What follows belongs to an exercise in optimizing a design on an open flow for small area and a short achievable clock period; a production flow would make more cautious choices.
At most, simulation tests tie the RTL to the original design; equivalence was not proved.
Some runs may be left out. An edit can pass the tests and still lose a function that they never use.
No functional check of the RTL was part of runs 2 to 7.

File: design.v
`timescale 1ns / 1ps
 `timescale 1ns / 1ps
module request_update (
	input	[31:0] di,
	input	re,	
	input	we,
	input	clk,
	input   rst,
	output	we_n,
	output	re_n,
	output	[8'd5-1:0]	r_adr,
	output	[8'd5-1:0]	w_adr,
	output  r_err,
	output  w_err,
	output  [31:0] data_out
);  
	wire full,empty;
	assign  we_n  = (we & (~full) & (~rst)) | (we & re & full);
	assign  re_n  = re & (~empty)& (~rst);
	assign  w_err  = we & (full);
	assign  r_err  = re & (empty);
	address_update  lut1(
	.clk	(clk),
	.rst	(rst),
	.re		(re),	
	.we		(we),
	.empty	(empty),
	.full	(full),
	.r_adr	(r_adr),
	.w_adr	(w_adr)
	);
	assign data_out  = di;
endmodule
module address_update (
	input   clk,
	input   rst,
	input	re,	
	input	we,
	output  empty,
	output	full,
	output	[8'd5-1:0] r_adr,
	output	[8'd5-1:0] w_adr
);
	reg  [8'd5:0] rd_addr;
	reg  [8'd5:0] wr_addr;
	reg  [3:0] count;
	assign  full  = (rd_addr[8'd5] ^ wr_addr[8'd5]) & (rd_addr[8'd5-1:0]==wr_addr[8'd5-1:0]);
	assign	empty = (rd_addr == wr_addr);
	always @(posedge clk ) begin
		if(rst) begin
			rd_addr <= 4'b0;
		end
		else if(re & ~empty ) begin
			rd_addr <= rd_addr +1'b1;
		end
	end
	always @(posedge clk ) begin
		if(rst) begin
			wr_addr <= 4'b0;
		end
		else if((we & ~full)|(we & re & full)) begin
			wr_addr <= wr_addr +1'b1;
		end
	end
	assign r_adr = rd_addr[8'd5-1:0];
	assign w_adr = wr_addr[8'd5-1:0];
endmodule
 `timescale 1ns / 1ps
module mem_ctr    (
	input	clk,
	input	rst,
	input	WE_N,
	input	RE_N,
	input	[8'd5-1:0] R_ADR,
	input	[8'd5-1:0] W_ADR,
	input	[31:0] DI,
 	output 	ENABLE_0,
	output	WE_0,
	output	[8'd5-2:0] A_0,
	output	[31:0] DI_0,
 	output 	ENABLE_1,
	output	WE_1,
	output	[8'd5-2:0] A_1,
	output	[31:0] DI_1
);
	wire	R_bit, W_bit;
	wire	[8'd5-2:0] R_A;
	wire	[8'd5-2:0] W_A;
	wire	CONFLICT;
	reg		W_bit_D;
	reg		[8'd5-2:0] W_A_D;
	reg		[31:0] DI_D; 	
	reg		flag;
	assign  {R_A,R_bit} = R_ADR;
	assign  {W_A,W_bit} = W_ADR;
	assign	CONFLICT = (RE_N & WE_N )&&(R_bit ^~ W_bit ) ? 1'b1 : 1'b0;
	always @(posedge clk ) begin
		if(rst) begin
			W_bit_D <= 1'b0 ;
			W_A_D	<= 31'b0 ;
			DI_D	<= 31'b0	;
			flag	<= 1'b0 ;
		end
		else if (CONFLICT) begin
			W_bit_D <= W_bit ;
			W_A_D	<= W_A   ;
			DI_D	<= DI	 ;
			flag	<= 1'b1 ;
		end
		else begin
			flag <= 1'b0;
		end
	end
	assign  ENABLE_0 = (RE_N & ~R_bit) | (WE_N & ~W_bit) | (flag & ~W_bit_D) ;
	assign  ENABLE_1 = (RE_N &  R_bit) | (WE_N &  W_bit) | (flag &  W_bit_D) ;
	assign	WE_0 = (~ (RE_N & ~R_bit) ) & ( WE_N & ~W_bit) | (flag & ~W_bit_D) ;
	assign	WE_1 = (~ (RE_N &  R_bit) ) & ( WE_N &  W_bit) | (flag &  W_bit_D) ;
	assign	A_0  = (RE_N & ~R_bit)   ? R_A   :
				   (flag & ~W_bit_D) ? W_A_D :
				   (WE_N & ~W_bit) 	 ? W_A   :
				   					   R_A   ;
	assign	A_1  = (RE_N & R_bit)   ? R_A   :
				   (flag & W_bit_D) ? W_A_D :
				   (WE_N & W_bit)   ? W_A   :
				   					  R_A   ;
	assign  DI_0 = (flag & ~W_bit_D ) ? DI_D:
				   (WE_N & ~W_bit)    ? DI  : 
									    DI_D;
	assign  DI_1 = (flag & W_bit_D )  ? DI_D:
				   (WE_N & W_bit)     ? DI  :
									    DI_D;
endmodule
 `timescale 1ns / 1ps
module single_port_ram (
	input clk,
	input rst,
	input ena,
	input wea,
	input	[31:0]	din,
	input	[8'd5-2:0] addr,
	output reg [31:0]	dout,
	output reg read_valid
);
	parameter  num = 32'b1<<8'd5;
	reg [31:0] ram[num-1:0];
	integer i;
	always @(posedge clk ) begin
		if(rst) begin
			for (i = 0;i<num ;i=i+1 ) begin
				ram[i] <= 32'b0;
			end
			dout <= 32'b0;			
			read_valid <=1'b0;
		end
		else if (ena && wea) begin
			ram[addr] <= din;
			read_valid <= 1'b0;
		end 
		else if (ena && ~wea) begin
			dout <= ram[addr];
			read_valid <=1'b1;
		end
		else
			read_valid <=1'b0;
	end
endmodule
 `timescale 1ns / 1ps
module fifo (
	input [31:0] DI,
	input	RE,
	input	WE,
	input   clk,
	input	rst,
	output	[31:0] res,
	output	read_valid,
	output	r_err,
	output	w_err
);
	wire	we_n;
	wire	re_n;
	wire	[8'd5-1:0]  r_adr;
	wire	[8'd5-1:0]  w_adr;	
	wire	[31:0] d_out;
	wire	read_valid_0,read_valid_1;
	request_update update_addr (
		.di		(DI),
		.re		(RE),	
		.we		(WE),
		.clk	(clk),
		.rst	(rst),
		.we_n	(we_n),
		.re_n	(re_n),
		.r_adr	(r_adr),
		.w_adr	(w_adr),
		.r_err	(r_err),
		.w_err	(w_err),
		.data_out (d_out)
	);
	wire	ENABLE_0,ENABLE_1;
	wire	WE_0,WE_1;
	wire	[8'd5-2:0] A_0;
	wire    [31:0] DI_0;
	wire	[8'd5-2:0] A_1;
	wire    [31:0] DI_1;
	wire    [31:0] RAM_0_out,RAM_1_out;
	mem_ctr mem_ctr_1(
		.clk	(clk),
		.rst	(rst),
		.WE_N	(we_n),
		.RE_N	(re_n),
		.R_ADR	(r_adr),
		.W_ADR	(w_adr),
		.DI		(d_out),
 		.ENABLE_0 (ENABLE_0),
		.WE_0	  (WE_0),
		.A_0	  (A_0)	,
		.DI_0	  (DI_0),
 		.ENABLE_1 (ENABLE_1),
		.WE_1	  (WE_1),
		.A_1	  (A_1),
		.DI_1	  (DI_1)
	);
	single_port_ram RAM_0(
		.clk	(clk),
		.rst	(rst),
		.ena	(ENABLE_0),
		.wea	(WE_0),
		.din	(DI_0),
		.addr	(A_0),
		.dout	(RAM_0_out),
		.read_valid (read_valid_0)
	);
	single_port_ram RAM_1(
		.clk	(clk),
		.rst	(rst),
		.ena	(ENABLE_1),
		.wea	(WE_1),
		.din	(DI_1),
		.addr	(A_1),
		.dout	(RAM_1_out),
		.read_valid (read_valid_1)
	);
	res_mux r(
		.clk	(clk),
		.rd_en	(RE),
		.en0	(read_valid_0),
		.en1	(read_valid_1),
		.data0	(RAM_0_out),
		.data1	(RAM_1_out),
		.out	(res),
		.read_valid (read_valid)
	);
endmodule
module res_mux (
	input	clk,
	input	rd_en,
	input 	en0,
	input 	en1,
	input [31:0] data0,
	input [31:0] data1,
	output [31:0] out,
	output read_valid
);
	reg en0_r;
	reg en1_r;
	assign out = (en0 ) ? data0 :
				 (en1 ) ? data1 :
				 	      32'hffffffff;
	assign read_valid = (en0 | en1);
endmodule
File: run.sh
#!/bin/bash
# synth_recipe.tcl (not shown) runs the flow's synth.tcl, then flattens the netlist and writes it again
# the make line also repeats each setting of config.mk as NAME=value (left out here)
make -C /OpenROAD-flow-scripts/flow DESIGN_CONFIG=/design/flow/config.mk WORK_HOME=/design/flow/orfs CLKGATE_MAP_FILE= SYNTH_SCRIPT=/design/flow/synth_recipe.tcl finish
File: config.mk
export PLATFORM = sky130hd
export DESIGN_NAME = fifo
export DESIGN_NICKNAME = fifo
export VERILOG_FILES = /design/flow/design.v
export SDC_FILE = /design/flow/constraint.sdc
export NUM_CORES = 4
export LEC_CHECK = 0
export CAP_MARGIN = 20
export CORE_MARGIN = 2
export CORE_UTILIZATION = 40
export SLEW_MARGIN = 20
File: constraint.sdc
create_clock -name core_clock -period 5.0 [get_ports {clk}]
set_input_delay 1.0000 -clock core_clock [delete_from_list [all_inputs] [get_ports {clk}]]
set_output_delay 1.0000 -clock core_clock [all_outputs]
set_load 0.01 [all_outputs]
Fig. 1: run 1, routed metal, one colour a layer
Scale bar: 100 µm.
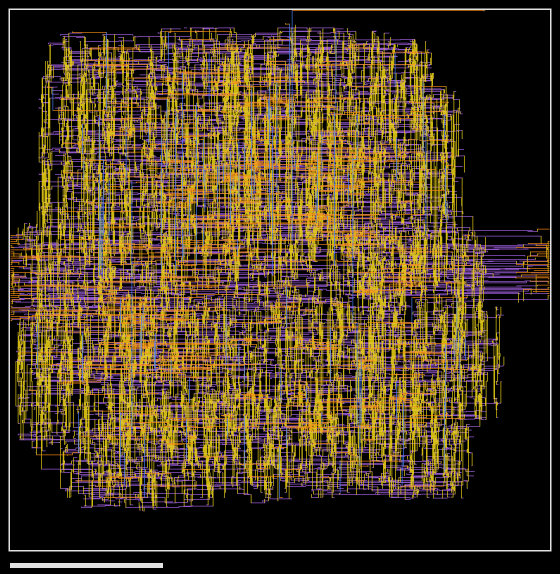
colour	layer	wire length
orange	M3	14200 µm
yellow	M2	68.6 mm
purple	M1	63.3 mm
blue	M4	3710 µm
vias: 34430
Total Wirelength: 149800 µm
Avg WL per Cell: 25.54 µm

Fig. 2: run 1, hierarchy map of the flops
Scale bar: 100 µm. Other sequential cells in the stronger grey, the rest of the logic in the fainter grey.
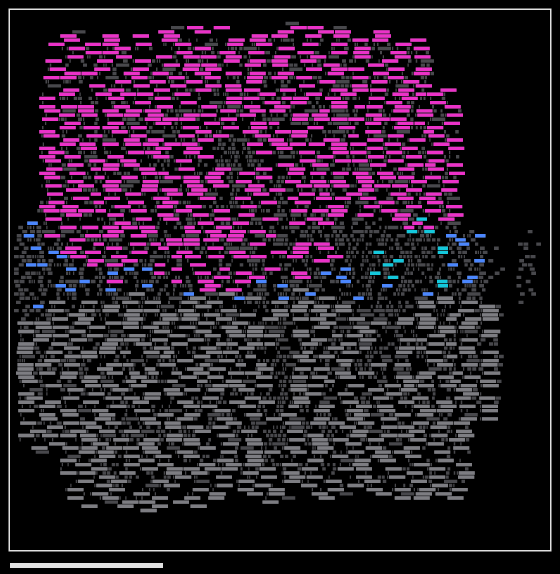
colour	scope	placed flops
cyan	update_addr	12
magenta	RAM_1	545
blue	mem_ctr_1	38
die area: 124500 µm²
Non-Filler Instances: 5864
final core utilization: 46.18%

==> flow_summary.ini, run 1 <==
[synth]
yosys.area_share.simple_pct = 12.08
yosysUniqueCellTypes = 75
synth_commonest_cells = nor2_1 (1058), edfxtp_1 (1024), a22oi_1 (306)
dominantRegCellSynth = edfxtp_1
synthArstFlopShare_pct = 0
synth_top_area_cell = edfxtp_1
synth_area_leaders = edfxtp_1 (63%), nor2_1 (8.2%), dfxtp_1 (4.8%)
ys_seq_area_share_pct = 67.92
syn_inst = 4082
synth_area_um2 = 48700
synth_most_common_cell = nor2_1
synth-edff-count = 1024
synth_nets = 4120
synth_fa_ha_area_share_pct = 0.05139
synth_top_family_by_area = compound AO/OA/AOI/OAI gates
synthMuxAreaShare_pct = 2.747
yosys_warnings = 3
synth-seq-cells = 1140
yosysTopAreaCellShare_pct = 63.15
synth_compound_area_share_pct = 13.37
synthXorXnorAreaFrac_pct = 0.3058
syn_area_per_cell_um2 = 11.93

[placed_design]
dpl_worst_slack_ns = -0.1771
gp_congestion = 0.8918
hpwl_um = 94300
io_buffers = 70

[timing]
setup_viol = 0
rsz0062_at_grt = false
fin_crit_sh_pct = 88.87
min_period_ns = 4.443
layout_setup_ws_ns = 0.5566
relSlewSlack_pct = 36.15
worst_slew_pin_slew_ns = 0.9336
max_freq_mhz = 225.1
clock_skew_ns = 0.03413
fin_setup_tns_ns = 0
hold_viol = 0
report.final.slew_viol_count = 0
whs_ns = 0.4720

[clock_tree]
cts_tree = done
cts_buffer_depth = 3
cts_max_level = 3
numCtsBuffers = 117
clock_latency_ns = 0.72
clockRootBuffer = clkbuf_16
cts.sinks = 1140
postCtsSetupRepairBufs = 0
cts_resized = 0
clk_pin_slew_ns = 0.06
holdBufCountCts = 0

[grt]
grt_overflow_total = 0
grt_pass1_wl_um = 220600
antenna_found_initial = 0
grt_pass1_vias = 33020
grt_max_degree = 67
track_usage_pct = 23.58

[cells_and_area]
diodes = 0
n_fill_cell = 10890
fin_nets = 4183
drive_above_1_share_pct = 11.63
synthToLayoutAreaGrowth_pct = 14.97

[route]
drtPass1Iterations = 6
vias_per_cell = 5.872
drcViolationCount = 0
drtIter0Drc = 4395
ant_nets = 0

[die]
start_util_pct = 40.17
fp.dieW_um = 352.9
fp.dieH_um = 352.9
coreArea_um2 = 121200
io_pins = 71
core.rowCount = 128

[status]
status = complete, no violations

[worst_setup_path]
crit_path_max_fanout = 30
r2r_start = update_addr.lut1.rd_addr[3]
crit_start = rst
path_class = input port to flip-flop
end_kind = flip-flop
crit_path_cell_trace = clkdlybuf4s50_1 > nor3_1 > a21boi_0 > o31ai_2 > a221o_4 > nand2_1 > buf_12 > o22ai_1 > a2111oi_0 > a31oi_1
startpoint_type = input port
cp_data_required_time_ns = 5.55
cp_slowest_cell = a2111oi_0
cpPeakStageDelay_ns = 0.82
critPathArrivalTime_ns = 4.99

[job]
maxCapViolCount = 0

[hold_path]
hp-class = flip-flop to flip-flop
hold_start = mem_ctr_1.DI_D[11]
Fig. 3: run 1, signal wires on met2
Scale bar: 100 µm.
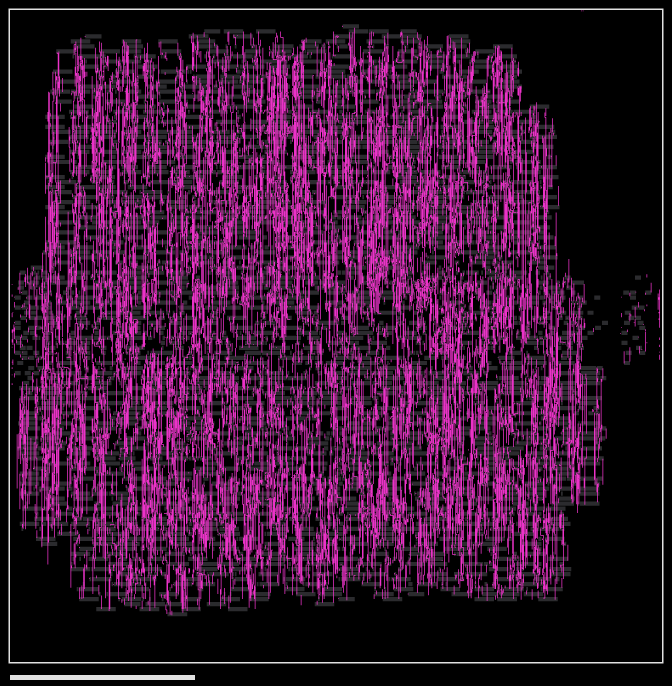
share of all routed wire	46%
main direction	vertical
longest straight run	103 µm

[run 1: per-stage QoR]
step	instances	instance area [µm²]
6_report	5864	55990
5_1_grt	5864	55990
4_1_cts	5864	55990
3_5_place_dp	5651	52320
3_3_place_gp	5651	52320
2_1_floorplan	4082	48700
[run 1: final timing paths]
path	cells past startpoint	slack, ns	endpoint
worst max-delay path	10	0.56	RAM_0.dout[26]
worst max register to register	11	0.57	RAM_0.dout[26]
worst min register to register	2	0.47	mem_ctr_1.DI_D[11]
worst min-delay path	2	0.47	mem_ctr_1.DI_D[11]
[run 1: critical path, delay by kind of cell]
kind                   cells  cell delay (ns)
AO/OA/AOI/OAI              6             2.63
buffers and inverters      2             0.87
AND/OR/NAND/NOR            2             0.46
[run 1: cell usage in the layout (no fill, tap or decap), drive strengths merged, types with 10 or more instances in the layout]
cell           instances
a31oi                 52
mux2i                128
dfxtp                116
buf                  248
a22oi                306
clkdlybuf4s50         70
o22a                  31
nor3                  14
a221oi                13
or2                   16
a222oi                33
xnor2                 10
nor2                1059
o21ai                 73
a211oi                22
inv                   52
o211ai                12
clkbuf               170
nor3b                 41
edfxtp              1024
a22o                  39
nand3                 11
nor4                  20
a2111oi               33
o2bb2ai               14
clkinv                35
a21oi                159
o22ai                 64
o221ai                13
nand2                256
or3                   11
[run 1: final cells by class]
| type | instances | area [µm²] | area share (%) |
|---|---|---|---|
| Clock buffer | 170 | 3351 | 5.985 |
| Clock inverter | 43 | 319.1 | 0.5699 |
| Inverter | 49 | 188.9 | 0.3375 |
| Multi-Input combinational cell | 2519 | 14130 | 25.24 |
| Sequential cell | 1140 | 33070 | 59.07 |
| Tap cell | 1625 | 2033 | 3.632 |
| Timing Repair Buffer | 318 | 2888 | 5.158 |
[run 1: per-layer routing]
metal | global-route usage, % | wire [µm]
met1 | 34.23 | 63320
met2 | 36.73 | 68610
met3 | 3.659 | 14150
met4 | 6.675 | 3712
met5 | 0 | 0
[run 1: flip-flops by register name (all words and copies together) (netlist names)]
| name | flops |
|---|---|
| RAM_1.ram | 512 |
| RAM_0.read_valid | 1 |
| update_addr.lut1.rd_addr | 6 |
| mem_ctr_1.DI_D | 32 |
| mem_ctr_1.flag | 1 |
| RAM_0.dout | 32 |
| mem_ctr_1.W_A_D | 4 |
| RAM_1.dout | 32 |
| RAM_0.ram | 512 |
| update_addr.lut1.wr_addr | 6 |
| RAM_1.read_valid | 1 |
| mem_ctr_1.W_bit_D | 1 |
[run 1: kinds of logic after synthesis]
logic type | after synthesis
xor+xnor | 17
fa+ha+maj | 2
compound gates | 909
simple gates | 1458
buf+inv | 423
mux | 133
flops | 1140
Fig. 4: run 1, top view of the die
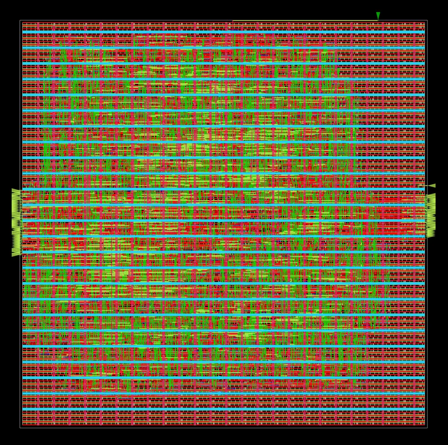

--- run 2 (diff from run 1) ---
==> design.v (replaced) <==
`timescale 1ns / 1ps
module fifo (
	input  [31:0] DI,
	input         RE,
	input         WE,
	input         clk,
	input         rst,
	output [31:0] res,
	output        read_valid,
	output        r_err,
	output        w_err
);
	reg  [4:0]  rd_ptr, wr_ptr;
	reg         empty, full;
	reg         rv;
	reg  [31:0] dout;
	wire rd = RE & ~empty;
	wire wr = WE & (~full | RE);
	assign r_err      = RE & empty;
	assign w_err      = WE & full;
	assign read_valid = rv;
	assign res        = dout;
	wire [31:0] wsel = 32'd1 << wr_ptr;
	wire [31:0] rsel = 32'd1 << rd_ptr;
	wire [31:0] mem_q [0:31];
	genvar k;
	generate
		for (k = 0; k < 32; k = k + 1) begin : g_word
			reg  [31:0] q;
			wire        en = wr & wsel[k];
			always @(posedge clk)
				q <= ({32{en}} & DI) | ({32{~en}} & q);
			assign mem_q[k] = q;
		end
	endgenerate
	reg [31:0] rdata;
	integer j;
	always @(*) begin
		rdata = 32'd0;
		for (j = 0; j < 32; j = j + 1)
			rdata = rdata | ({32{rsel[j]}} & mem_q[j]);
	end
	wire [4:0] rd_inc = rd_ptr + 5'd1;
	wire [4:0] wr_inc = wr_ptr + 5'd1;
	always @(posedge clk) begin
		dout <= rdata;
		if (rst) begin
			rd_ptr <= 5'd0;
			wr_ptr <= 5'd0;
			empty  <= 1'b1;
			full   <= 1'b0;
			rv     <= 1'b0;
		end else begin
			rv <= rd;
			if (rd) rd_ptr <= rd_inc;
			if (wr) wr_ptr <= wr_inc;
			empty <= ~wr & (empty | (rd & (rd_inc == wr_ptr)));
			full  <= (full & ~(rd & ~wr)) | (wr & ~rd & (wr_inc == rd_ptr));
		end
	end
endmodule
Fig. 5: run 2, top view of the die
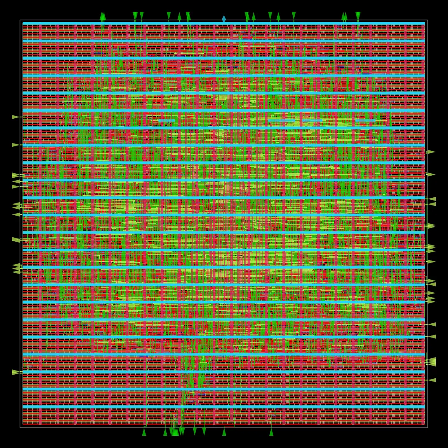
final core utilization: 47.00%
Die Y: 318.2 µm
row count: 115
design area: 46120 µm²

Fig. 6: run 2, logic cells by family
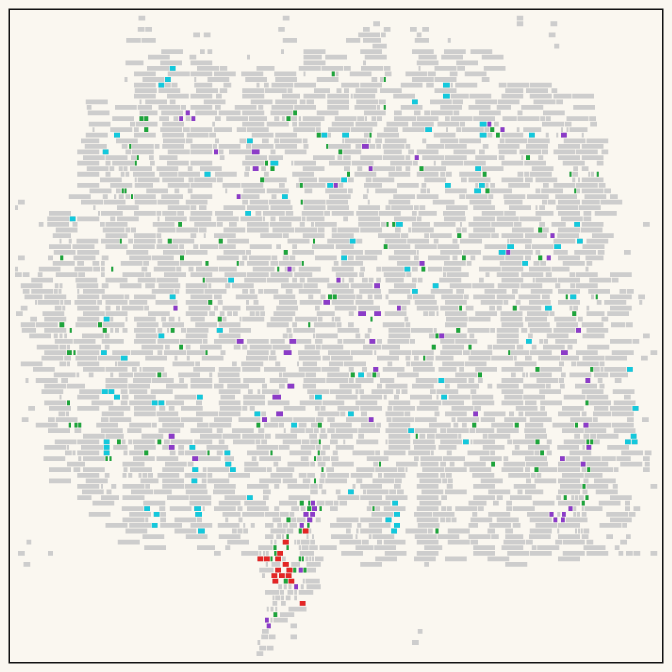
colour	family	cells	most used
green	nand cells	142	nand2_1
cyan	non-inverting ao/oa cells	90	a22o_1
purple	and/or cells	63	or4_1
red	xor and xnor cells	15	xnor2_1
fraction of area in multi-input gates: 16.31%
commonest non-fill, non-tap cell in the layout: edfxtp_1

==> run 2 against run 1 <==
Compared with the run above:
- clock skew fell by 0.0049 ns
- worst hold slack improved by 0.067 ns
- routed wire length fell by 14%
- die area fell by 19%
- register-to-register slack improved by 0.89 ns
- via count fell by 31%
- still clean on timing, DRC and antenna
- first-iteration DRC count fell by 22%
==> flow_summary.ini, run 2 <==
[clock_tree]
cts_buffer_depth = 3
clock_latency_ns = 0.70
holdBufCountCts = 0
cts.sinks = 1069
cts_max_level = 3
postCtsSetupRepairBufs = 0
cts_tree = done

[synth]
synth-edff-count = 1024
synth_commonest_cells = edfxtp_1 (1024), a22oi_1 (214), a22o_1 (71)
dominantRegCellSynth = edfxtp_1
yosys_warnings = 1
synth_area_um2 = 39480
synth_nets = 2218
syn_area_per_cell_um2 = 18.19
syn_inst = 2170
synthArstFlopShare_pct = 0
synth-seq-cells = 1069
synth_top_area_cell = edfxtp_1
yosysTopAreaCellShare_pct = 77.89

[placed_design]
dp_cells = 3517
place_area_um2 = 42610
gp_congestion = 0.8850
io_buffers = 70
hpwl_um = 75750

[job]
maxCapViolCount = 0

[die]
coreArea_um2 = 98130
io_pins = 71
start_util_pct = 40.23
fp.dieW_um = 318.2
die_area_um2 = 101200

[timing]
relSlewSlack_pct = 15.18
worst_slew_pin_slew_ns = 1.271
whs_ns = 0.5395
min_period_ns = 3.535
hold_viol = 0
fin_setup_tns_ns = 0
max_freq_mhz = 282.9
setup_viol = 0
report.final.slew_viol_count = 0

[grt]
grt_pass1_vias = 23290
grt_pass1_wl_um = 179600
grt_overflow_total = 0
antenna_found_initial = 5

[worst_setup_path]
path_class = flip-flop to flip-flop
cp_data_required_time_ns = 5.55
end_kind = flip-flop
crit_path_max_fanout = 45

[cells_and_area]
seqCellArea_um2 = 31660
drive_above_1_share_pct = 16.63
layout_common_cells = edfxtp_1 (1024), a22oi_1 (214), buf_4 (113), clkbuf_16 (108), a22o_1 (71)

[route]
drtIter0Drc = 3428
drtPass1Iterations = 6
vias_per_cell = 6.357
drcViolationCount = 0

[hold_path]
hp-class = flip-flop to flip-flop

[status]
status = complete, no violations
Fig. 7: run 2, M1 wires
Supply wires on this layer in grey.
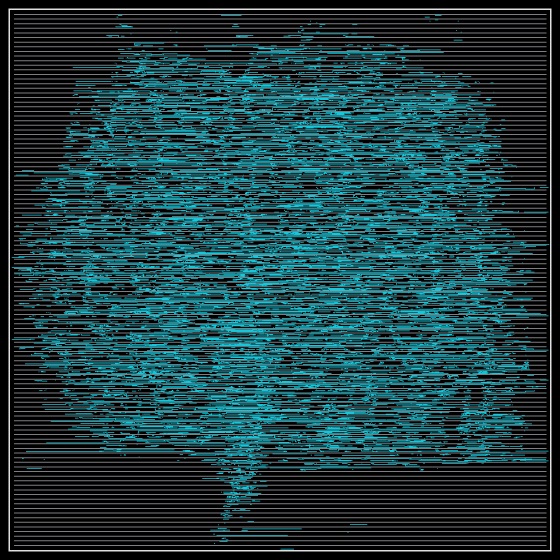
share of all routed wire	37%
wire length on this layer	48.4 mm
main direction	horizontal
longest straight run	123 µm
nets with wire on the layer	2304
M1 GR Usage: 33.67%
Total Wirelength: 129300 µm
vias: 23660

Fig. 8: run 2, routed metal, one colour a layer
Scale bar: 100 µm.
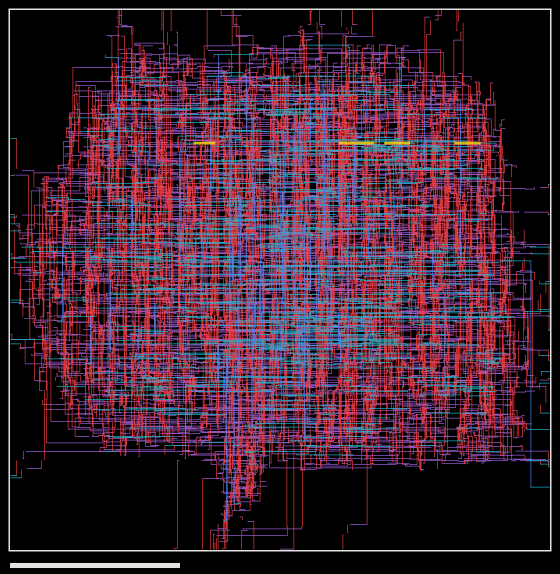
colour	layer	wire length
blue	M4	6100 µm
yellow	M5	58.0 µm
purple	M1	48.4 mm
red	M2	59.7 mm
cyan	M3	15100 µm
Avg WL per Cell: 34.75 µm
gr usage total: 25.14%

## run 2: worst paths after layout
kind	from	endpoint	slack [ns]	cells past startpoint
worst max-delay path	rd_ptr[3]	dout[20]	1.46	5
worst min-delay path	flip-flop	dout[10]	0.54	2
worst max register to register	rd_ptr[3]	dout[20]	1.46	5
worst min register to register	flip-flop	dout[10]	0.54	2
## run 2: stage by stage
step	worst slack, ns	utilization (%)
floorplan	0.9935	-
global placement	1.212	43.43
detailed placement	1.202	43.42
CTS	1.588	47.03
global route	1.475	47.00
finish	1.465	47.00
## run 2: routing by layer
layer  track usage [%]  vias up  routed length, µm
li1                  -     9426                  -
met3             5.698      349              15140
met2             39.67     1737              59690
met1             33.67    12140              48360
met4             10.61        8               6097
met5                 0        -                 57
## run 2: kinds of logic after synthesis
family	share of synthesized area, %
AOI/OAI and AO/OA	10.53
xor gates and xnor gates	0.3328
adders and majority gates	0.3803
buffers and inverters	1.737
DFF	80.17
muxes	2.475
and+or+nand+nor	4.371
## run 2: critical path, stage by stage (launching register included)
cell and delay (ns):
dfxtp_4 0.90, and4b_1 0.63, buf_4 0.41, a222oi_1 0.48, o221ai_1 0.36, or4_1 0.56
## run 2: cell type report
class                           instances  area share, %
Inverter                               13         0.1058
Multi-Input combinational cell        953          16.31
Clock buffer                          138          6.234
Clock inverter                         67          1.449
Timing Repair Buffer                  195          3.771
Tap cell                             1287          3.491
Sequential cell                      1069          68.64
Fig. 9: run 2, signal wires on met2
Scale bar: 100 µm.
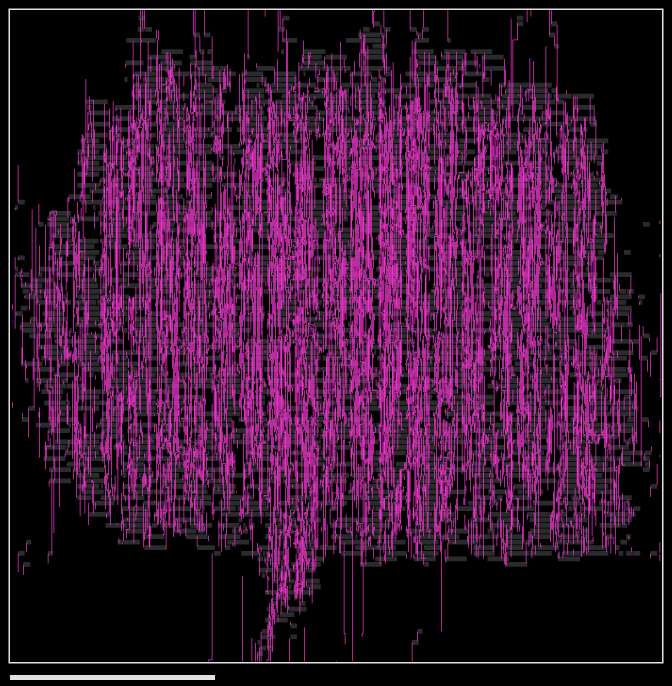

--- run 3 (diff from run 2) ---
--- a/design.v
+++ b/design.v
@@ -23,3 +23,3 @@
 	wire [31:0] wsel = 32'd1 << wr_ptr;
-	wire [31:0] rsel = 32'd1 << rd_ptr;
+	reg  [31:0] rsel;	 
 	wire [31:0] mem_q [0:31];
@@ -44,4 +44,6 @@
 	wire [4:0] wr_inc = wr_ptr + 5'd1;
+	wire [4:0] rd_next = rst ? 5'd0 : rd ? rd_inc : rd_ptr;
 	always @(posedge clk) begin
 		dout <= rdata;
+		rsel <= 32'd1 << rd_next;
 		if (rst) begin
--- a/config.mk
+++ b/config.mk
@@ -10,2 +10,3 @@
 export CORE_UTILIZATION = 40
+export SETUP_SLACK_MARGIN = 2.5
 export SLEW_MARGIN = 20
Fig. 10: run 3, signal wires on met2
Scale bar: 100 µm.
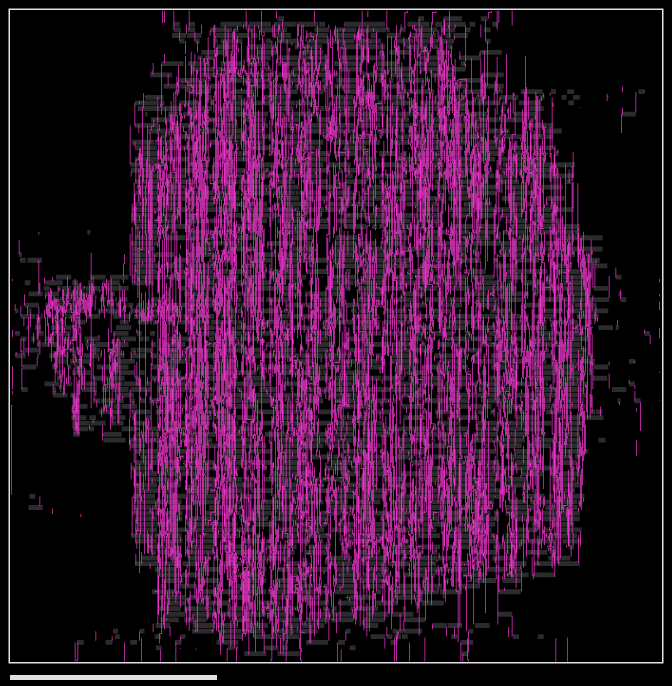
main direction	vertical
wire length on this layer	55.8 mm
share of all routed wire	45%
nets with wire on the layer	1931

Fig. 11: run 3, top view of the die
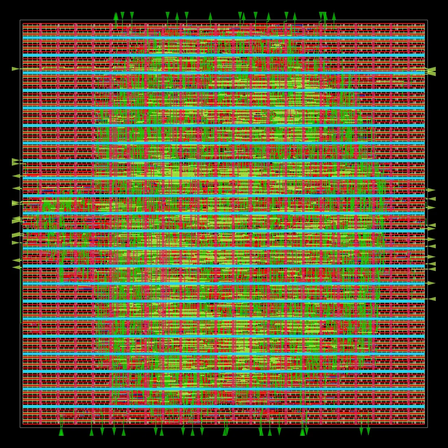
Die Y: 315.6 µm
Non-Filler Instances: 3616

==> run 3 against run 2 <==
Compared with the run above:
- clock skew hardly changed
- via count is 3.4% lower
- sequential share of layout area is 2.4 points higher
- global-route usage is 0.44 points lower
- utilization is 0.20 points higher
- critical path depth is 1 lower
- fmax is 43% higher
- routed wire length is 4.2% lower
- register-to-register slack better by 1.1 ns
- design area is 1.3% lower
- largest cell class unchanged
==> flow_summary.ini, run 3 <==
[clock_tree]
cts.sinks = 1101
holdBufCountCts = 0
clockRootBuffer = clkbuf_16
cts_max_level = 3
clk_pin_slew_ns = 0.06
numCtsBuffers = 107
cts_tree = done
cts_buffer_depth = 3
clock_latency_ns = 0.70

[synth]
syn_inst = 2071
synth_commonest_cells = edfxtp_1 (1024), a22oi_1 (512), nand4_1 (130)
synth-edff-count = 1024
yosysTopAreaCellShare_pct = 79.17
synth_top_area_cell = edfxtp_1
synth-seq-cells = 1101
ys_seq_area_share_pct = 83.13
synth_nets = 2114
syn_area_per_cell_um2 = 18.76
synth_area_um2 = 38840
yosysUniqueCellTypes = 50
yosys_warnings = 1
synthArstFlopShare_pct = 0
dominantRegCellSynth = edfxtp_1
synth_most_common_cell = edfxtp_1
synth_area_leaders = edfxtp_1 (79%), a22oi_1 (9.9%), dfxtp_1 (4.0%)

[placed_design]
hpwl_um = 68100
place_area_um2 = 41750
gp_congestion = 0.8450
io_buffers = 70

[cells_and_area]
synthToLayoutAreaGrowth_pct = 17.18
fin_area_um2 = 45510
final_util_pct = 47.20
n_fill_cell = 7989
layout_common_cells = edfxtp_1 (1024), a22oi_1 (512), nand4_1 (130), clkbuf_16 (108), buf_4 (100)
drive_above_1_share_pct = 16.52
fin_nets = 2288
final_common_cell = edfxtp_1

[route]
wl_per_cell_um = 34.25
vias_per_cell = 6.324
ant_nets = 0
drcViolationCount = 0
drtIter0Drc = 4008
drtPass1Iterations = 6

[worst_setup_path]
critPathArrivalTime_ns = 2.94
cp_slowest_cell = or4_1
cp_data_required_time_ns = 5.47
crit_path_cell_trace = buf_4 > a22oi_1 > nand4_1 > or4_1
cp.buffers_inverters = 1
crit_family = simple AND/OR/NAND/NOR gates
cpPeakStageDelay_ns = 0.78
path_class = flip-flop to flip-flop
crit_path_max_fanout = 32
startpoint_type = flip-flop
end_kind = flip-flop

[die]
core.rowCount = 114
start_util_pct = 40.28
coreArea_um2 = 96420
die_area_um2 = 99610
io_pins = 71
fp.dieW_um = 315.6

[job]
maxCapViolCount = 0

[status]
status = complete, no violations

[grt]
grt_pass1_wl_um = 172500
grt_pass1_vias = 22240
top_usage_layer = met2
grt_max_degree = 33
grt_overflow_total = 0
met2_usage_pct = 37.58
met1_usage_pct = 36.10
met3_usage_pct = 4.749

[timing]
setup_viol = 0
clock_skew_ns = 0.02913
relSlewSlack_pct = 14.21
worst_slew_pin_slew_ns = 1.287
fin_setup_tns_ns = 0
max_freq_mhz = 405.8
min_period_ns = 2.464
rsz0062_at_grt = false
hold_viol = 0
fin_crit_sh_pct = 49.29
report.final.slew_viol_count = 0

[hold_path]
hp-class = flip-flop to flip-flop
Fig. 12: run 3, routed metal, one colour a layer
Scale bar: 100 µm.
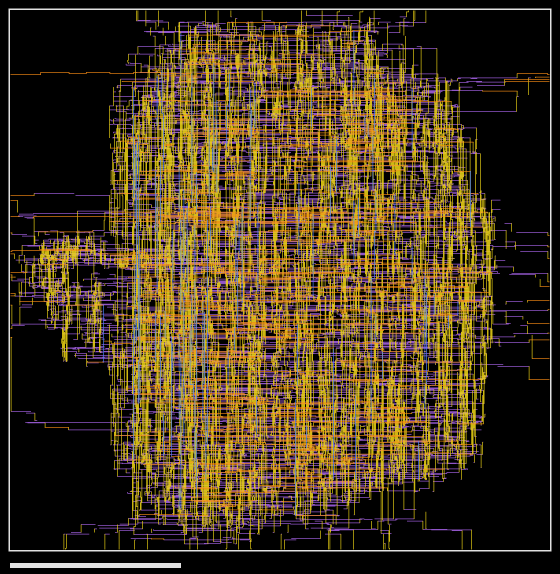
colour	layer	wire length
purple	M1	48.4 mm
orange	M3	15800 µm
yellow	M2	55.8 mm
blue	M4	3820 µm
gr usage total: 24.70%
vias: 22870
Total Wirelength: 123900 µm

Fig. 13: run 3, M1 wires
Supply wires on this layer in grey.
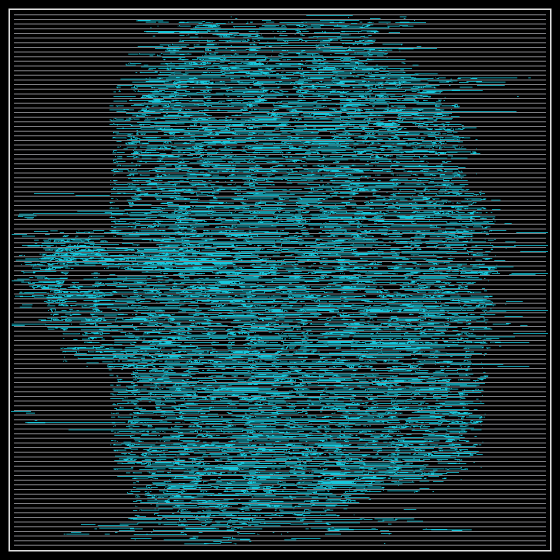
share of all routed wire	39%
longest straight run	120 µm
main direction	horizontal

[run 3: cell types whose count changed after synthesis, sizes merged, moves of 35 or more]
cell,before,now
nand4,52,130
clkbuf,69,104
buf,66,13
mux2,43,0
a221oi,67,0
nand2,53,15
a22o,71,0
a22oi,214,512
mux2i,47,0
[run 3: worst reg2reg max path, cell delays in order (launching register included)]
cell,delay [ns]
dfxtp_2,0.32
buf_4,0.33
a22oi_1,0.65
nand4_1,0.17
or4_1,0.78
[run 3: per-layer routing]
metal | share of wire, % | vias to the layer above
met5 | 0 | -
met4 | 3.1 | 0
met3 | 13 | 230
met2 | 45 | 1796
met1 | 39 | 11760
li1 | - | 9080
[run 3: cells by family after synthesis]
logic type	share of synthesized area, %
AND/OR/NAND/NOR	4.719
flip-flops	83.13
AO/OA/AOI/OAI	10.19
XOR/XNOR	0.4284
adder cells (fa/ha/maj)	0.2255
buffers and inverters	1.301
[run 3: layout make-up]
type / count / area, µm² / area share [%]
Antenna cell: 3 / 7.507 / 0.01649
Multi-Input combinational cell: 847 / 6381 / 14.02
Tap cell: 1276 / 1597 / 3.508
Sequential cell: 1101 / 32330 / 71.04
Timing Repair Buffer: 181 / 1562 / 3.431
Inverter: 7 / 26.28 / 0.05773
Clock buffer: 133 / 2816 / 6.188
Clock inverter: 68 / 789.5 / 1.735
[run 3: per-stage QoR]
stage,std cells,hold WS (ns),setup WS (ns)
4_1_cts,3611,0.5443,2.274
2_1_floorplan,2071,0.4958,2.486
3_5_place_dp,3389,0.5492,1.185
3_3_place_gp,3387,0.5388,1.238
6_report,3616,0.5581,2.536
5_1_grt,3613,0.5745,2.501
[run 3: path summary, 6_finish.rpt]
check             cells past startpoint  endpoint  slack, ns     from
hold / removal                        2      full       0.56     full
setup reg to reg                      4   dout[5]       2.54  rsel[7]
setup / recovery                      4   dout[5]       2.54  rsel[7]
hold reg to reg                       2      full       0.56     full
[run 3: what timing repair did]
action	CTS	global route
pin swaps	13	1
setup endpoints to repair	896	178
resized for setup	49	6
cloned	1	0
setup buffers	20	2
Fig. 14: run 3, logic cells by family
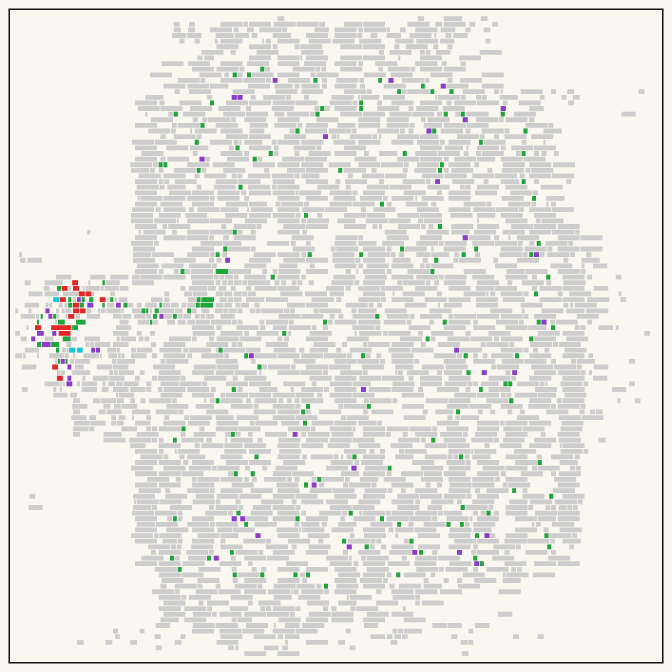

--- run 4 (diff from run 3) ---
--- a/config.mk
+++ b/config.mk
@@ -10,3 +10,6 @@
 export CORE_UTILIZATION = 40
-export SETUP_SLACK_MARGIN = 2.5
+export CTS_BUF_LIST = sky130_fd_sc_hd__clkbuf_16
+export CTS_CLUSTER_DIAMETER = 100
+export CTS_CLUSTER_SIZE = 25
+export SETUP_SLACK_MARGIN = 2.7
 export SLEW_MARGIN = 20
Fig. 15: run 4, logic cells by family
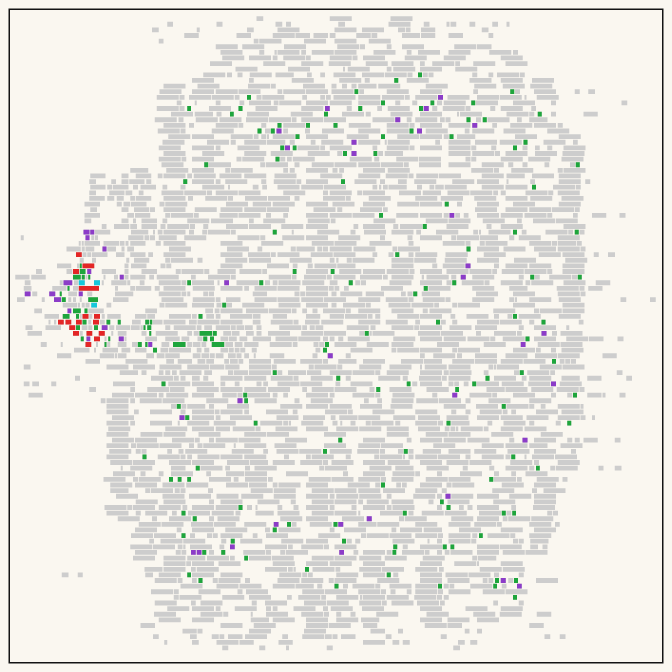
colour	family	cells
purple	and/or cells	48
red	xor and xnor cells	16
green	nand cells	163
cyan	non-inverting ao/oa cells	3
Non-Filler Instances: 3544
fraction of area in multi-input gates: 14.62%

Fig. 16: run 4, signal wires on met2
Scale bar: 100 µm.
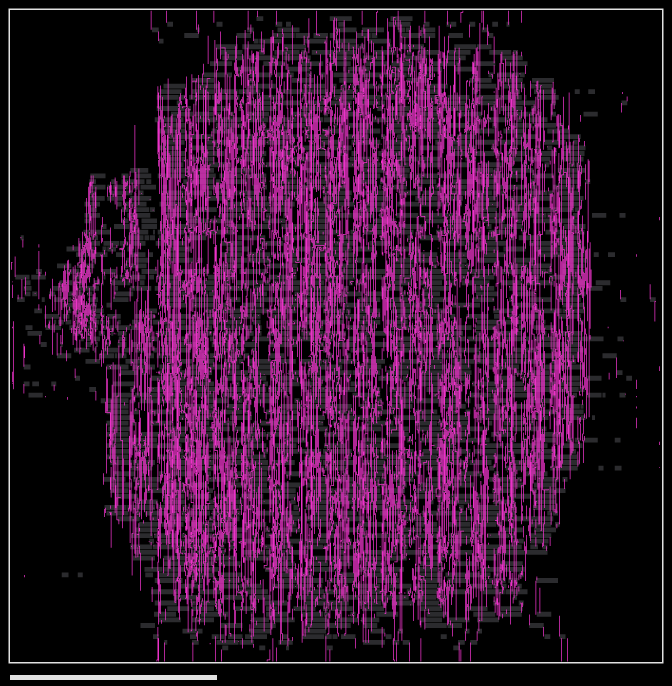
longest straight run	116 µm
main direction	vertical
wire length on this layer	56.1 mm
M2 GR Usage: 37.61%
Total Wirelength: 125500 µm
vias: 22780

Fig. 17: run 4, M1 wires
Supply wires on this layer in grey.
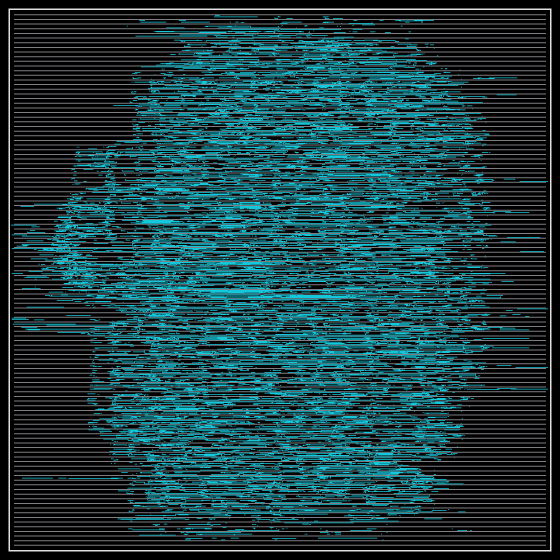
longest straight run	71.3 µm
wire length on this layer	48.7 mm
share of all routed wire	39%
nets with wire on the layer	2165
M1 GR Usage: 36.52%

Fig. 18: run 4, routed metal, one colour a layer
Scale bar: 100 µm.
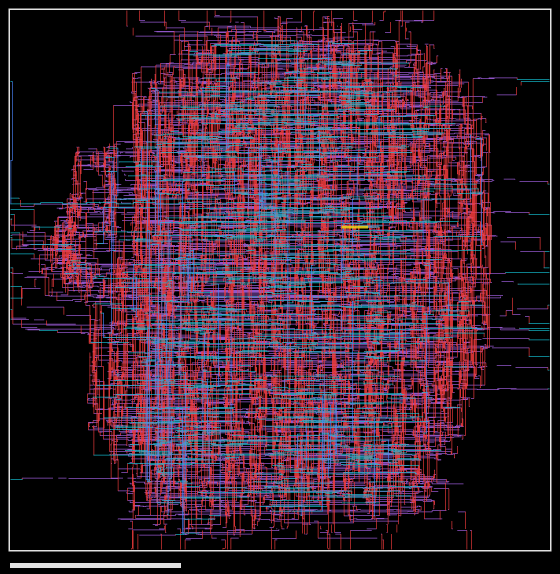
colour	layer	wire length
blue	M4	4050 µm
yellow	M5	13.8 µm
cyan	M3	16600 µm
purple	M1	48.7 mm
red	M2	56.1 mm

==> run 4 against run 3 <==
Compared with the run above:
- global-route usage grew 0.27 points
- sequential cell count unchanged
- fmax rose by 3.4%
- clock skew is 0.0070 ns lower
- utilization decreased by 1.7 points
- final cell count fell by 2.0%
- non-clock buffer count up 37
- critical path depth fell by 1
- first-iteration DRC count decreased by 0.92%
- die area stayed put
- still clean
- count of clock-buffer cells in the layout fell by 82
==> flow_summary.ini, run 4 <==
[clock_tree]
cts.sinks = 1101
cts_max_level = 2
numCtsBuffers = 50
cts_buffer_depth = 3
clk_pin_slew_ns = 0.10
cts_tree = done
clock_latency_ns = 0.65
clockRootBuffer = clkbuf_16
holdBufCountCts = 0

[timing]
worst_slew_pin_slew_ns = 1.053
clock_skew_ns = 0.02213
relSlewSlack_pct = 29.80
report.final.slew_viol_count = 0
max_freq_mhz = 419.6
min_period_ns = 2.383
hold_viol = 0
setup_viol = 0
fin_setup_tns_ns = 0
rsz0062_at_grt = true
fin_crit_sh_pct = 47.67
whs_ns = 0.5473

[route]
vias_per_cell = 6.427
wl_per_cell_um = 35.42
drtIter0Drc = 3971
ant_nets = 0
drcViolationCount = 0
drtPass1Iterations = 5

[synth]
syn_area_per_cell_um2 = 18.76
yosysTopAreaCellShare_pct = 79.17
synthArstFlopShare_pct = 0
synth_top_area_cell = edfxtp_1
yosys_warnings = 1
synth_nets = 2114
synth_area_um2 = 38840
ys_seq_area_share_pct = 83.13
synth-seq-cells = 1101
synth-edff-count = 1024
syn_inst = 2071
yosysUniqueCellTypes = 50
synth_most_common_cell = edfxtp_1
synth_area_leaders = edfxtp_1 (79%), a22oi_1 (9.9%), dfxtp_1 (4.0%)
synth_commonest_cells = edfxtp_1 (1024), a22oi_1 (512), nand4_1 (130)
dominantRegCellSynth = edfxtp_1

[cells_and_area]
final_util_pct = 45.46
layout_common_cells = edfxtp_1 (1024), a22oi_1 (510), nand4_1 (130), buf_4 (121), clkbuf_16 (51)
drive_above_1_share_pct = 14.61
final_common_cell = edfxtp_1
fin_nets = 2269
synthToLayoutAreaGrowth_pct = 12.85
n_fill_cell = 8174

[worst_setup_path]
cp.buffers_inverters = 2
crit_path_cell_trace = buf_6 > and2_4 > buf_6
crit_family = buffers and inverters
cp_common_cell = buf_6
end_kind = primary output
rrSetupSlack_ns = 2.74
cp_data_required_time_ns = 4.00
crit_path_max_fanout = 9
cpPeakStageDelay_ns = 0.15
path_class = input port to primary output
startpoint_type = input port
cp_slowest_cell = and2_4
rr_worst_depth = 4
crit_end = r_err
r2r-end = dout[22]
cp_num_cells = 3
r2r_start = rsel[15]
crit_start = RE
critPathArrivalTime_ns = 1.38

[grt]
grt_pass1_vias = 21920
track_usage_pct = 24.97
grt_max_degree = 33
grt_pass1_wl_um = 173900
grt_overflow_total = 0
antenna_found_initial = 6

[hold_path]
hold_start = full
hp-class = flip-flop to flip-flop

[die]
io_pins = 71
core.rowCount = 114
die_area_um2 = 99610
fp.dieW_um = 315.6
fp.dieH_um = 315.6
coreArea_um2 = 96420
start_util_pct = 40.28

[job]
maxCapViolCount = 0

[placed_design]
io_buffers = 70
hpwl_um = 69050
gp_congestion = 0.8846
dp_cells = 3395

[status]
status = complete, no violations
run 4: cell type report:
type	count	area, µm²	share of cell area (%)
Tap cell	1276	1597	3.642
Sequential cell	1101	32340	73.77
Inverter	7	26.28	0.05994
Clock buffer	51	1276	2.911
Antenna cell	2	5.005	0.01142
Timing Repair Buffer	218	2007	4.578
Clock inverter	41	175.2	0.3996
Multi-Input combinational cell	848	6410	14.62
run 4: worst register-to-register path, stage by stage (launching register included):
cell and delay, ns:
dfxtp_2 0.33, buf_4 0.33, a22oi_1 0.44, nand4_1 0.38, or4_1 0.64
run 4: per-stage QoR:
step	worst slack [ns]	cell area [µm²]
finish	2.617	43830
global route	2.601	43830
CTS	2.256	43790
detailed placement	1.081	41800
global placement	1.089	41800
floorplan	2.486	39180
run 4: layer usage:
layer / global-route usage (%) / up-vias / share of wire (%)
met3: 5.582 / 231 / 13
li1: - / 8977 / -
met4: 7.238 / 2 / 3.2
met2: 37.61 / 1852 / 45
met5: 0 / - / 0.010
met1: 36.52 / 11720 / 39
run 4: worst min path at each step:
stage | endpoint | slack (ns) | cells past startpoint
6_report | full | 0.55 | 2
5_1_grt | full | 0.59 | 2
4_1_cts | full | 0.55 | 2
3_5_place_dp | wr_ptr[1] | 0.56 | 2
3_3_place_gp | wr_ptr[1] | 0.54 | 2
2_1_floorplan | full | 0.50 | 2
run 4: cells by family after synthesis:
| family | after synthesis | share of synthesized area (%) |
|---|---|---|
| adder cells (fa/ha/maj) | 7 | 0.2255 |
| XOR/XNOR | 16 | 0.4284 |
| AND/OR/NAND/NOR | 293 | 4.719 |
| AO/OA/AOI/OAI | 530 | 10.19 |
| buffers and inverters | 124 | 1.301 |
| flip-flops | 1101 | 83.13 |
run 4: what timing repair did:
| item | in CTS | in global routing |
|---|---|---|
| resized for setup | 65 | 16 |
| cloned | 2 | 0 |
| buffers inserted | 47 | 6 |
| pin swaps | 25 | 4 |
| endpoints found under the setup margin | 1072 | 186 |
Fig. 19: run 4, top view of the die
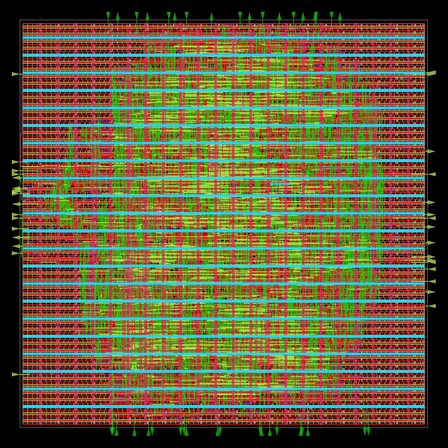

--- run 5 (diff from run 4) ---
--- a/config.mk
+++ b/config.mk
@@ -9,3 +9,3 @@
 export CORE_MARGIN = 2
-export CORE_UTILIZATION = 40
+export CORE_UTILIZATION = 60
 export CTS_BUF_LIST = sky130_fd_sc_hd__clkbuf_16
@@ -13,3 +13,3 @@
 export CTS_CLUSTER_SIZE = 25
-export SETUP_SLACK_MARGIN = 2.7
+export SETUP_SLACK_MARGIN = 2.5
 export SLEW_MARGIN = 20
Fig. 20: run 5, top view of the die
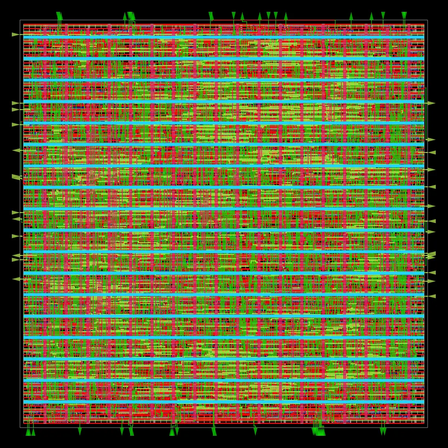
row count: 93
final core utilization: 67.09%
die area: 66790 µm²

Fig. 21: run 5, logic cells by family
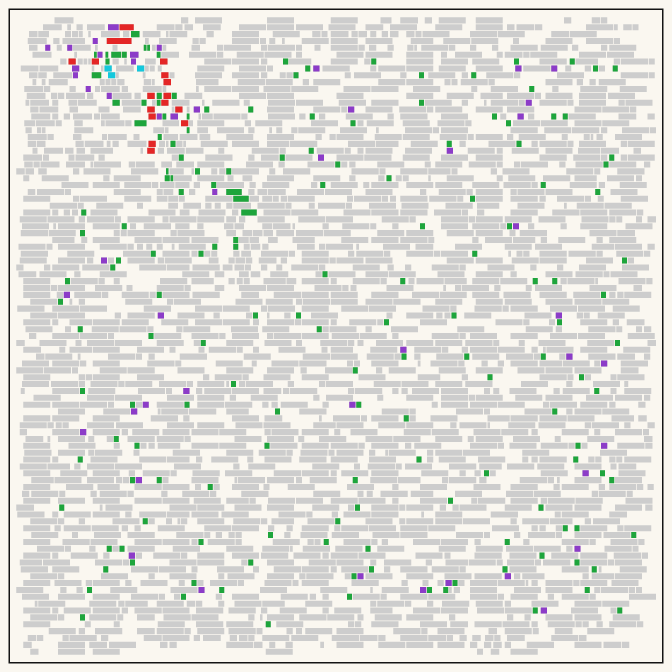
colour	family	cells
purple	and/or cells	48
red	xor and xnor cells	16
cyan	non-inverting ao/oa cells	3
green	nand cells	163
Non-Filler Instances: 3106
fraction of area in multi-input gates: 14.81%

Fig. 22: run 5, M1 wires
Supply wires on this layer in grey.
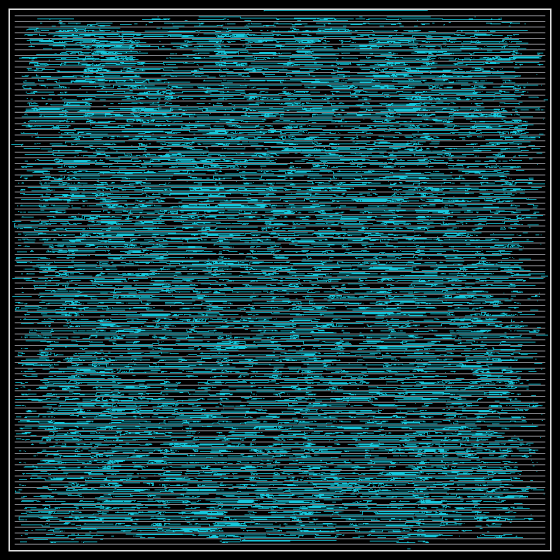
main direction	horizontal
share of all routed wire	37%
longest straight run	81.4 µm
wire length on this layer	46.1 mm
vias: 22700
Total Wirelength: 123400 µm
M1 GR Usage: 53.94%

Fig. 23: run 5, routed metal, one colour a layer
Scale bar: 100 µm.
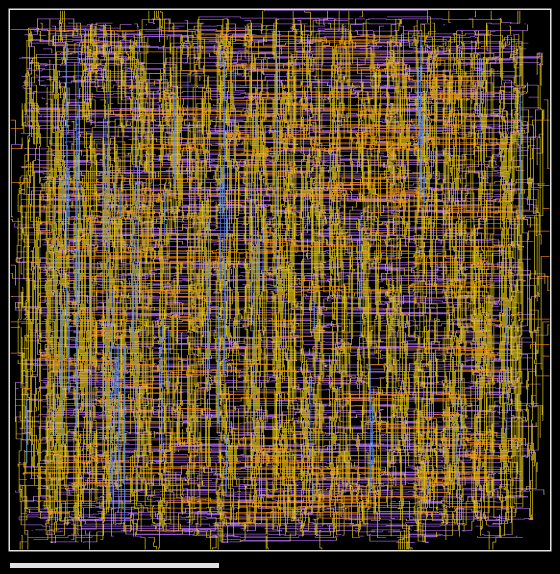
colour	layer	wire length
blue	M4	5110 µm
purple	M1	46.1 mm
orange	M3	14500 µm
yellow	M2	57.7 mm
Avg WL per Cell: 39.74 µm
gr usage total: 37.12%

==> run 5 against run 4 <==
Compared with the run above:
- global-route usage is 12 points higher
- non-clock buffer count is 18 lower
- critical path depth is 1 higher
- still clean
==> flow_summary.ini, run 5 <==
[status]
status = complete, no violations

[synth]
dominantRegCellSynth = edfxtp_1
synth_commonest_cells = edfxtp_1 (1024), a22oi_1 (512), nand4_1 (130)
synthXorXnorAreaFrac_pct = 0.4284
synthArstFlopShare_pct = 0
synth-edff-count = 1024
synth_top_area_cell = edfxtp_1
yosysUniqueCellTypes = 50
syn_inst = 2071
synth_area_um2 = 38840
yosys_warnings = 1
synthMuxAreaShare_pct = 0
yosys.area_share.simple_pct = 4.719
synth_compound_area_share_pct = 10.19
synth_most_common_cell = edfxtp_1
synth-seq-cells = 1101
yosysTopAreaCellShare_pct = 79.17
synth_top_family_by_area = compound AO/OA/AOI/OAI gates
synth_nets = 2114
synth_fa_ha_area_share_pct = 0.2255
syn_area_per_cell_um2 = 18.76
synth_area_leaders = edfxtp_1 (79%), a22oi_1 (9.9%), dfxtp_1 (4.0%)
ys_seq_area_share_pct = 83.13

[placed_design]
io_buffers = 70
place_area_um2 = 41400
gp_congestion = 0.8646
hpwl_um = 67190
dp_cells = 2984

[timing]
relSlewSlack_pct = 27.05
clock_skew_ns = 0.02717
fin_setup_tns_ns = 0
fin_crit_sh_pct = 50.43
report.final.slew_viol_count = 0
setup_viol = 0
worst_slew_pin_slew_ns = 1.091
rsz0062_at_grt = false
min_period_ns = 2.522
max_freq_mhz = 396.6
hold_viol = 0

[worst_setup_path]
critPathArrivalTime_ns = 2.99
path_class = flip-flop to flip-flop
rrSetupSlack_ns = 2.48
r2r_start = rsel[8]
rr_worst_depth = 4
end_kind = flip-flop
r2r-end = dout[20]
crit_start = rsel[8]
crit_path_max_fanout = 20
cp_data_required_time_ns = 5.47
startpoint_type = flip-flop

[clock_tree]
clk_pin_slew_ns = 0.10
clockRootBuffer = clkbuf_16
cts_max_level = 2
cts.sinks = 1101
cts_buffer_depth = 3
clock_latency_ns = 0.66
cts_tree = done
numCtsBuffers = 50

[job]
maxCapViolCount = 0

[die]
start_util_pct = 60.47
io_pins = 71
coreArea_um2 = 64230
fp.dieH_um = 258.4
fp.dieW_um = 258.4

[cells_and_area]
final_common_cell = edfxtp_1
seqCellArea_um2 = 32330
drive_above_1_share_pct = 13.29
layout_common_cells = edfxtp_1 (1024), a22oi_1 (512), nand4_1 (130), buf_4 (114), clkbuf_16 (50)
multiInputGateArea_um2 = 6384
n_fill_cell = 4358
synthToLayoutAreaGrowth_pct = 10.95
fin_area_um2 = 43100
fin_nets = 2250

[grt]
grt_overflow_total = 0
grt_pass1_wl_um = 170000
grt_max_degree = 33
grt_pass1_vias = 21790
antenna_found_initial = 0

[hold_path]
worstHoldEndpoint = dout[7]
worstHoldPathCells = 3
hp-class = flip-flop to flip-flop

[route]
drtPass1Iterations = 6
drtIter0Drc = 3994
drcViolationCount = 0
vias_per_cell = 7.307
ant_nets = 0
-- run 5: cell counts after synthesis --
No cell type changed its count.
-- run 5: cell families (layout without fill, tap and decap cells) --
family | Yosys count | count (layout)
buf+inv | 124 | 301
compound gates | 530 | 530
other cells | 0 | 2
fa+ha+maj | 7 | 7
xor+xnor | 16 | 16
flops | 1101 | 1101
simple gates | 293 | 294
-- run 5: routing by layer --
metal	global-route usage (%)	share of wire [%]	vias up
met5	0	0	-
met4	13.55	4.1	0
met3	6.690	12	254
met2	57.40	47	1754
met1	53.94	37	11750
li1	-	-	8937
-- run 5: final cells by class --
cell class / instances / share of cell area (%)
diodes: 2 / 0.01161
flip-flops and latches: 1101 / 75.03
clock inverters: 44 / 0.4965
well taps: 855 / 2.482
repair buffers: 200 / 4.204
multi-input cells: 847 / 14.81
inverters: 7 / 0.06097
clock buffers: 50 / 2.903
-- run 5: critical path, cell delays in order (launching register included) --
cell	delay, ns
dfxtp_2	0.64
buf_4	0.39
a22oi_1	0.24
nand4_1	0.31
or4_1	0.74
-- run 5: how the worst max path moves through the flow --
| stage | slack (ns) | endpoint | depth (start not counted) |
|---|---|---|---|
| finish | 2.48 | dout[20] | 4 |
| CTS | 2.40 | r_err | 3 |
| global route | 2.51 | flip-flop | 6 |
| global placement | 1.08 | flip-flop | 6 |
| floorplan | 2.49 | flip-flop | 5 |
| detailed placement | 1.08 | flip-flop | 6 |
-- run 5: what timing repair did --
action                                   CTS  global route
endpoints found under the setup margin  1008           146
buffers inserted                          18             7
hold buffers                               0             0
pin swaps                                  8             4
cloned                                     1             0
hold endpoints to repair                   0             0
gates resized for setup                   52             6
-- run 5: per-stage QoR --
| stage | hold slack (ns) | setup slack (ns) |
|---|---|---|
| floorplan | 0.4958 | 2.486 |
| global placement | 0.5500 | 1.082 |
| detailed placement | 0.5645 | 1.083 |
| CTS | 0.5784 | 2.402 |
| global route | 0.6040 | 2.507 |
| finish | 0.5760 | 2.478 |
Fig. 24: run 5, signal wires on met2
Scale bar: 100 µm.
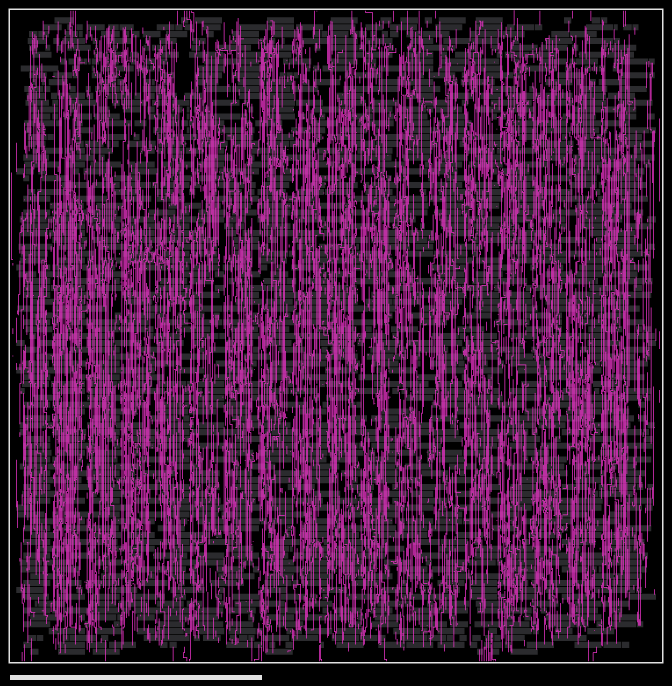

--- run 6 (diff from run 5) ---
--- a/config.mk
+++ b/config.mk
@@ -13,3 +13,3 @@
 export CTS_CLUSTER_SIZE = 25
-export SETUP_SLACK_MARGIN = 2.5
+export SETUP_SLACK_MARGIN = 2.9
 export SLEW_MARGIN = 20
Fig. 25: run 6, signal wires on met2
Scale bar: 100 µm.
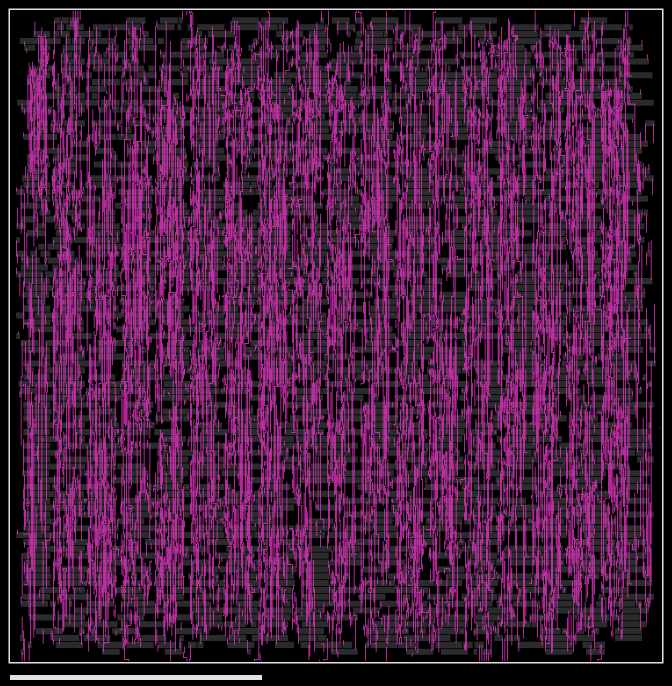
share of all routed wire	47%
longest straight run	114 µm
wire length on this layer	55.9 mm
nets with wire on the layer	1894
main direction	vertical
M2 GR Usage: 56.03%
Total Wirelength: 119800 µm

Fig. 26: run 6, M1 wires
Supply wires on this layer in grey.
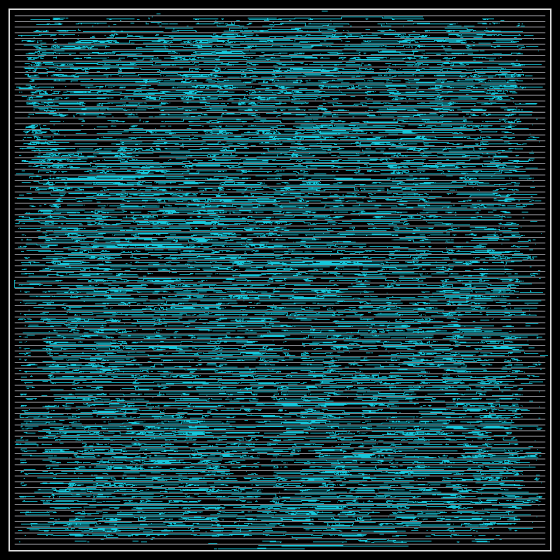
share of all routed wire	37%
main direction	horizontal
M1 GR Usage: 51.60%
vias: 22340

==> run 6 against run 5 <==
Compared with the run above:
- utilization rose by 0.52 points
- critical endpoint is now r_err
- non-clock buffer count rose by 2
- register-to-register slack improved by 0.40 ns
- clock skew fell by 0.0015 ns
- synthesized cell count did not move
- sequential cell count did not move
- area after synthesis did not move
- still clean on timing, DRC and antenna
- final cell count barely moved
==> flow_summary.ini, run 6 <==
[clock_tree]
cts_tree = done
cts_buffer_depth = 3
cts.sinks = 1101
clockRootBuffer = clkbuf_16
clock_latency_ns = 0.65
cts_max_level = 2
numCtsBuffers = 50
clk_pin_slew_ns = 0.09

[route]
drtPass1Iterations = 8
drtIter0Drc = 3649
vias_per_cell = 7.198
drcViolationCount = 0
ant_nets = 0

[timing]
max_freq_mhz = 425.2
worst_slew_pin_slew_ns = 1.100
setup_viol = 0
relSlewSlack_pct = 26.40
whs_ns = 0.5424
report.final.slew_viol_count = 0
rsz0062_at_grt = true
hold_viol = 0
layout_setup_ws_ns = 2.648
fin_crit_sh_pct = 47.04
clock_skew_ns = 0.02562
fin_setup_tns_ns = 0
min_period_ns = 2.352

[synth]
synth_nets = 2114
yosysUniqueCellTypes = 50
synth-seq-cells = 1101
ys_seq_area_share_pct = 83.13
synthArstFlopShare_pct = 0
syn_area_per_cell_um2 = 18.76
synth_most_common_cell = edfxtp_1
yosysTopAreaCellShare_pct = 79.17
synth_top_area_cell = edfxtp_1
synth_commonest_cells = edfxtp_1 (1024), a22oi_1 (512), nand4_1 (130)
syn_inst = 2071
synth_area_um2 = 38840
synth_area_leaders = edfxtp_1 (79%), a22oi_1 (9.9%), dfxtp_1 (4.0%)
yosys_warnings = 1
dominantRegCellSynth = edfxtp_1
synth-edff-count = 1024

[worst_setup_path]
cp_data_required_time_ns = 4.00
crit_path_max_fanout = 3
end_kind = primary output
startpoint_type = input port
path_class = input port to primary output
critPathArrivalTime_ns = 1.35

[die]
fp.dieH_um = 258.4
fp.dieW_um = 258.4
core.rowCount = 93
io_pins = 71
die_area_um2 = 66790
coreArea_um2 = 64230
start_util_pct = 60.47

[status]
status = complete, no violations

[placed_design]
hpwl_um = 62210
io_buffers = 70
gp_congestion = 0.8421
dp_cells = 2961
dpl_worst_slack_ns = 1.108

[grt]
grt_pass1_wl_um = 164900
grt_overflow_total = 0
grt_max_degree = 33
grt_pass1_vias = 21580
antenna_found_initial = 4

[cells_and_area]
fin_cells = 3104
n_fill_cell = 4320
synthToLayoutAreaGrowth_pct = 11.82
fin_nets = 2251
final_common_cell = edfxtp_1
layout_common_cells = edfxtp_1 (1024), a22oi_1 (506), nand4_1 (130), buf_4 (86), clkbuf_16 (51)
drive_above_1_share_pct = 16.73

[job]
maxCapViolCount = 0

[hold_path]
hp-class = flip-flop to flip-flop
Fig. 27: run 6, logic cells by family
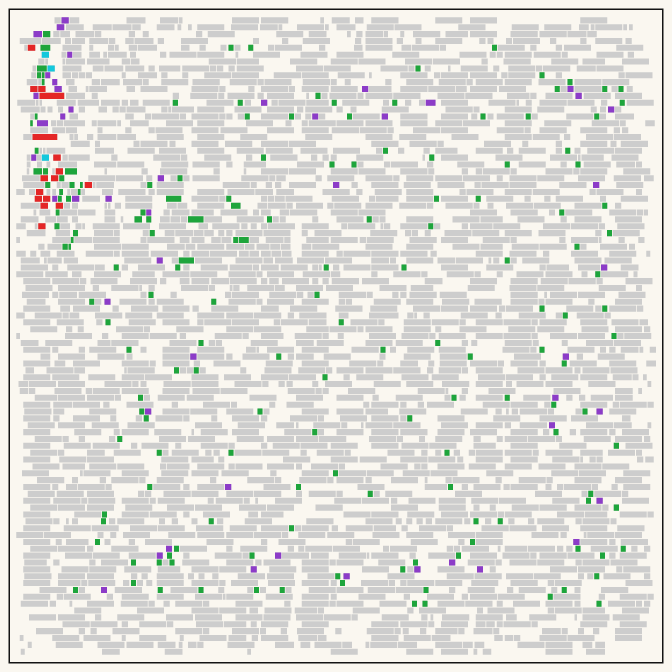
colour	family	cells
red	xor and xnor cells	16
purple	and/or cells	48
green	nand cells	163
cyan	non-inverting ao/oa cells	3

Fig. 28: run 6, routed metal, one colour a layer
Scale bar: 100 µm.
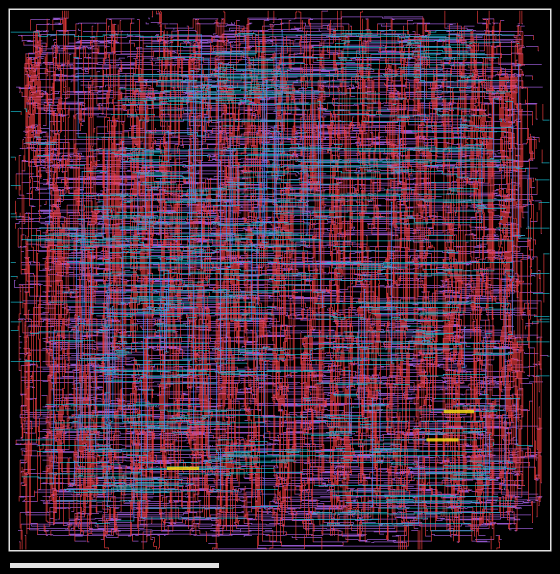
colour	layer	wire length
blue	M4	4550 µm
purple	M1	44.4 mm
cyan	M3	14900 µm
yellow	M5	40.5 µm
red	M2	55.9 mm
Avg WL per Cell: 38.61 µm
gr usage total: 36.11%

run 6: cell counts after synthesis:
No cell type changed its count.
run 6: cells by family after synthesis:
family | share of synthesized area (%)
compound gates | 10.19
xor+xnor | 0.4284
fa+ha+maj | 0.2255
buf+inv | 1.301
flops | 83.13
simple gates | 4.719
run 6: timing repair:
item | CTS | global route
buffers inserted | 44 | 5
gates cloned | 1 | 0
setup endpoints to repair | 1101 | 472
resized for setup | 203 | 63
pin swaps | 21 | 3
hold buffers | 0 | 0
run 6: cell type report:
type                    count  area, µm²  share of cell area [%]
flip-flops and latches   1101      32370                   74.54
multi-input cells         846       6446                   14.84
repair buffers            202       2034                   4.684
clock buffers              51       1276                   2.938
well taps                 855       1070                   2.463
clock inverters            41      201.4                  0.4638
inverters                   7      26.28                 0.06050
diodes                      1      2.502                0.005762
run 6: per-stage QoR:
| step | utilization (%) | area (µm²) |
|---|---|---|
| after floorplan | - | 39180 |
| after global placement | 64.24 | 41260 |
| after detailed placement | 64.20 | 41240 |
| after CTS | 67.27 | 43210 |
| after global routing | 67.61 | 43430 |
| final | 67.62 | 43430 |
run 6: per-layer routing:
layer	vias up	part of all wire [%]	track usage, %
li1	8948	-	-
met1	11500	37	51.60
met2	1642	47	56.03
met3	252	12	7.942
met4	6	3.8	12.41
met5	-	0.033	0
run 6: critical path, cell delays in order:
cell and delay (ns):
buf_12 0.10, and2_4 0.14, buf_6 0.11
run 6: final timing paths:
check	start	to	slack, ns	cells past startpoint
setup reg to reg	rsel[2]	dout[10]	2.88	4
hold reg to reg	rd_ptr[1]	rd_ptr[1]	0.54	2
hold / removal	rd_ptr[1]	rd_ptr[1]	0.54	2
setup / recovery	RE	r_err	2.65	3
Fig. 29: run 6, top view of the die
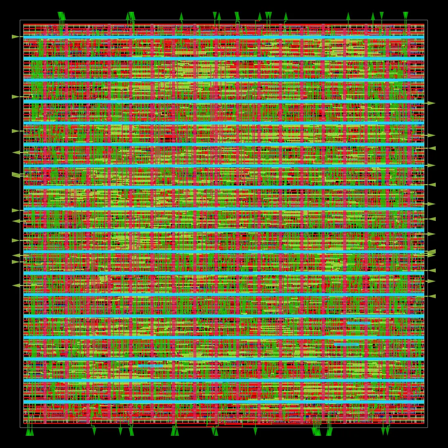

--- run 7 (diff from run 6) ---
==> design.v (replaced) <==
`timescale 1ns / 1ps
module fifo (
	input  [31:0] DI,
	input         RE,
	input         WE,
	input         clk,
	input         rst,
	output [31:0] res,
	output        read_valid,
	output        r_err,
	output        w_err
);
	reg  [5:0]  count;
	reg         empty, full;
	reg  [31:0] rsel;	 
	reg         rv;
	reg  [31:0] dout;
	wire rd = RE & ~empty;
	wire wr = WE & (~full | RE);
	assign r_err      = RE & empty;
	assign w_err      = WE & full;
	assign read_valid = rv;
	assign res        = dout;
	reg [31:0] stage [0:31];
	integer k;
	always @(posedge clk)
		if (wr) begin
			stage[0] <= DI;
			for (k = 1; k < 32; k = k + 1)
				stage[k] <= stage[k-1];
		end
	reg [31:0] rdata;
	integer j;
	always @(*) begin
		rdata = 32'd0;
		for (j = 0; j < 32; j = j + 1)
			rdata = rdata | ({32{rsel[j]}} & stage[j]);
	end
	wire [5:0] count_next = rst ? 6'd0 : count + {5'd0, wr & ~rd} - {5'd0, rd & ~wr};
	wire [4:0] head_next  = count_next[4:0] - 5'd1;
	always @(posedge clk) begin
		dout  <= rdata;
		rv    <= ~rst & rd;
		count <= count_next;
		empty <= count_next == 6'd0;
		full  <= count_next[5];
		rsel  <= 32'd1 << head_next;
	end
endmodule
Fig. 30: run 7, top view of the die
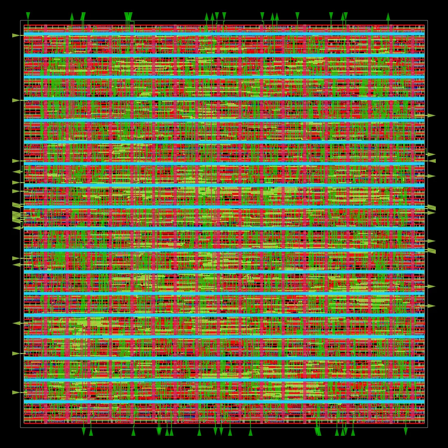
row count: 92
Ports: 71
Total Wirelength: 100900 µm
die area: 65520 µm²

Fig. 31: run 7, register map, names as in the netlist
Scale bar: 100 µm. Other sequential cells in the stronger grey, the rest of the logic in the fainter grey.
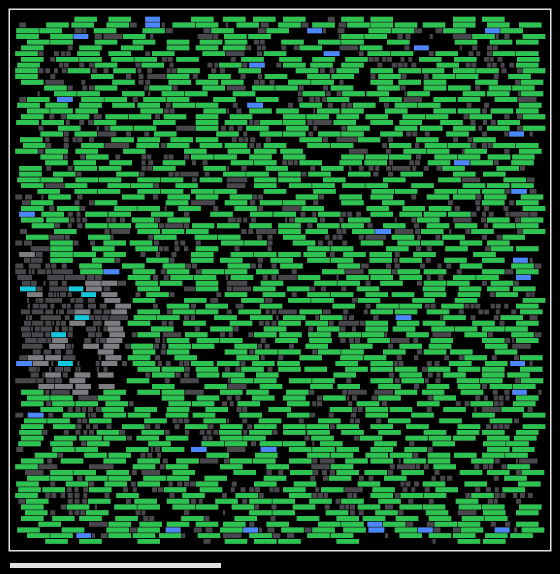
colour	signal	placed flops	where
blue	dout	32	all over the die
cyan	count	6	west
green	stage	1024	all over the die
not coloured	34
final core utilization: 66.78%
register area: 32260 µm²
Seq area share: 76.71%

==> run 7 against run 6 <==
Compared with the run above:
- fmax decreased by 5.1%
- synthesized cell count down 5.4%
- sequential cell count decreased by 5
- first-iteration DRC count shrank 13%
- non-clock buffer count is 65 lower
- count of clock-buffer cells in the layout grew 1
- worst hold slack worse by 0.091 ns
- routed wire length decreased by 16%
- area after synthesis is 1.9% lower
- critical path type is now input port to flip-flop
- final cell count decreased by 5.5%
- via count is 6.5% lower
==> flow_summary.ini, run 7 <==
[timing]
max_freq_mhz = 403.6
min_period_ns = 2.477
fin_crit_sh_pct = 49.55
worst_slew_pin_slew_ns = 0.8972
setup_viol = 0
hold_viol = 0
layout_setup_ws_ns = 2.523
fin_setup_tns_ns = 0
clock_skew_ns = 0.02158
relSlewSlack_pct = 40.18
rsz0062_at_grt = true
report.final.slew_viol_count = 0

[synth]
synth-edff-count = 1024
synth_top_area_cell = edfxtp_1
synth-seq-cells = 1096
synth_most_common_cell = edfxtp_1
syn_inst = 1959
yosysTopAreaCellShare_pct = 80.73
synth_area_leaders = edfxtp_1 (81%), a22oi_1 (10%), dfxtp_1 (3.8%)
syn_area_per_cell_um2 = 19.44
synth_nets = 2002
synth_commonest_cells = edfxtp_1 (1024), a22oi_1 (512), nand4_1 (128)
yosysUniqueCellTypes = 34
synth_area_um2 = 38090
yosys_warnings = 2
dominantRegCellSynth = edfxtp_1
ys_seq_area_share_pct = 84.51
synthArstFlopShare_pct = 0

[cells_and_area]
final_common_cell = edfxtp_1
top_register = stage
diodes = 0
layout_common_cells = edfxtp_1 (1024), a22oi_1 (512), nand4_1 (128), clkbuf_16 (53), dfxtp_2 (49)
largest_register_ffs = 1024
reg_top3 = stage (1024), dout (32), rsel (32)
synthToLayoutAreaGrowth_pct = 10.39
drive_above_1_share_pct = 12.50
fin_nets = 2091

[clock_tree]
holdBufCountCts = 0
cts.sinks = 1096
clk_pin_slew_ns = 0.10
cts_buffer_depth = 3
cts_tree = done
numCtsBuffers = 49
clockRootBuffer = clkbuf_16
cts_max_level = 2
clock_latency_ns = 0.64

[grt]
grt_max_degree = 107
grt_overflow_total = 0
grt_pass1_vias = 20170
grt_pass1_wl_um = 142400
antenna_found_initial = 0

[worst_setup_path]
cp_num_cells = 14
startpoint_type = input port
cpPeakStageDelay_ns = 0.35
cp.buffers_inverters = 5
cp_slowest_cell = fa_2
cp_data_required_time_ns = 5.55
crit_path_cell_trace = buf_12 > inv_12 > nor2_4 > ha_4 > inv_2 > ha_4 > fa_2 > a21o_1 > a21oi_4 > buf_6 > xor2_4 > buf_6 > nand2b_4 > a211oi_2
critPathArrivalTime_ns = 3.03
crit_family = adder cells
end_kind = flip-flop
crit_path_max_fanout = 5
r2r-end = rsel[16]
r2r_start = count[5]
rr_worst_depth = 13
crit_start = RE
crit_end = rsel[16]
path_class = input port to flip-flop
rrSetupSlack_ns = 2.58

[hold_path]
hp-class = flip-flop to flip-flop
worstHoldPathCells = 0

[route]
wl_met2_um = 47080
vias_per_cell = 7.119
drt-met1-wl_um = 40660
ant_nets = 0
drcViolationCount = 0
top_layer = met4
wl_met3_um = 10310
drtIter0Drc = 3168
drtPass1Iterations = 5

[die]
coreArea_um2 = 62970
fp.dieH_um = 256.0
start_util_pct = 60.49
fp.dieW_um = 256.0

[job]
maxCapViolCount = 0

[status]
status = complete, no violations

[placed_design]
gp_congestion = 0.8115
hpwl_um = 51010
dpl_worst_slack_ns = 0.8382
io_buffers = 70
Fig. 32: run 7, M1 wires
Supply wires on this layer in grey.
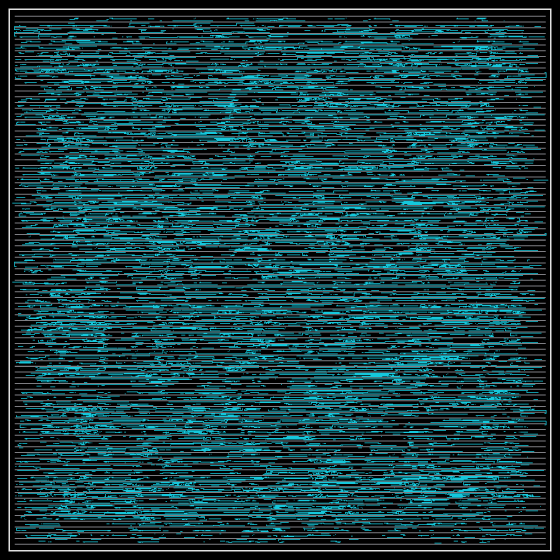
wire length on this layer	40.7 mm
main direction	horizontal
nets with wire on the layer	1992
vias: 20890
M1 GR Usage: 45.77%

Fig. 33: run 7, routed metal, one colour a layer
Scale bar: 100 µm.
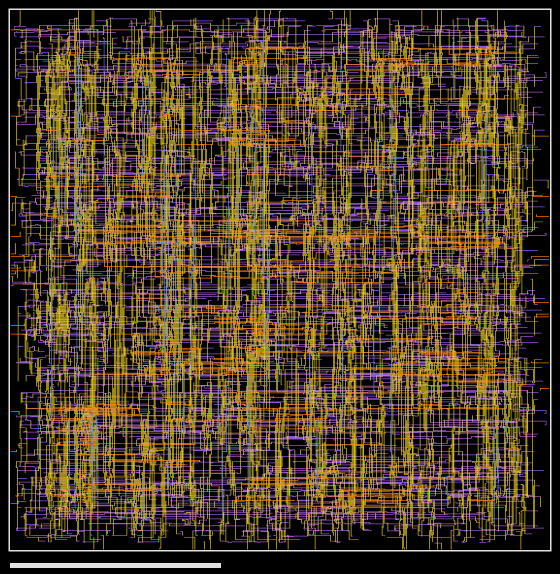
colour	layer	wire length
yellow	M2	47.1 mm
blue	M4	2820 µm
purple	M1	40.7 mm
orange	M3	10300 µm
gr usage total: 30.39%
Avg WL per Cell: 34.38 µm

[run 7: cell types whose count changed in the layout (fill, tap and decap cells not counted), sizes merged, moves of 3 or more]
cell / delta
xnor2: -7
a31oi: -4
clkdlybuf4s50: +15
nand3: -7
nor3: -13
buf: -83
a21o: +3
nor4: -6
nor2: -25
or2: -3
dfxtp: -5
nand2: -10
[run 7: layer usage]
| layer | GRT usage, % | up-vias |
|---|---|---|
| met5 | 0 | - |
| met4 | 8.723 | 0 |
| met3 | 4.585 | 165 |
| met2 | 47.08 | 1284 |
| met1 | 45.77 | 10980 |
| li1 | - | 8458 |
[run 7: how the worst min path moves through the flow]
stage                        from            end  slack [ns]
detailed placement  stage[17][11]  stage[18][11]        0.43
floorplan            stage[9][30]  stage[10][30]        0.43
CTS                 stage[10][15]  stage[11][15]        0.45
global placement     stage[27][4]   stage[28][4]        0.43
finish               stage[17][9]   stage[18][9]        0.45
global route        stage[30][23]  stage[31][23]        0.46
[run 7: worst register-to-register path: cells and delay by family (launching register included)]
family | cells | cell delay [ns]
AND/OR/NAND/NOR | 1 | 0.08
AO/OA/AOI/OAI | 4 | 0.58
flip-flops | 1 | 0.34
buffers and inverters | 4 | 0.40
XOR/XNOR | 1 | 0.17
adder cells (fa/ha/maj) | 3 | 0.77
[run 7: layout make-up]
class                   count  area (µm²)
flip-flops and latches   1096       32260
fillers                  4249       20920
multi-input cells         753        5704
repair buffers            137        1518
clock buffers              52        1301
well taps                 846        1059
clock inverters            39       151.4
inverters                  11       60.06
[run 7: per-stage QoR]
step	hold WS (ns)	cell area (µm²)	cells	util [%]
floorplan	0.4268	38160	1959	-
global placement	0.4294	39960	2817	63.47
detailed placement	0.4334	39960	2817	63.47
CTS	0.4514	41870	2927	66.50
global route	0.4584	42050	2934	66.78
finish	0.4513	42050	2934	66.78
[run 7: repair_timing]
item | in CTS | in global routing
gates cloned | 6 | 1
resized for setup | 233 | 26
buffers inserted | 13 | 6
pin swaps | 10 | 13
setup endpoints to repair | 1100 | 572
[run 7: logic make-up after synthesis]
family / after synthesis / synth area share, %
xor+xnor: 8 / 0.2825
mux: 1 / 0.05912
fa+ha+maj: 7 / 0.2496
buf+inv: 110 / 1.091
simple gates: 212 / 3.436
compound gates: 525 / 10.37
flops: 1096 / 84.51
Fig. 34: run 7, signal wires on met2
Scale bar: 100 µm.
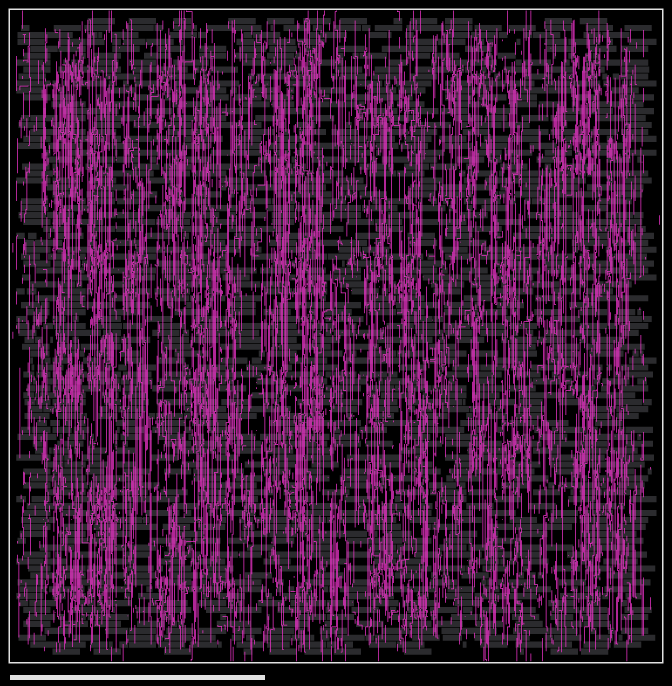

--- run 8 (diff from run 7) ---
--- a/design.v
+++ b/design.v
@@ -12,3 +12,3 @@
 );
-	reg  [5:0]  count;
+	reg  [4:0]  head;	 
 	reg         empty, full;
@@ -38,4 +38,7 @@
 	end
-	wire [5:0] count_next = rst ? 6'd0 : count + {5'd0, wr & ~rd} - {5'd0, rd & ~wr};
-	wire [4:0] head_next  = count_next[4:0] - 5'd1;
+	wire up = wr & ~rd;
+	wire dn = rd & ~wr;
+	wire [4:0] head_p1 = head + 5'd1;
+	wire [4:0] head_m1 = head - 5'd1;
+	wire [4:0] head_next = rst ? 5'd31 : up ? head_p1 : dn ? head_m1 : head;
 	always @(posedge clk) begin
@@ -43,5 +46,5 @@
 		rv    <= ~rst & rd;
-		count <= count_next;
-		empty <= count_next == 6'd0;
-		full  <= count_next[5];
+		head  <= head_next;
+		empty <= rst | (empty & ~up) | (dn & (head == 5'd0));
+		full  <= ~rst & ((full & ~dn) | (up & (head == 5'd30)));
 		rsel  <= 32'd1 << head_next;
Fig. 35: run 8, signal wires on met2
Scale bar: 100 µm.
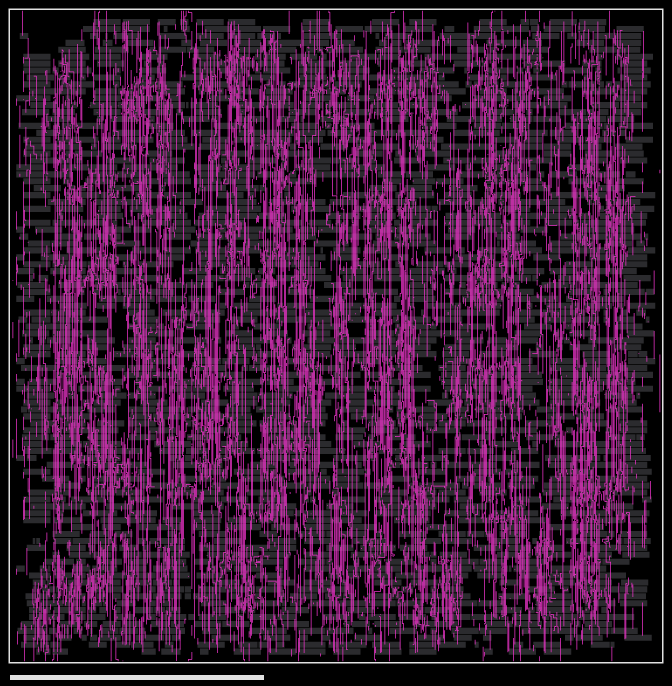
nets with wire on the layer	1934
main direction	vertical
wire length on this layer	47.8 mm
share of all routed wire	47%
vias: 21350
M2 GR Usage: 47.55%
Total Wirelength: 101500 µm

Fig. 36: run 8, register map, names as in the netlist
Scale bar: 100 µm. Other sequential cells in the stronger grey, the rest of the logic in the fainter grey.
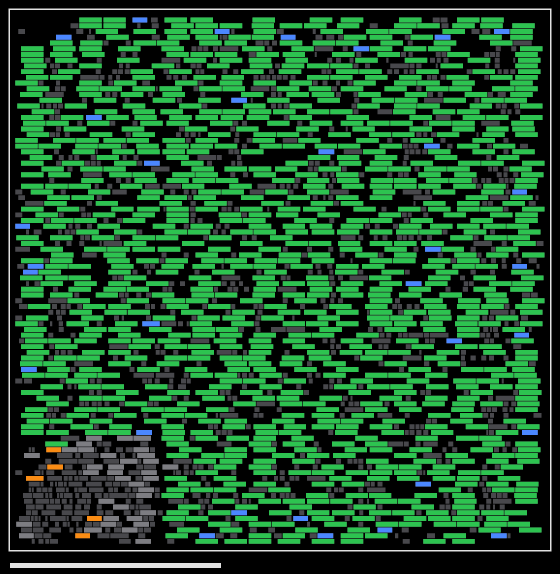
colour	signal	placed flops	where
blue	dout	32	all over the die
orange	head	5	south-west
green	stage	1024	all over the die
not coloured	35
register area: 32280 µm²
final core utilization: 67.27%

==> run 8 against run 7 <==
Compared with the run above:
- still clean on timing, DRC and antenna
- worst hold slack worse by 0.0030 ns
- register-to-register slack better by 0.30 ns
- fmax up 5.4%
- final cell count up 1.1%
- die area up 0.32%
- via count up 2.2%
==> flow_summary.ini, run 8 <==
[synth]
synth_area_leaders = edfxtp_1 (80%), a22oi_1 (10%), dfxtp_1 (3.8%)
yosysUniqueCellTypes = 44
synth_commonest_cells = edfxtp_1 (1024), a22oi_1 (512), nand4_1 (129)
dominantRegCellSynth = edfxtp_1
syn_area_per_cell_um2 = 19.35
syn_inst = 1975
synth-seq-cells = 1096
ys_seq_area_share_pct = 84.23
synthArstFlopShare_pct = 0
synth_area_um2 = 38220
synth_most_common_cell = edfxtp_1
synth-edff-count = 1024
yosys_warnings = 2
synth_nets = 2015
synth_top_area_cell = edfxtp_1
yosysTopAreaCellShare_pct = 80.46

[worst_setup_path]
crit_path_max_fanout = 2
r2r_start = rsel[27]
path_class = input port to primary output
rr_worst_depth = 4
startpoint_type = input port
crit_start = WE
end_kind = primary output
cp_data_required_time_ns = 4.00
rrSetupSlack_ns = 2.88
critPathArrivalTime_ns = 1.35
r2r-end = dout[0]
crit_end = w_err

[grt]
grt_overflow_total = 0
grt_pass1_vias = 20300
grt_max_degree = 99
grt_pass1_wl_um = 143500
antenna_found_initial = 1
met3_usage_pct = 4.399
top_usage_layer = met2
met1_usage_pct = 45.44

[timing]
whs_ns = 0.4483
fin_setup_tns_ns = 0
relSlewSlack_pct = 38.13
worst_slew_pin_slew_ns = 0.9281
rsz0062_at_grt = true
setup_viol = 0
hold_viol = 0
report.final.slew_viol_count = 0
min_period_ns = 2.350
fin_crit_sh_pct = 47.00
clock_skew_ns = 0.02379
max_freq_mhz = 425.6

[cells_and_area]
n_fill_cell = 4208
drive_above_1_share_pct = 13.86
top_register = stage
final_common_cell = edfxtp_1
synthToLayoutAreaGrowth_pct = 10.84
fin_nets = 2123
layout_common_cells = edfxtp_1 (1024), a22oi_1 (512), nand4_1 (129), buf_4 (57), dfxtp_2 (52)
reg_top3 = stage (1024), dout (32), rsel (32)
largest_register_ffs = 1024
diodes = 0
multiInputGateArea_um2 = 5862

[placed_design]
place_area_um2 = 40430
io_buffers = 70
hpwl_um = 52430
gp_congestion = 0.8347

[route]
drcViolationCount = 0
ant_nets = 0
vias_per_cell = 7.197
drtIter0Drc = 3229
drtPass1Iterations = 6

[die]
start_util_pct = 60.69
coreArea_um2 = 62970
fp.dieW_um = 256.4
io_pins = 71
core.rowCount = 92

[clock_tree]
numCtsBuffers = 49
clk_pin_slew_ns = 0.10
cts_tree = done
cts_buffer_depth = 3
cts_max_level = 2
cts.sinks = 1096
clockRootBuffer = clkbuf_16
clock_latency_ns = 0.63
holdBufCountCts = 0

[hold_path]
hold_start = stage[22][7]
hp-class = flip-flop to flip-flop

[status]
status = complete, no violations

[job]
maxCapViolCount = 0
Fig. 37: run 8, routed metal, one colour a layer
Scale bar: 100 µm.
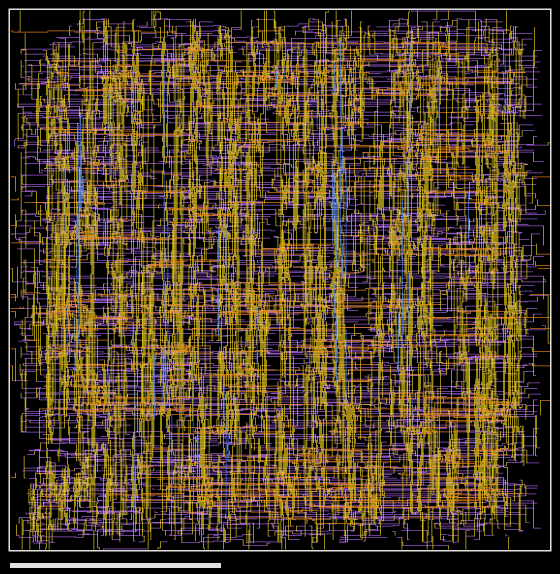
colour	layer	wire length
blue	M4	2820 µm
orange	M3	10400 µm
purple	M1	40.6 mm
yellow	M2	47.8 mm
Avg WL per Cell: 34.23 µm
gr usage total: 30.27%

Fig. 38: run 8, top view of the die
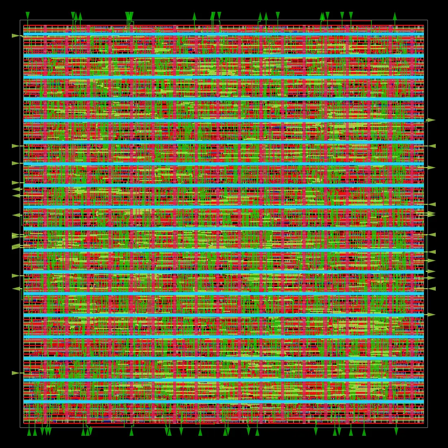
die area: 65730 µm²
design area: 42360 µm²
Die Y: 256.4 µm

## run 8: worst min path at each step
| stage | slack (ns) | to | cells past startpoint |
|---|---|---|---|
| global placement | 0.43 | stage[9][6] | 0 |
| floorplan | 0.43 | stage[10][30] | 0 |
| CTS | 0.45 | stage[19][31] | 0 |
| finish | 0.45 | stage[23][7] | 0 |
| detailed placement | 0.43 | stage[24][2] | 0 |
| global route | 0.46 | stage[13][7] | 0 |
## run 8: worst max-delay path, stage by stage
cell    delay (ns)
buf_8         0.09
and2_4        0.14
buf_6         0.11
## run 8: cell type report
class	count	share of cell area, %
Clock inverter	39	0.3456
Clock buffer	50	2.954
Timing Repair Buffer	160	4.035
Sequential cell	1096	76.20
Tap cell	846	2.499
Timing Repair inverter	1	0.02068
Inverter	8	0.1063
Multi-Input combinational cell	767	13.84
## run 8: cells by family (layout without fill, tap and decap cells)
family                   Yosys count  count (layout)  share of synthesized area, %
flip-flops                      1096            1096                         84.23
AO/OA/AOI/OAI                    537             537                         10.55
AND/OR/NAND/NOR                  224             224                         3.801
buffers and inverters            112             258                         1.208
adder cells (fa/ha/maj)            4               4                        0.1310
multiplexers                       2               2                       0.07858
## run 8: through the flow
stage / std cells / setup WS (ns) / util [%]
after detailed placement: 2854 / 1.595 / 64.20
after global routing: 2967 / 2.645 / 67.27
after floorplan: 1975 / -13.43 / -
after CTS: 2952 / 2.641 / 66.59
after global placement: 2853 / 1.409 / 64.16
final: 2967 / 2.650 / 67.27
## run 8: metal layers
metal | up-vias | wire length, µm | part of all wire [%]
li1 | 8602 | - | -
met5 | - | 0 | 0
met4 | 0 | 2823 | 2.8
met2 | 1418 | 47810 | 47
met1 | 11160 | 40550 | 40
met3 | 178 | 10360 | 10
## run 8: what timing repair did
item,4_1_cts,5_1_grt
setup endpoints to repair,1099,55
cloned,0,2
setup buffers,9,13
pin swaps,3,12
resized for setup,200,59
Fig. 39: run 8, M1 wires
Supply wires on this layer in grey.
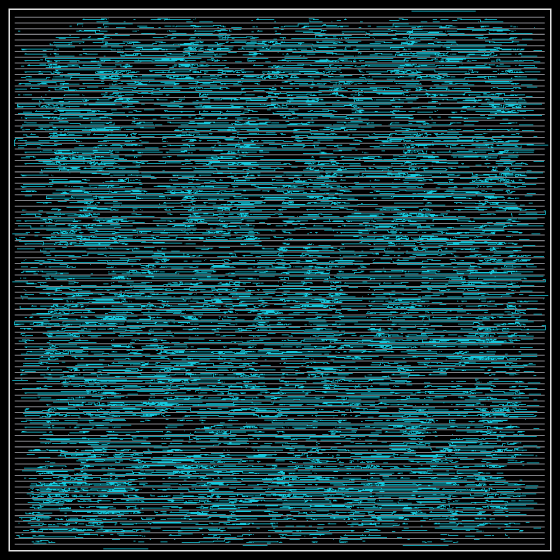

--- run 9 (diff from run 8) ---
==> flow/run.sh (new file) <==
#!/bin/bash
# The standard layout with two changes: small port buffers (the flow's
# timing repair upsizes those on critical paths) and a clock tree without
# dummy loads.  Each tool's output goes to the ORFS logs under orfs/logs;
# make's own output goes to standard.log here.
set -euo pipefail
bash standard.sh \
  "BUFFER_PORTS_ARGS=-buffer_cell sky130_fd_sc_hd__buf_2" \
  "CTS_ARGS=-sink_clustering_enable -repair_clock_nets -sink_clustering_size 25 -sink_clustering_max_diameter 100 -buf_list sky130_fd_sc_hd__clkbuf_16 -dont_use_dummy_load" \
  finish > standard.log 2>&1
==> standard.sh (new file) <==
#!/bin/bash
# synth_recipe.tcl (not shown) runs the flow's synth.tcl, then flattens the netlist and writes it again
# the make line also repeats each setting of config.mk as NAME=value (left out here)
make -C /OpenROAD-flow-scripts/flow DESIGN_CONFIG=/design/flow/config.mk WORK_HOME=/design/flow/orfs CLKGATE_MAP_FILE= SYNTH_SCRIPT=/design/flow/synth_recipe.tcl "${@:-finish}"
removed: run.sh
Fig. 40: run 9, M1 wires
Supply wires on this layer in grey.
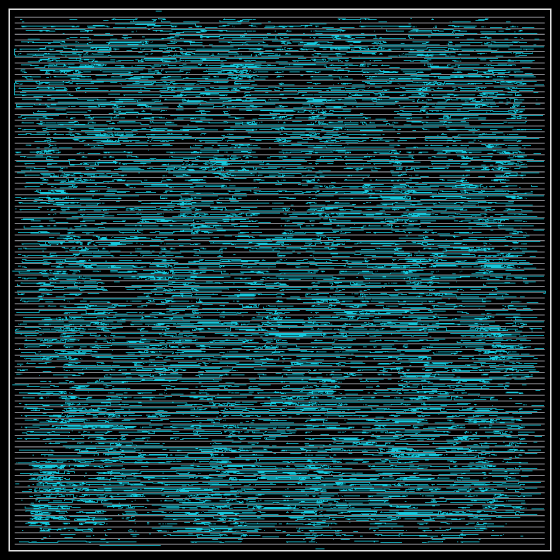
wire length on this layer	39.2 mm
longest straight run	58.9 µm
share of all routed wire	39%

Fig. 41: run 9, top view of the die
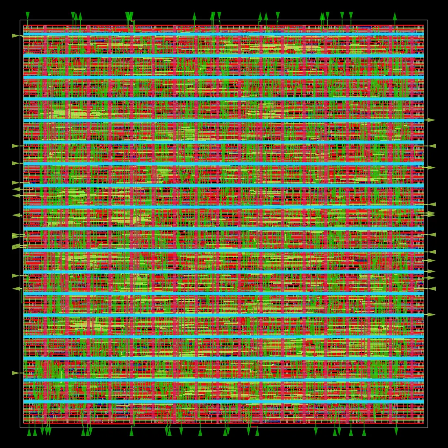
final core utilization: 66.54%
die width: 256.4 µm
design area: 41900 µm²

==> run 9 against run 8 <==
Compared with the run above:
- area after synthesis stayed put
- via count fell by 0.30%
- die area unchanged
- synthesized cell count stayed put
- worst hold slack got worse by 0.0031 ns
- critical path type unchanged
- still clean
- sequential cell count unchanged
==> flow_summary.ini, run 9 <==
[status]
status = complete, no violations

[synth]
yosys.area_share.simple_pct = 3.801
syn_inst = 1975
synth_area_um2 = 38220
synth-edff-count = 1024
syn_area_per_cell_um2 = 19.35
synth_commonest_cells = edfxtp_1 (1024), a22oi_1 (512), nand4_1 (129)
synth_area_leaders = edfxtp_1 (80%), a22oi_1 (10%), dfxtp_1 (3.8%)
synth_fa_ha_area_share_pct = 0.1310
synth_nets = 2015
synthMuxAreaShare_pct = 0.07858
yosysTopAreaCellShare_pct = 80.46
synth-seq-cells = 1096
synth_compound_area_share_pct = 10.55
synth_most_common_cell = edfxtp_1
yosysUniqueCellTypes = 44
synth_top_family_by_area = compound AO/OA/AOI/OAI gates

[cells_and_area]
layout_common_cells = edfxtp_1 (1024), a22oi_1 (512), nand4_1 (129), buf_4 (69), dfxtp_2 (54)
synthToLayoutAreaGrowth_pct = 9.635
largest_register_ffs = 1024
drive_above_1_share_pct = 15.70
fin_nets = 2125

[route]
vias_per_cell = 7.264
ant_nets = 0
wl_per_cell_um = 34.39
drtIter0Drc = 3295
drtPass1Iterations = 6

[worst_setup_path]
path_class = input port to primary output
end_kind = primary output
critPathArrivalTime_ns = 1.33
cp_data_required_time_ns = 4.00
crit_path_max_fanout = 2
startpoint_type = input port

[clock_tree]
numCtsBuffers = 49
holdBufCountCts = 0
cts_max_level = 2
cts_buffer_depth = 3
clock_latency_ns = 0.65
cts_tree = done

[grt]
grt_pass1_wl_um = 142900
antenna_found_initial = 1
grt_overflow_total = 0
grt_max_degree = 92

[die]
start_util_pct = 60.69
core.rowCount = 92
die_area_um2 = 65730
coreArea_um2 = 62970

[placed_design]
io_buffers = 70
gp_congestion = 0.8095

[timing]
fin_setup_tns_ns = 0
hold_viol = 0
worst_slew_pin_slew_ns = 0.9130
report.final.slew_viol_count = 0
setup_viol = 0
rsz0062_at_grt = true
clock_skew_ns = 0.03861
Fig. 42: run 9, routed metal, one colour a layer
Scale bar: 100 µm.
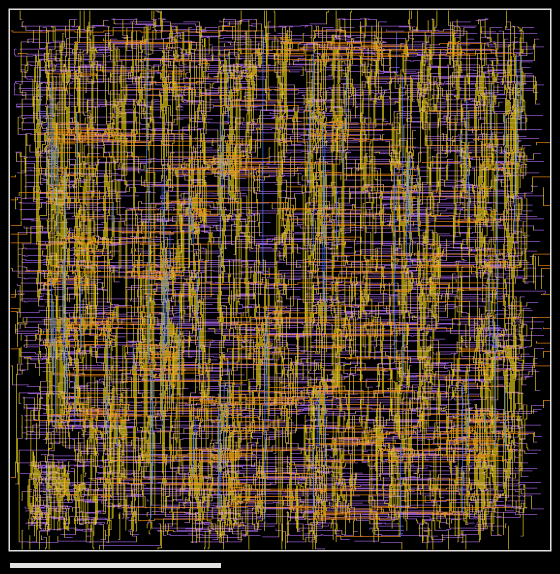
colour	layer	wire length
orange	M3	11200 µm
blue	M4	3500 µm
yellow	M2	46.9 mm
purple	M1	39.2 mm
vias: 21290
Total Wirelength: 100800 µm
gr usage total: 30.21%

Fig. 43: run 9, register map, names as in the netlist
Scale bar: 100 µm. Other sequential cells in the stronger grey, the rest of the logic in the fainter grey.
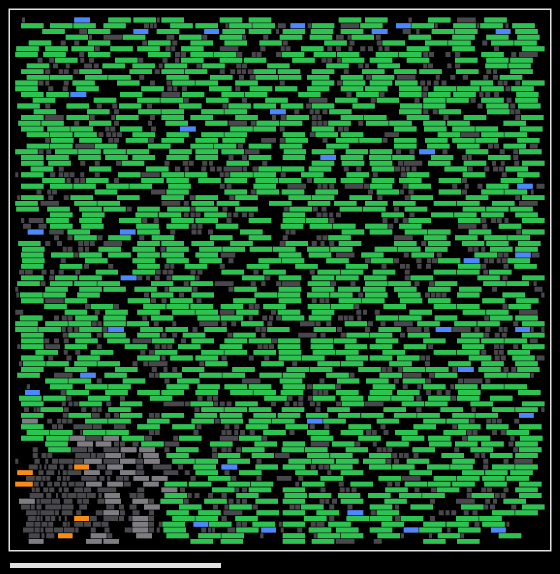
colour	signal	placed flops	where
orange	head	5	south-west
green	stage	1024	all over the die
blue	dout	32	all over the die
not coloured	35
register area: 32270 µm²
Seq area share: 77.01%

[run 9: cell counts after synthesis]
Identical to the previous run, type by type.
[run 9: critical path, cell delays in order]
cell    delay, ns
buf_8        0.09
and2_4       0.13
buf_6        0.11
[run 9: cells by family after synthesis]
family | after synthesis
AO/OA/AOI/OAI | 537
adder cells (fa/ha/maj) | 4
buffers and inverters | 112
flip-flops | 1096
multiplexers | 2
AND/OR/NAND/NOR | 224
[run 9: final cells by class]
cell class	count	area, µm²
antenna	2	5.005
clock buffer	49	1226
fill	4261	21070
inverter	8	46.29
multi-input combinational	767	5836
sequential	1096	32270
tap	846	1059
timing repair buffer	163	1461
[run 9: per-layer routing]
metal,vias to the layer above,share of wire (%),global-route usage [%],wire (µm)
met3,226,11,5.961,11150
met5,-,0,0,0
met4,0,3.5,10.38,3499
met1,11110,39,43.83,39210
met2,1403,47,46.71,46940
li1,8555,-,-,-
[run 9: timing repair]
item,CTS,global route
setup endpoints to repair,324,62
buffers inserted,13,12
gates resized for setup,58,36
endpoints found under the hold margin,0,0
pin swaps,9,10
[run 9: final timing paths]
check / slack (ns) / depth (start not counted) / start / to
setup / recovery: 2.67 / 3 / RE / r_err
hold / removal: 0.45 / 0 / stage[25][9] / stage[26][9]
setup reg to reg: 2.89 / 4 / rsel[13] / dout[17]
hold reg to reg: 0.45 / 0 / stage[25][9] / stage[26][9]
[run 9: stage by stage]
stage	hold WS, ns	util, %	setup WS [ns]	instances
3_5_place_dp	0.4329	63.59	2.098	2855
4_1_cts	0.4333	66.11	2.667	2917
6_report	0.4452	66.54	2.665	2931
3_3_place_gp	0.4289	63.55	1.831	2854
5_1_grt	0.4365	66.53	2.659	2929
2_1_floorplan	0.4268	-	-13.43	1975
Fig. 44: run 9, signal wires on met2
Scale bar: 100 µm.
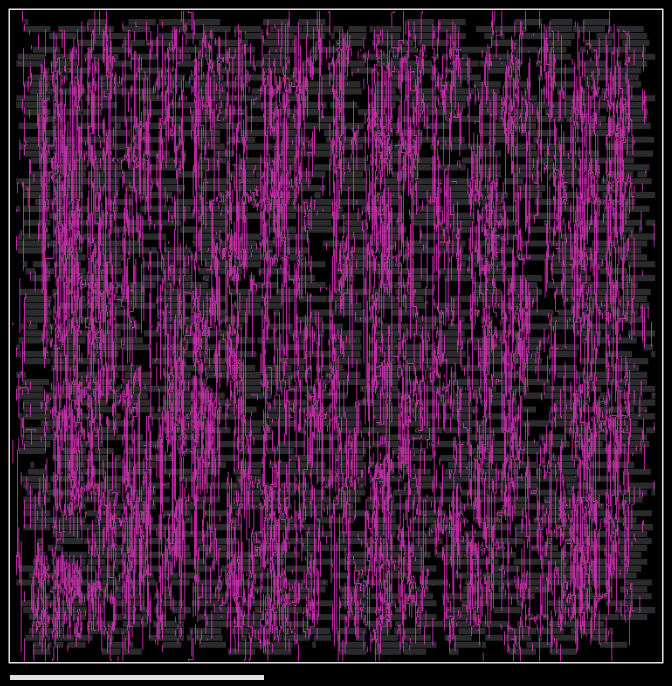

--- run 10 (diff from run 9) ---
--- a/flow/run.sh
+++ b/flow/run.sh
@@ -7,3 +7,3 @@
 bash standard.sh \
-  "BUFFER_PORTS_ARGS=-buffer_cell sky130_fd_sc_hd__buf_2" \
+  "BUFFER_PORTS_ARGS=-buffer_cell sky130_fd_sc_hd__buf_1" \
   "CTS_ARGS=-sink_clustering_enable -repair_clock_nets -sink_clustering_size 25 -sink_clustering_max_diameter 100 -buf_list sky130_fd_sc_hd__clkbuf_16 -dont_use_dummy_load" \
--- a/config.mk
+++ b/config.mk
@@ -13,3 +13,3 @@
 export CTS_CLUSTER_SIZE = 25
-export SETUP_SLACK_MARGIN = 2.9
+export SETUP_SLACK_MARGIN = 2.7
 export SLEW_MARGIN = 20
Fig. 45: run 10, signal wires on met2
Scale bar: 100 µm.
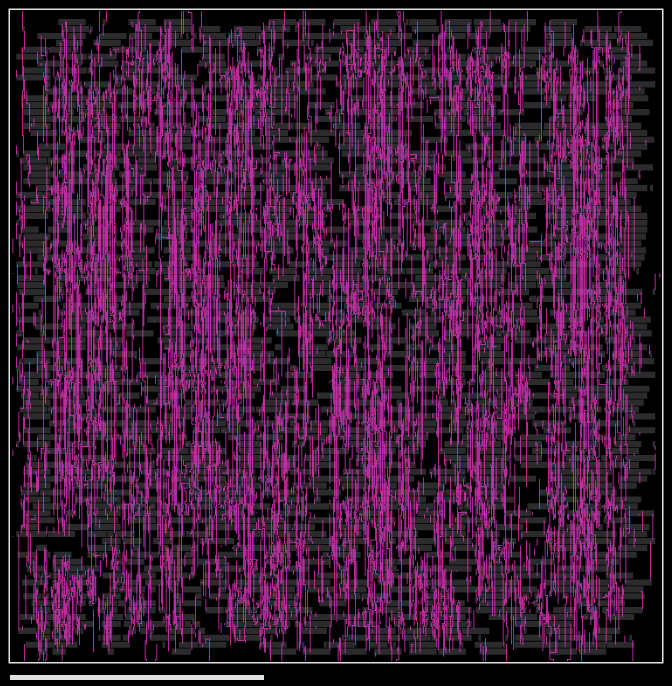
longest straight run	115 µm
nets with wire on the layer	1914
wire length on this layer	46.3 mm
vias: 21080
Total Wirelength: 101400 µm
M2 GR Usage: 46.33%

Fig. 46: run 10, routed metal, one colour a layer
Scale bar: 100 µm.
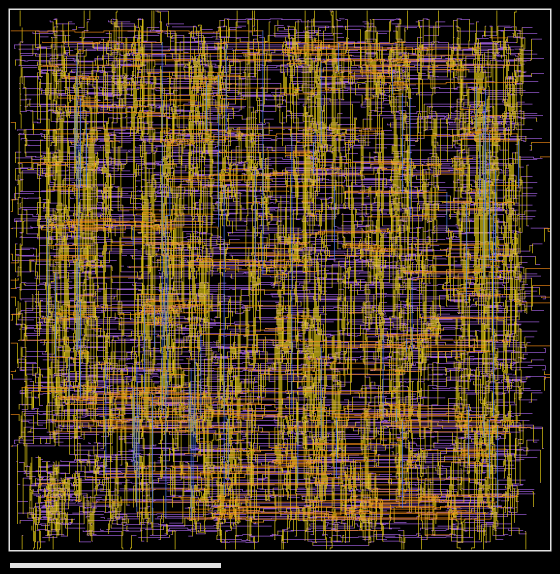
colour	layer	wire length
yellow	M2	46.3 mm
orange	M3	11700 µm
blue	M4	3030 µm
purple	M1	40.4 mm
gr usage total: 30.58%
Avg WL per Cell: 34.78 µm

Fig. 47: run 10, top view of the die
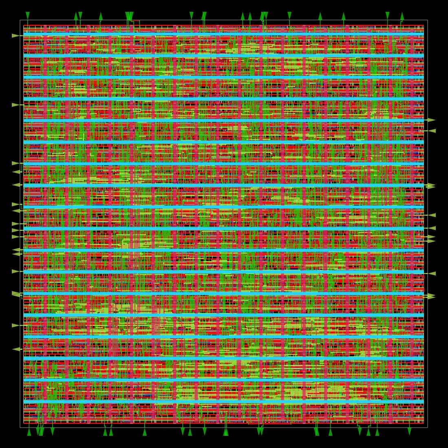
design area: 41340 µm²
Non-Filler Instances: 2915

Fig. 48: run 10, M1 wires
Supply wires on this layer in grey.
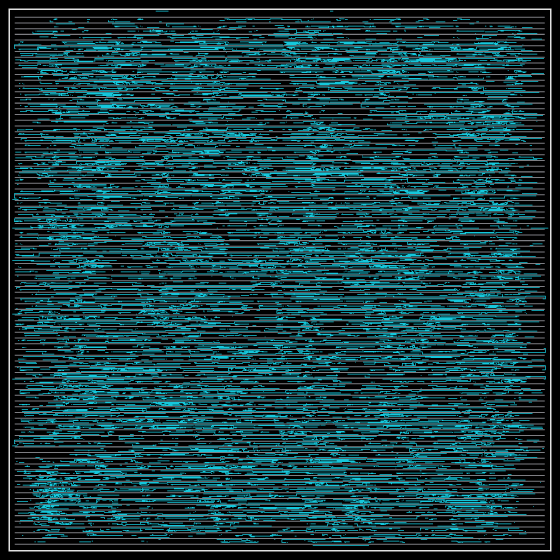
main direction	horizontal
longest straight run	90.2 µm
share of all routed wire	40%
wire length on this layer	40.4 mm

==> run 10 against run 9 <==
Compared with the run above:
- worst hold slack about the same
- critical endpoint is now w_err
- design area down 1.3%
- critical path type unchanged
==> flow_summary.ini, run 10 <==
[clock_tree]
cts_buffer_depth = 3
clk_pin_slew_ns = 0.09
clockRootBuffer = clkbuf_16
numCtsBuffers = 49
clock_latency_ns = 0.64
cts_tree = done
cts_max_level = 2
cts.sinks = 1096

[hold_path]
hp-class = flip-flop to flip-flop

[cells_and_area]
diodes = 0
largest_register_ffs = 1024
drive_above_1_share_pct = 9.908
n_fill_cell = 4240
reg_top3 = stage (1024), dout (32), rsel (32)
top_register = stage
synthToLayoutAreaGrowth_pct = 8.178
final_common_cell = edfxtp_1
layout_common_cells = edfxtp_1 (1024), a22oi_1 (512), nand4_1 (129), buf_1 (66), buf_4 (61)
fin_nets = 2111

[worst_setup_path]
crit_path_max_fanout = 4
r2r_start = rsel[9]
rr_worst_depth = 4
r2r-end = dout[30]
cp_slowest_cell = and2_4
startpoint_type = input port
end_kind = primary output
rrSetupSlack_ns = 2.85
crit_start = WE
crit_path_cell_trace = buf_12 > and2_4 > buf_6
path_class = input port to primary output
cp_data_required_time_ns = 4.00
critPathArrivalTime_ns = 1.34
crit_end = w_err
cpPeakStageDelay_ns = 0.13

[placed_design]
hpwl_um = 51540
io_buffers = 70
gp_congestion = 0.8193

[route]
drtIter0Drc = 3190
vias_per_cell = 7.231
ant_nets = 0
drcViolationCount = 0
drtPass1Iterations = 6

[synth]
ys_seq_area_share_pct = 84.23
yosysTopAreaCellShare_pct = 80.46
yosysUniqueCellTypes = 44
synth_area_leaders = edfxtp_1 (80%), a22oi_1 (10%), dfxtp_1 (3.8%)
synth_top_area_cell = edfxtp_1
synth_area_um2 = 38220
synth-seq-cells = 1096
synth_commonest_cells = edfxtp_1 (1024), a22oi_1 (512), nand4_1 (129)
syn_area_per_cell_um2 = 19.35
dominantRegCellSynth = edfxtp_1
synth-edff-count = 1024
synth_most_common_cell = edfxtp_1
yosys_warnings = 2
synthArstFlopShare_pct = 0
syn_inst = 1975
synth_nets = 2015

[timing]
worst_slew_pin_slew_ns = 0.9074
relSlewSlack_pct = 39.50
fin_crit_sh_pct = 46.80
max_freq_mhz = 427.4
hold_viol = 0
fin_setup_tns_ns = 0
clock_skew_ns = 0.02516
report.final.slew_viol_count = 0
rsz0062_at_grt = true
min_period_ns = 2.340
whs_ns = 0.4455
setup_viol = 0

[grt]
grt_overflow_total = 0
grt_pass1_vias = 20540
antenna_found_initial = 0
grt_pass1_wl_um = 144500
grt_max_degree = 89

[die]
coreArea_um2 = 62970
die_area_um2 = 65730
core.rowCount = 92
fp.dieH_um = 256.4
start_util_pct = 60.69
io_pins = 71
fp.dieW_um = 256.4

[status]
status = complete, no violations

[job]
maxCapViolCount = 0
run 10: cell count changes in the layout (fill, tap and decap cells not counted), moves of 8 or more:
cell	change
dfxtp_2	-19
buf_6	-26
buf_4	-8
buf_1	+66
nor4_1	+8
dfxtp_1	+21
buf_2	-46
run 10: worst max-delay path, delay by kind of cell:
kind          cells  cell delay, ns
buf+inv           2            0.21
simple gates      1            0.13
run 10: cell type report:
class,count,area (µm²),area share [%]
multi-input cells,767,5664,13.70
well taps,846,1059,2.560
repair buffers,149,1124,2.718
inverters,8,35.03,0.08474
clock buffers,49,1226,2.966
flip-flops and latches,1096,32230,77.97
run 10: layer usage:
metal  vias up  share of wire [%]  track usage, %
met3       169                 12           6.900
met5         -                  0               0
li1       8520                  -               -
met1     11010                 40           45.46
met4         0                3.0           8.721
met2      1375                 46           46.33
run 10: worst min path at each step:
stage | cells after the start | endpoint | slack (ns) | startpoint
final | 0 | stage[7][11] | 0.45 | stage[6][11]
after global routing | 0 | stage[26][11] | 0.46 | stage[25][11]
after CTS | 0 | stage[7][11] | 0.44 | stage[6][11]
after detailed placement | 0 | stage[1][4] | 0.43 | stage[0][4]
after global placement | 0 | stage[29][21] | 0.43 | stage[28][21]
after floorplan | 0 | stage[10][30] | 0.43 | stage[9][30]
run 10: what timing repair did:
action,in CTS,in global routing
pin swaps,1,0
hold buffers,0,0
endpoints found under the setup margin,922,33
cloned,0,0
buffers inserted,5,6
gates resized for setup,9,11
run 10: per-stage QoR:
stage	setup WS (ns)	util [%]	std cells	instance area [µm²]
final	2.660	65.66	2915	41340
after global routing	2.652	65.66	2915	41340
after CTS	2.544	65.53	2909	41260
after detailed placement	1.723	63.46	2855	39960
after global placement	1.811	63.46	2855	39960
after floorplan	-13.43	-	1975	38330
run 10: logic make-up (layout without fill, tap and decap cells):
group	count (synthesis)	in the layout	share of synthesized area [%]
adders and majority gates	4	4	0.1310
buffers and inverters	112	206	1.208
muxes	2	2	0.07858
DFF	1096	1096	84.23
and+or+nand+nor	224	224	3.801
AOI/OAI and AO/OA	537	537	10.55

separate check: timing with driven ports:
The results above use ideal ports. As a check the final layouts listed here were re-extracted and re-timed, cells and wires unchanged. Step 1: set_driving_cell puts a clkbuf_16 on clk and a buf_2 on each other input, an assumption about the parent block. Step 2 moves the port delays by t, midway between the first and last clock arrival at a register: inputs arrive t later, outputs are due t later. That takes back most of the time a late clock gives input paths. Slacks: no drivers / after step 1 / after step 2; pairs: no drivers / after step 1.
| run | t (ns) | setup slack, ns | worst slew at a driven data input, ns |
|---|---|---|---|
| run 1 | 0.780 | 0.557 / 0.567 / -0.178 | 0.05 |
| run 2 | 0.764 | 1.465 / 1.465 / 1.128 | 0.07 |
| run 3 | 0.756 | 2.536 / 2.534 / 1.858 | 0.07 |
| run 4 | 0.701 | 2.617 / 2.585 / 2.127 | 0.10 |
| run 5 | 0.716 | 2.478 / 2.478 / 1.883 | 0.04 |
| run 6 | 0.705 | 2.648 / 2.600 / 2.152 | 0.06 |
| run 7 | 0.695 | 2.523 / 2.540 / 1.845 | 0.06 |
| run 8 | 0.682 | 2.650 / 2.608 / 2.065 | 0.05 |
| run 9 | 0.691 | 2.665 / 2.627 / 2.224 | 0.05 |
| run 10 | 0.691 | 2.660 / 2.614 / 2.119 | 0.06 |
Met with ideal ports but missed after step 2: setup timing in run 1. The setup slack of run 1, which loses most, moves by +0.010 ns with the drivers and by -0.735 ns with both steps.
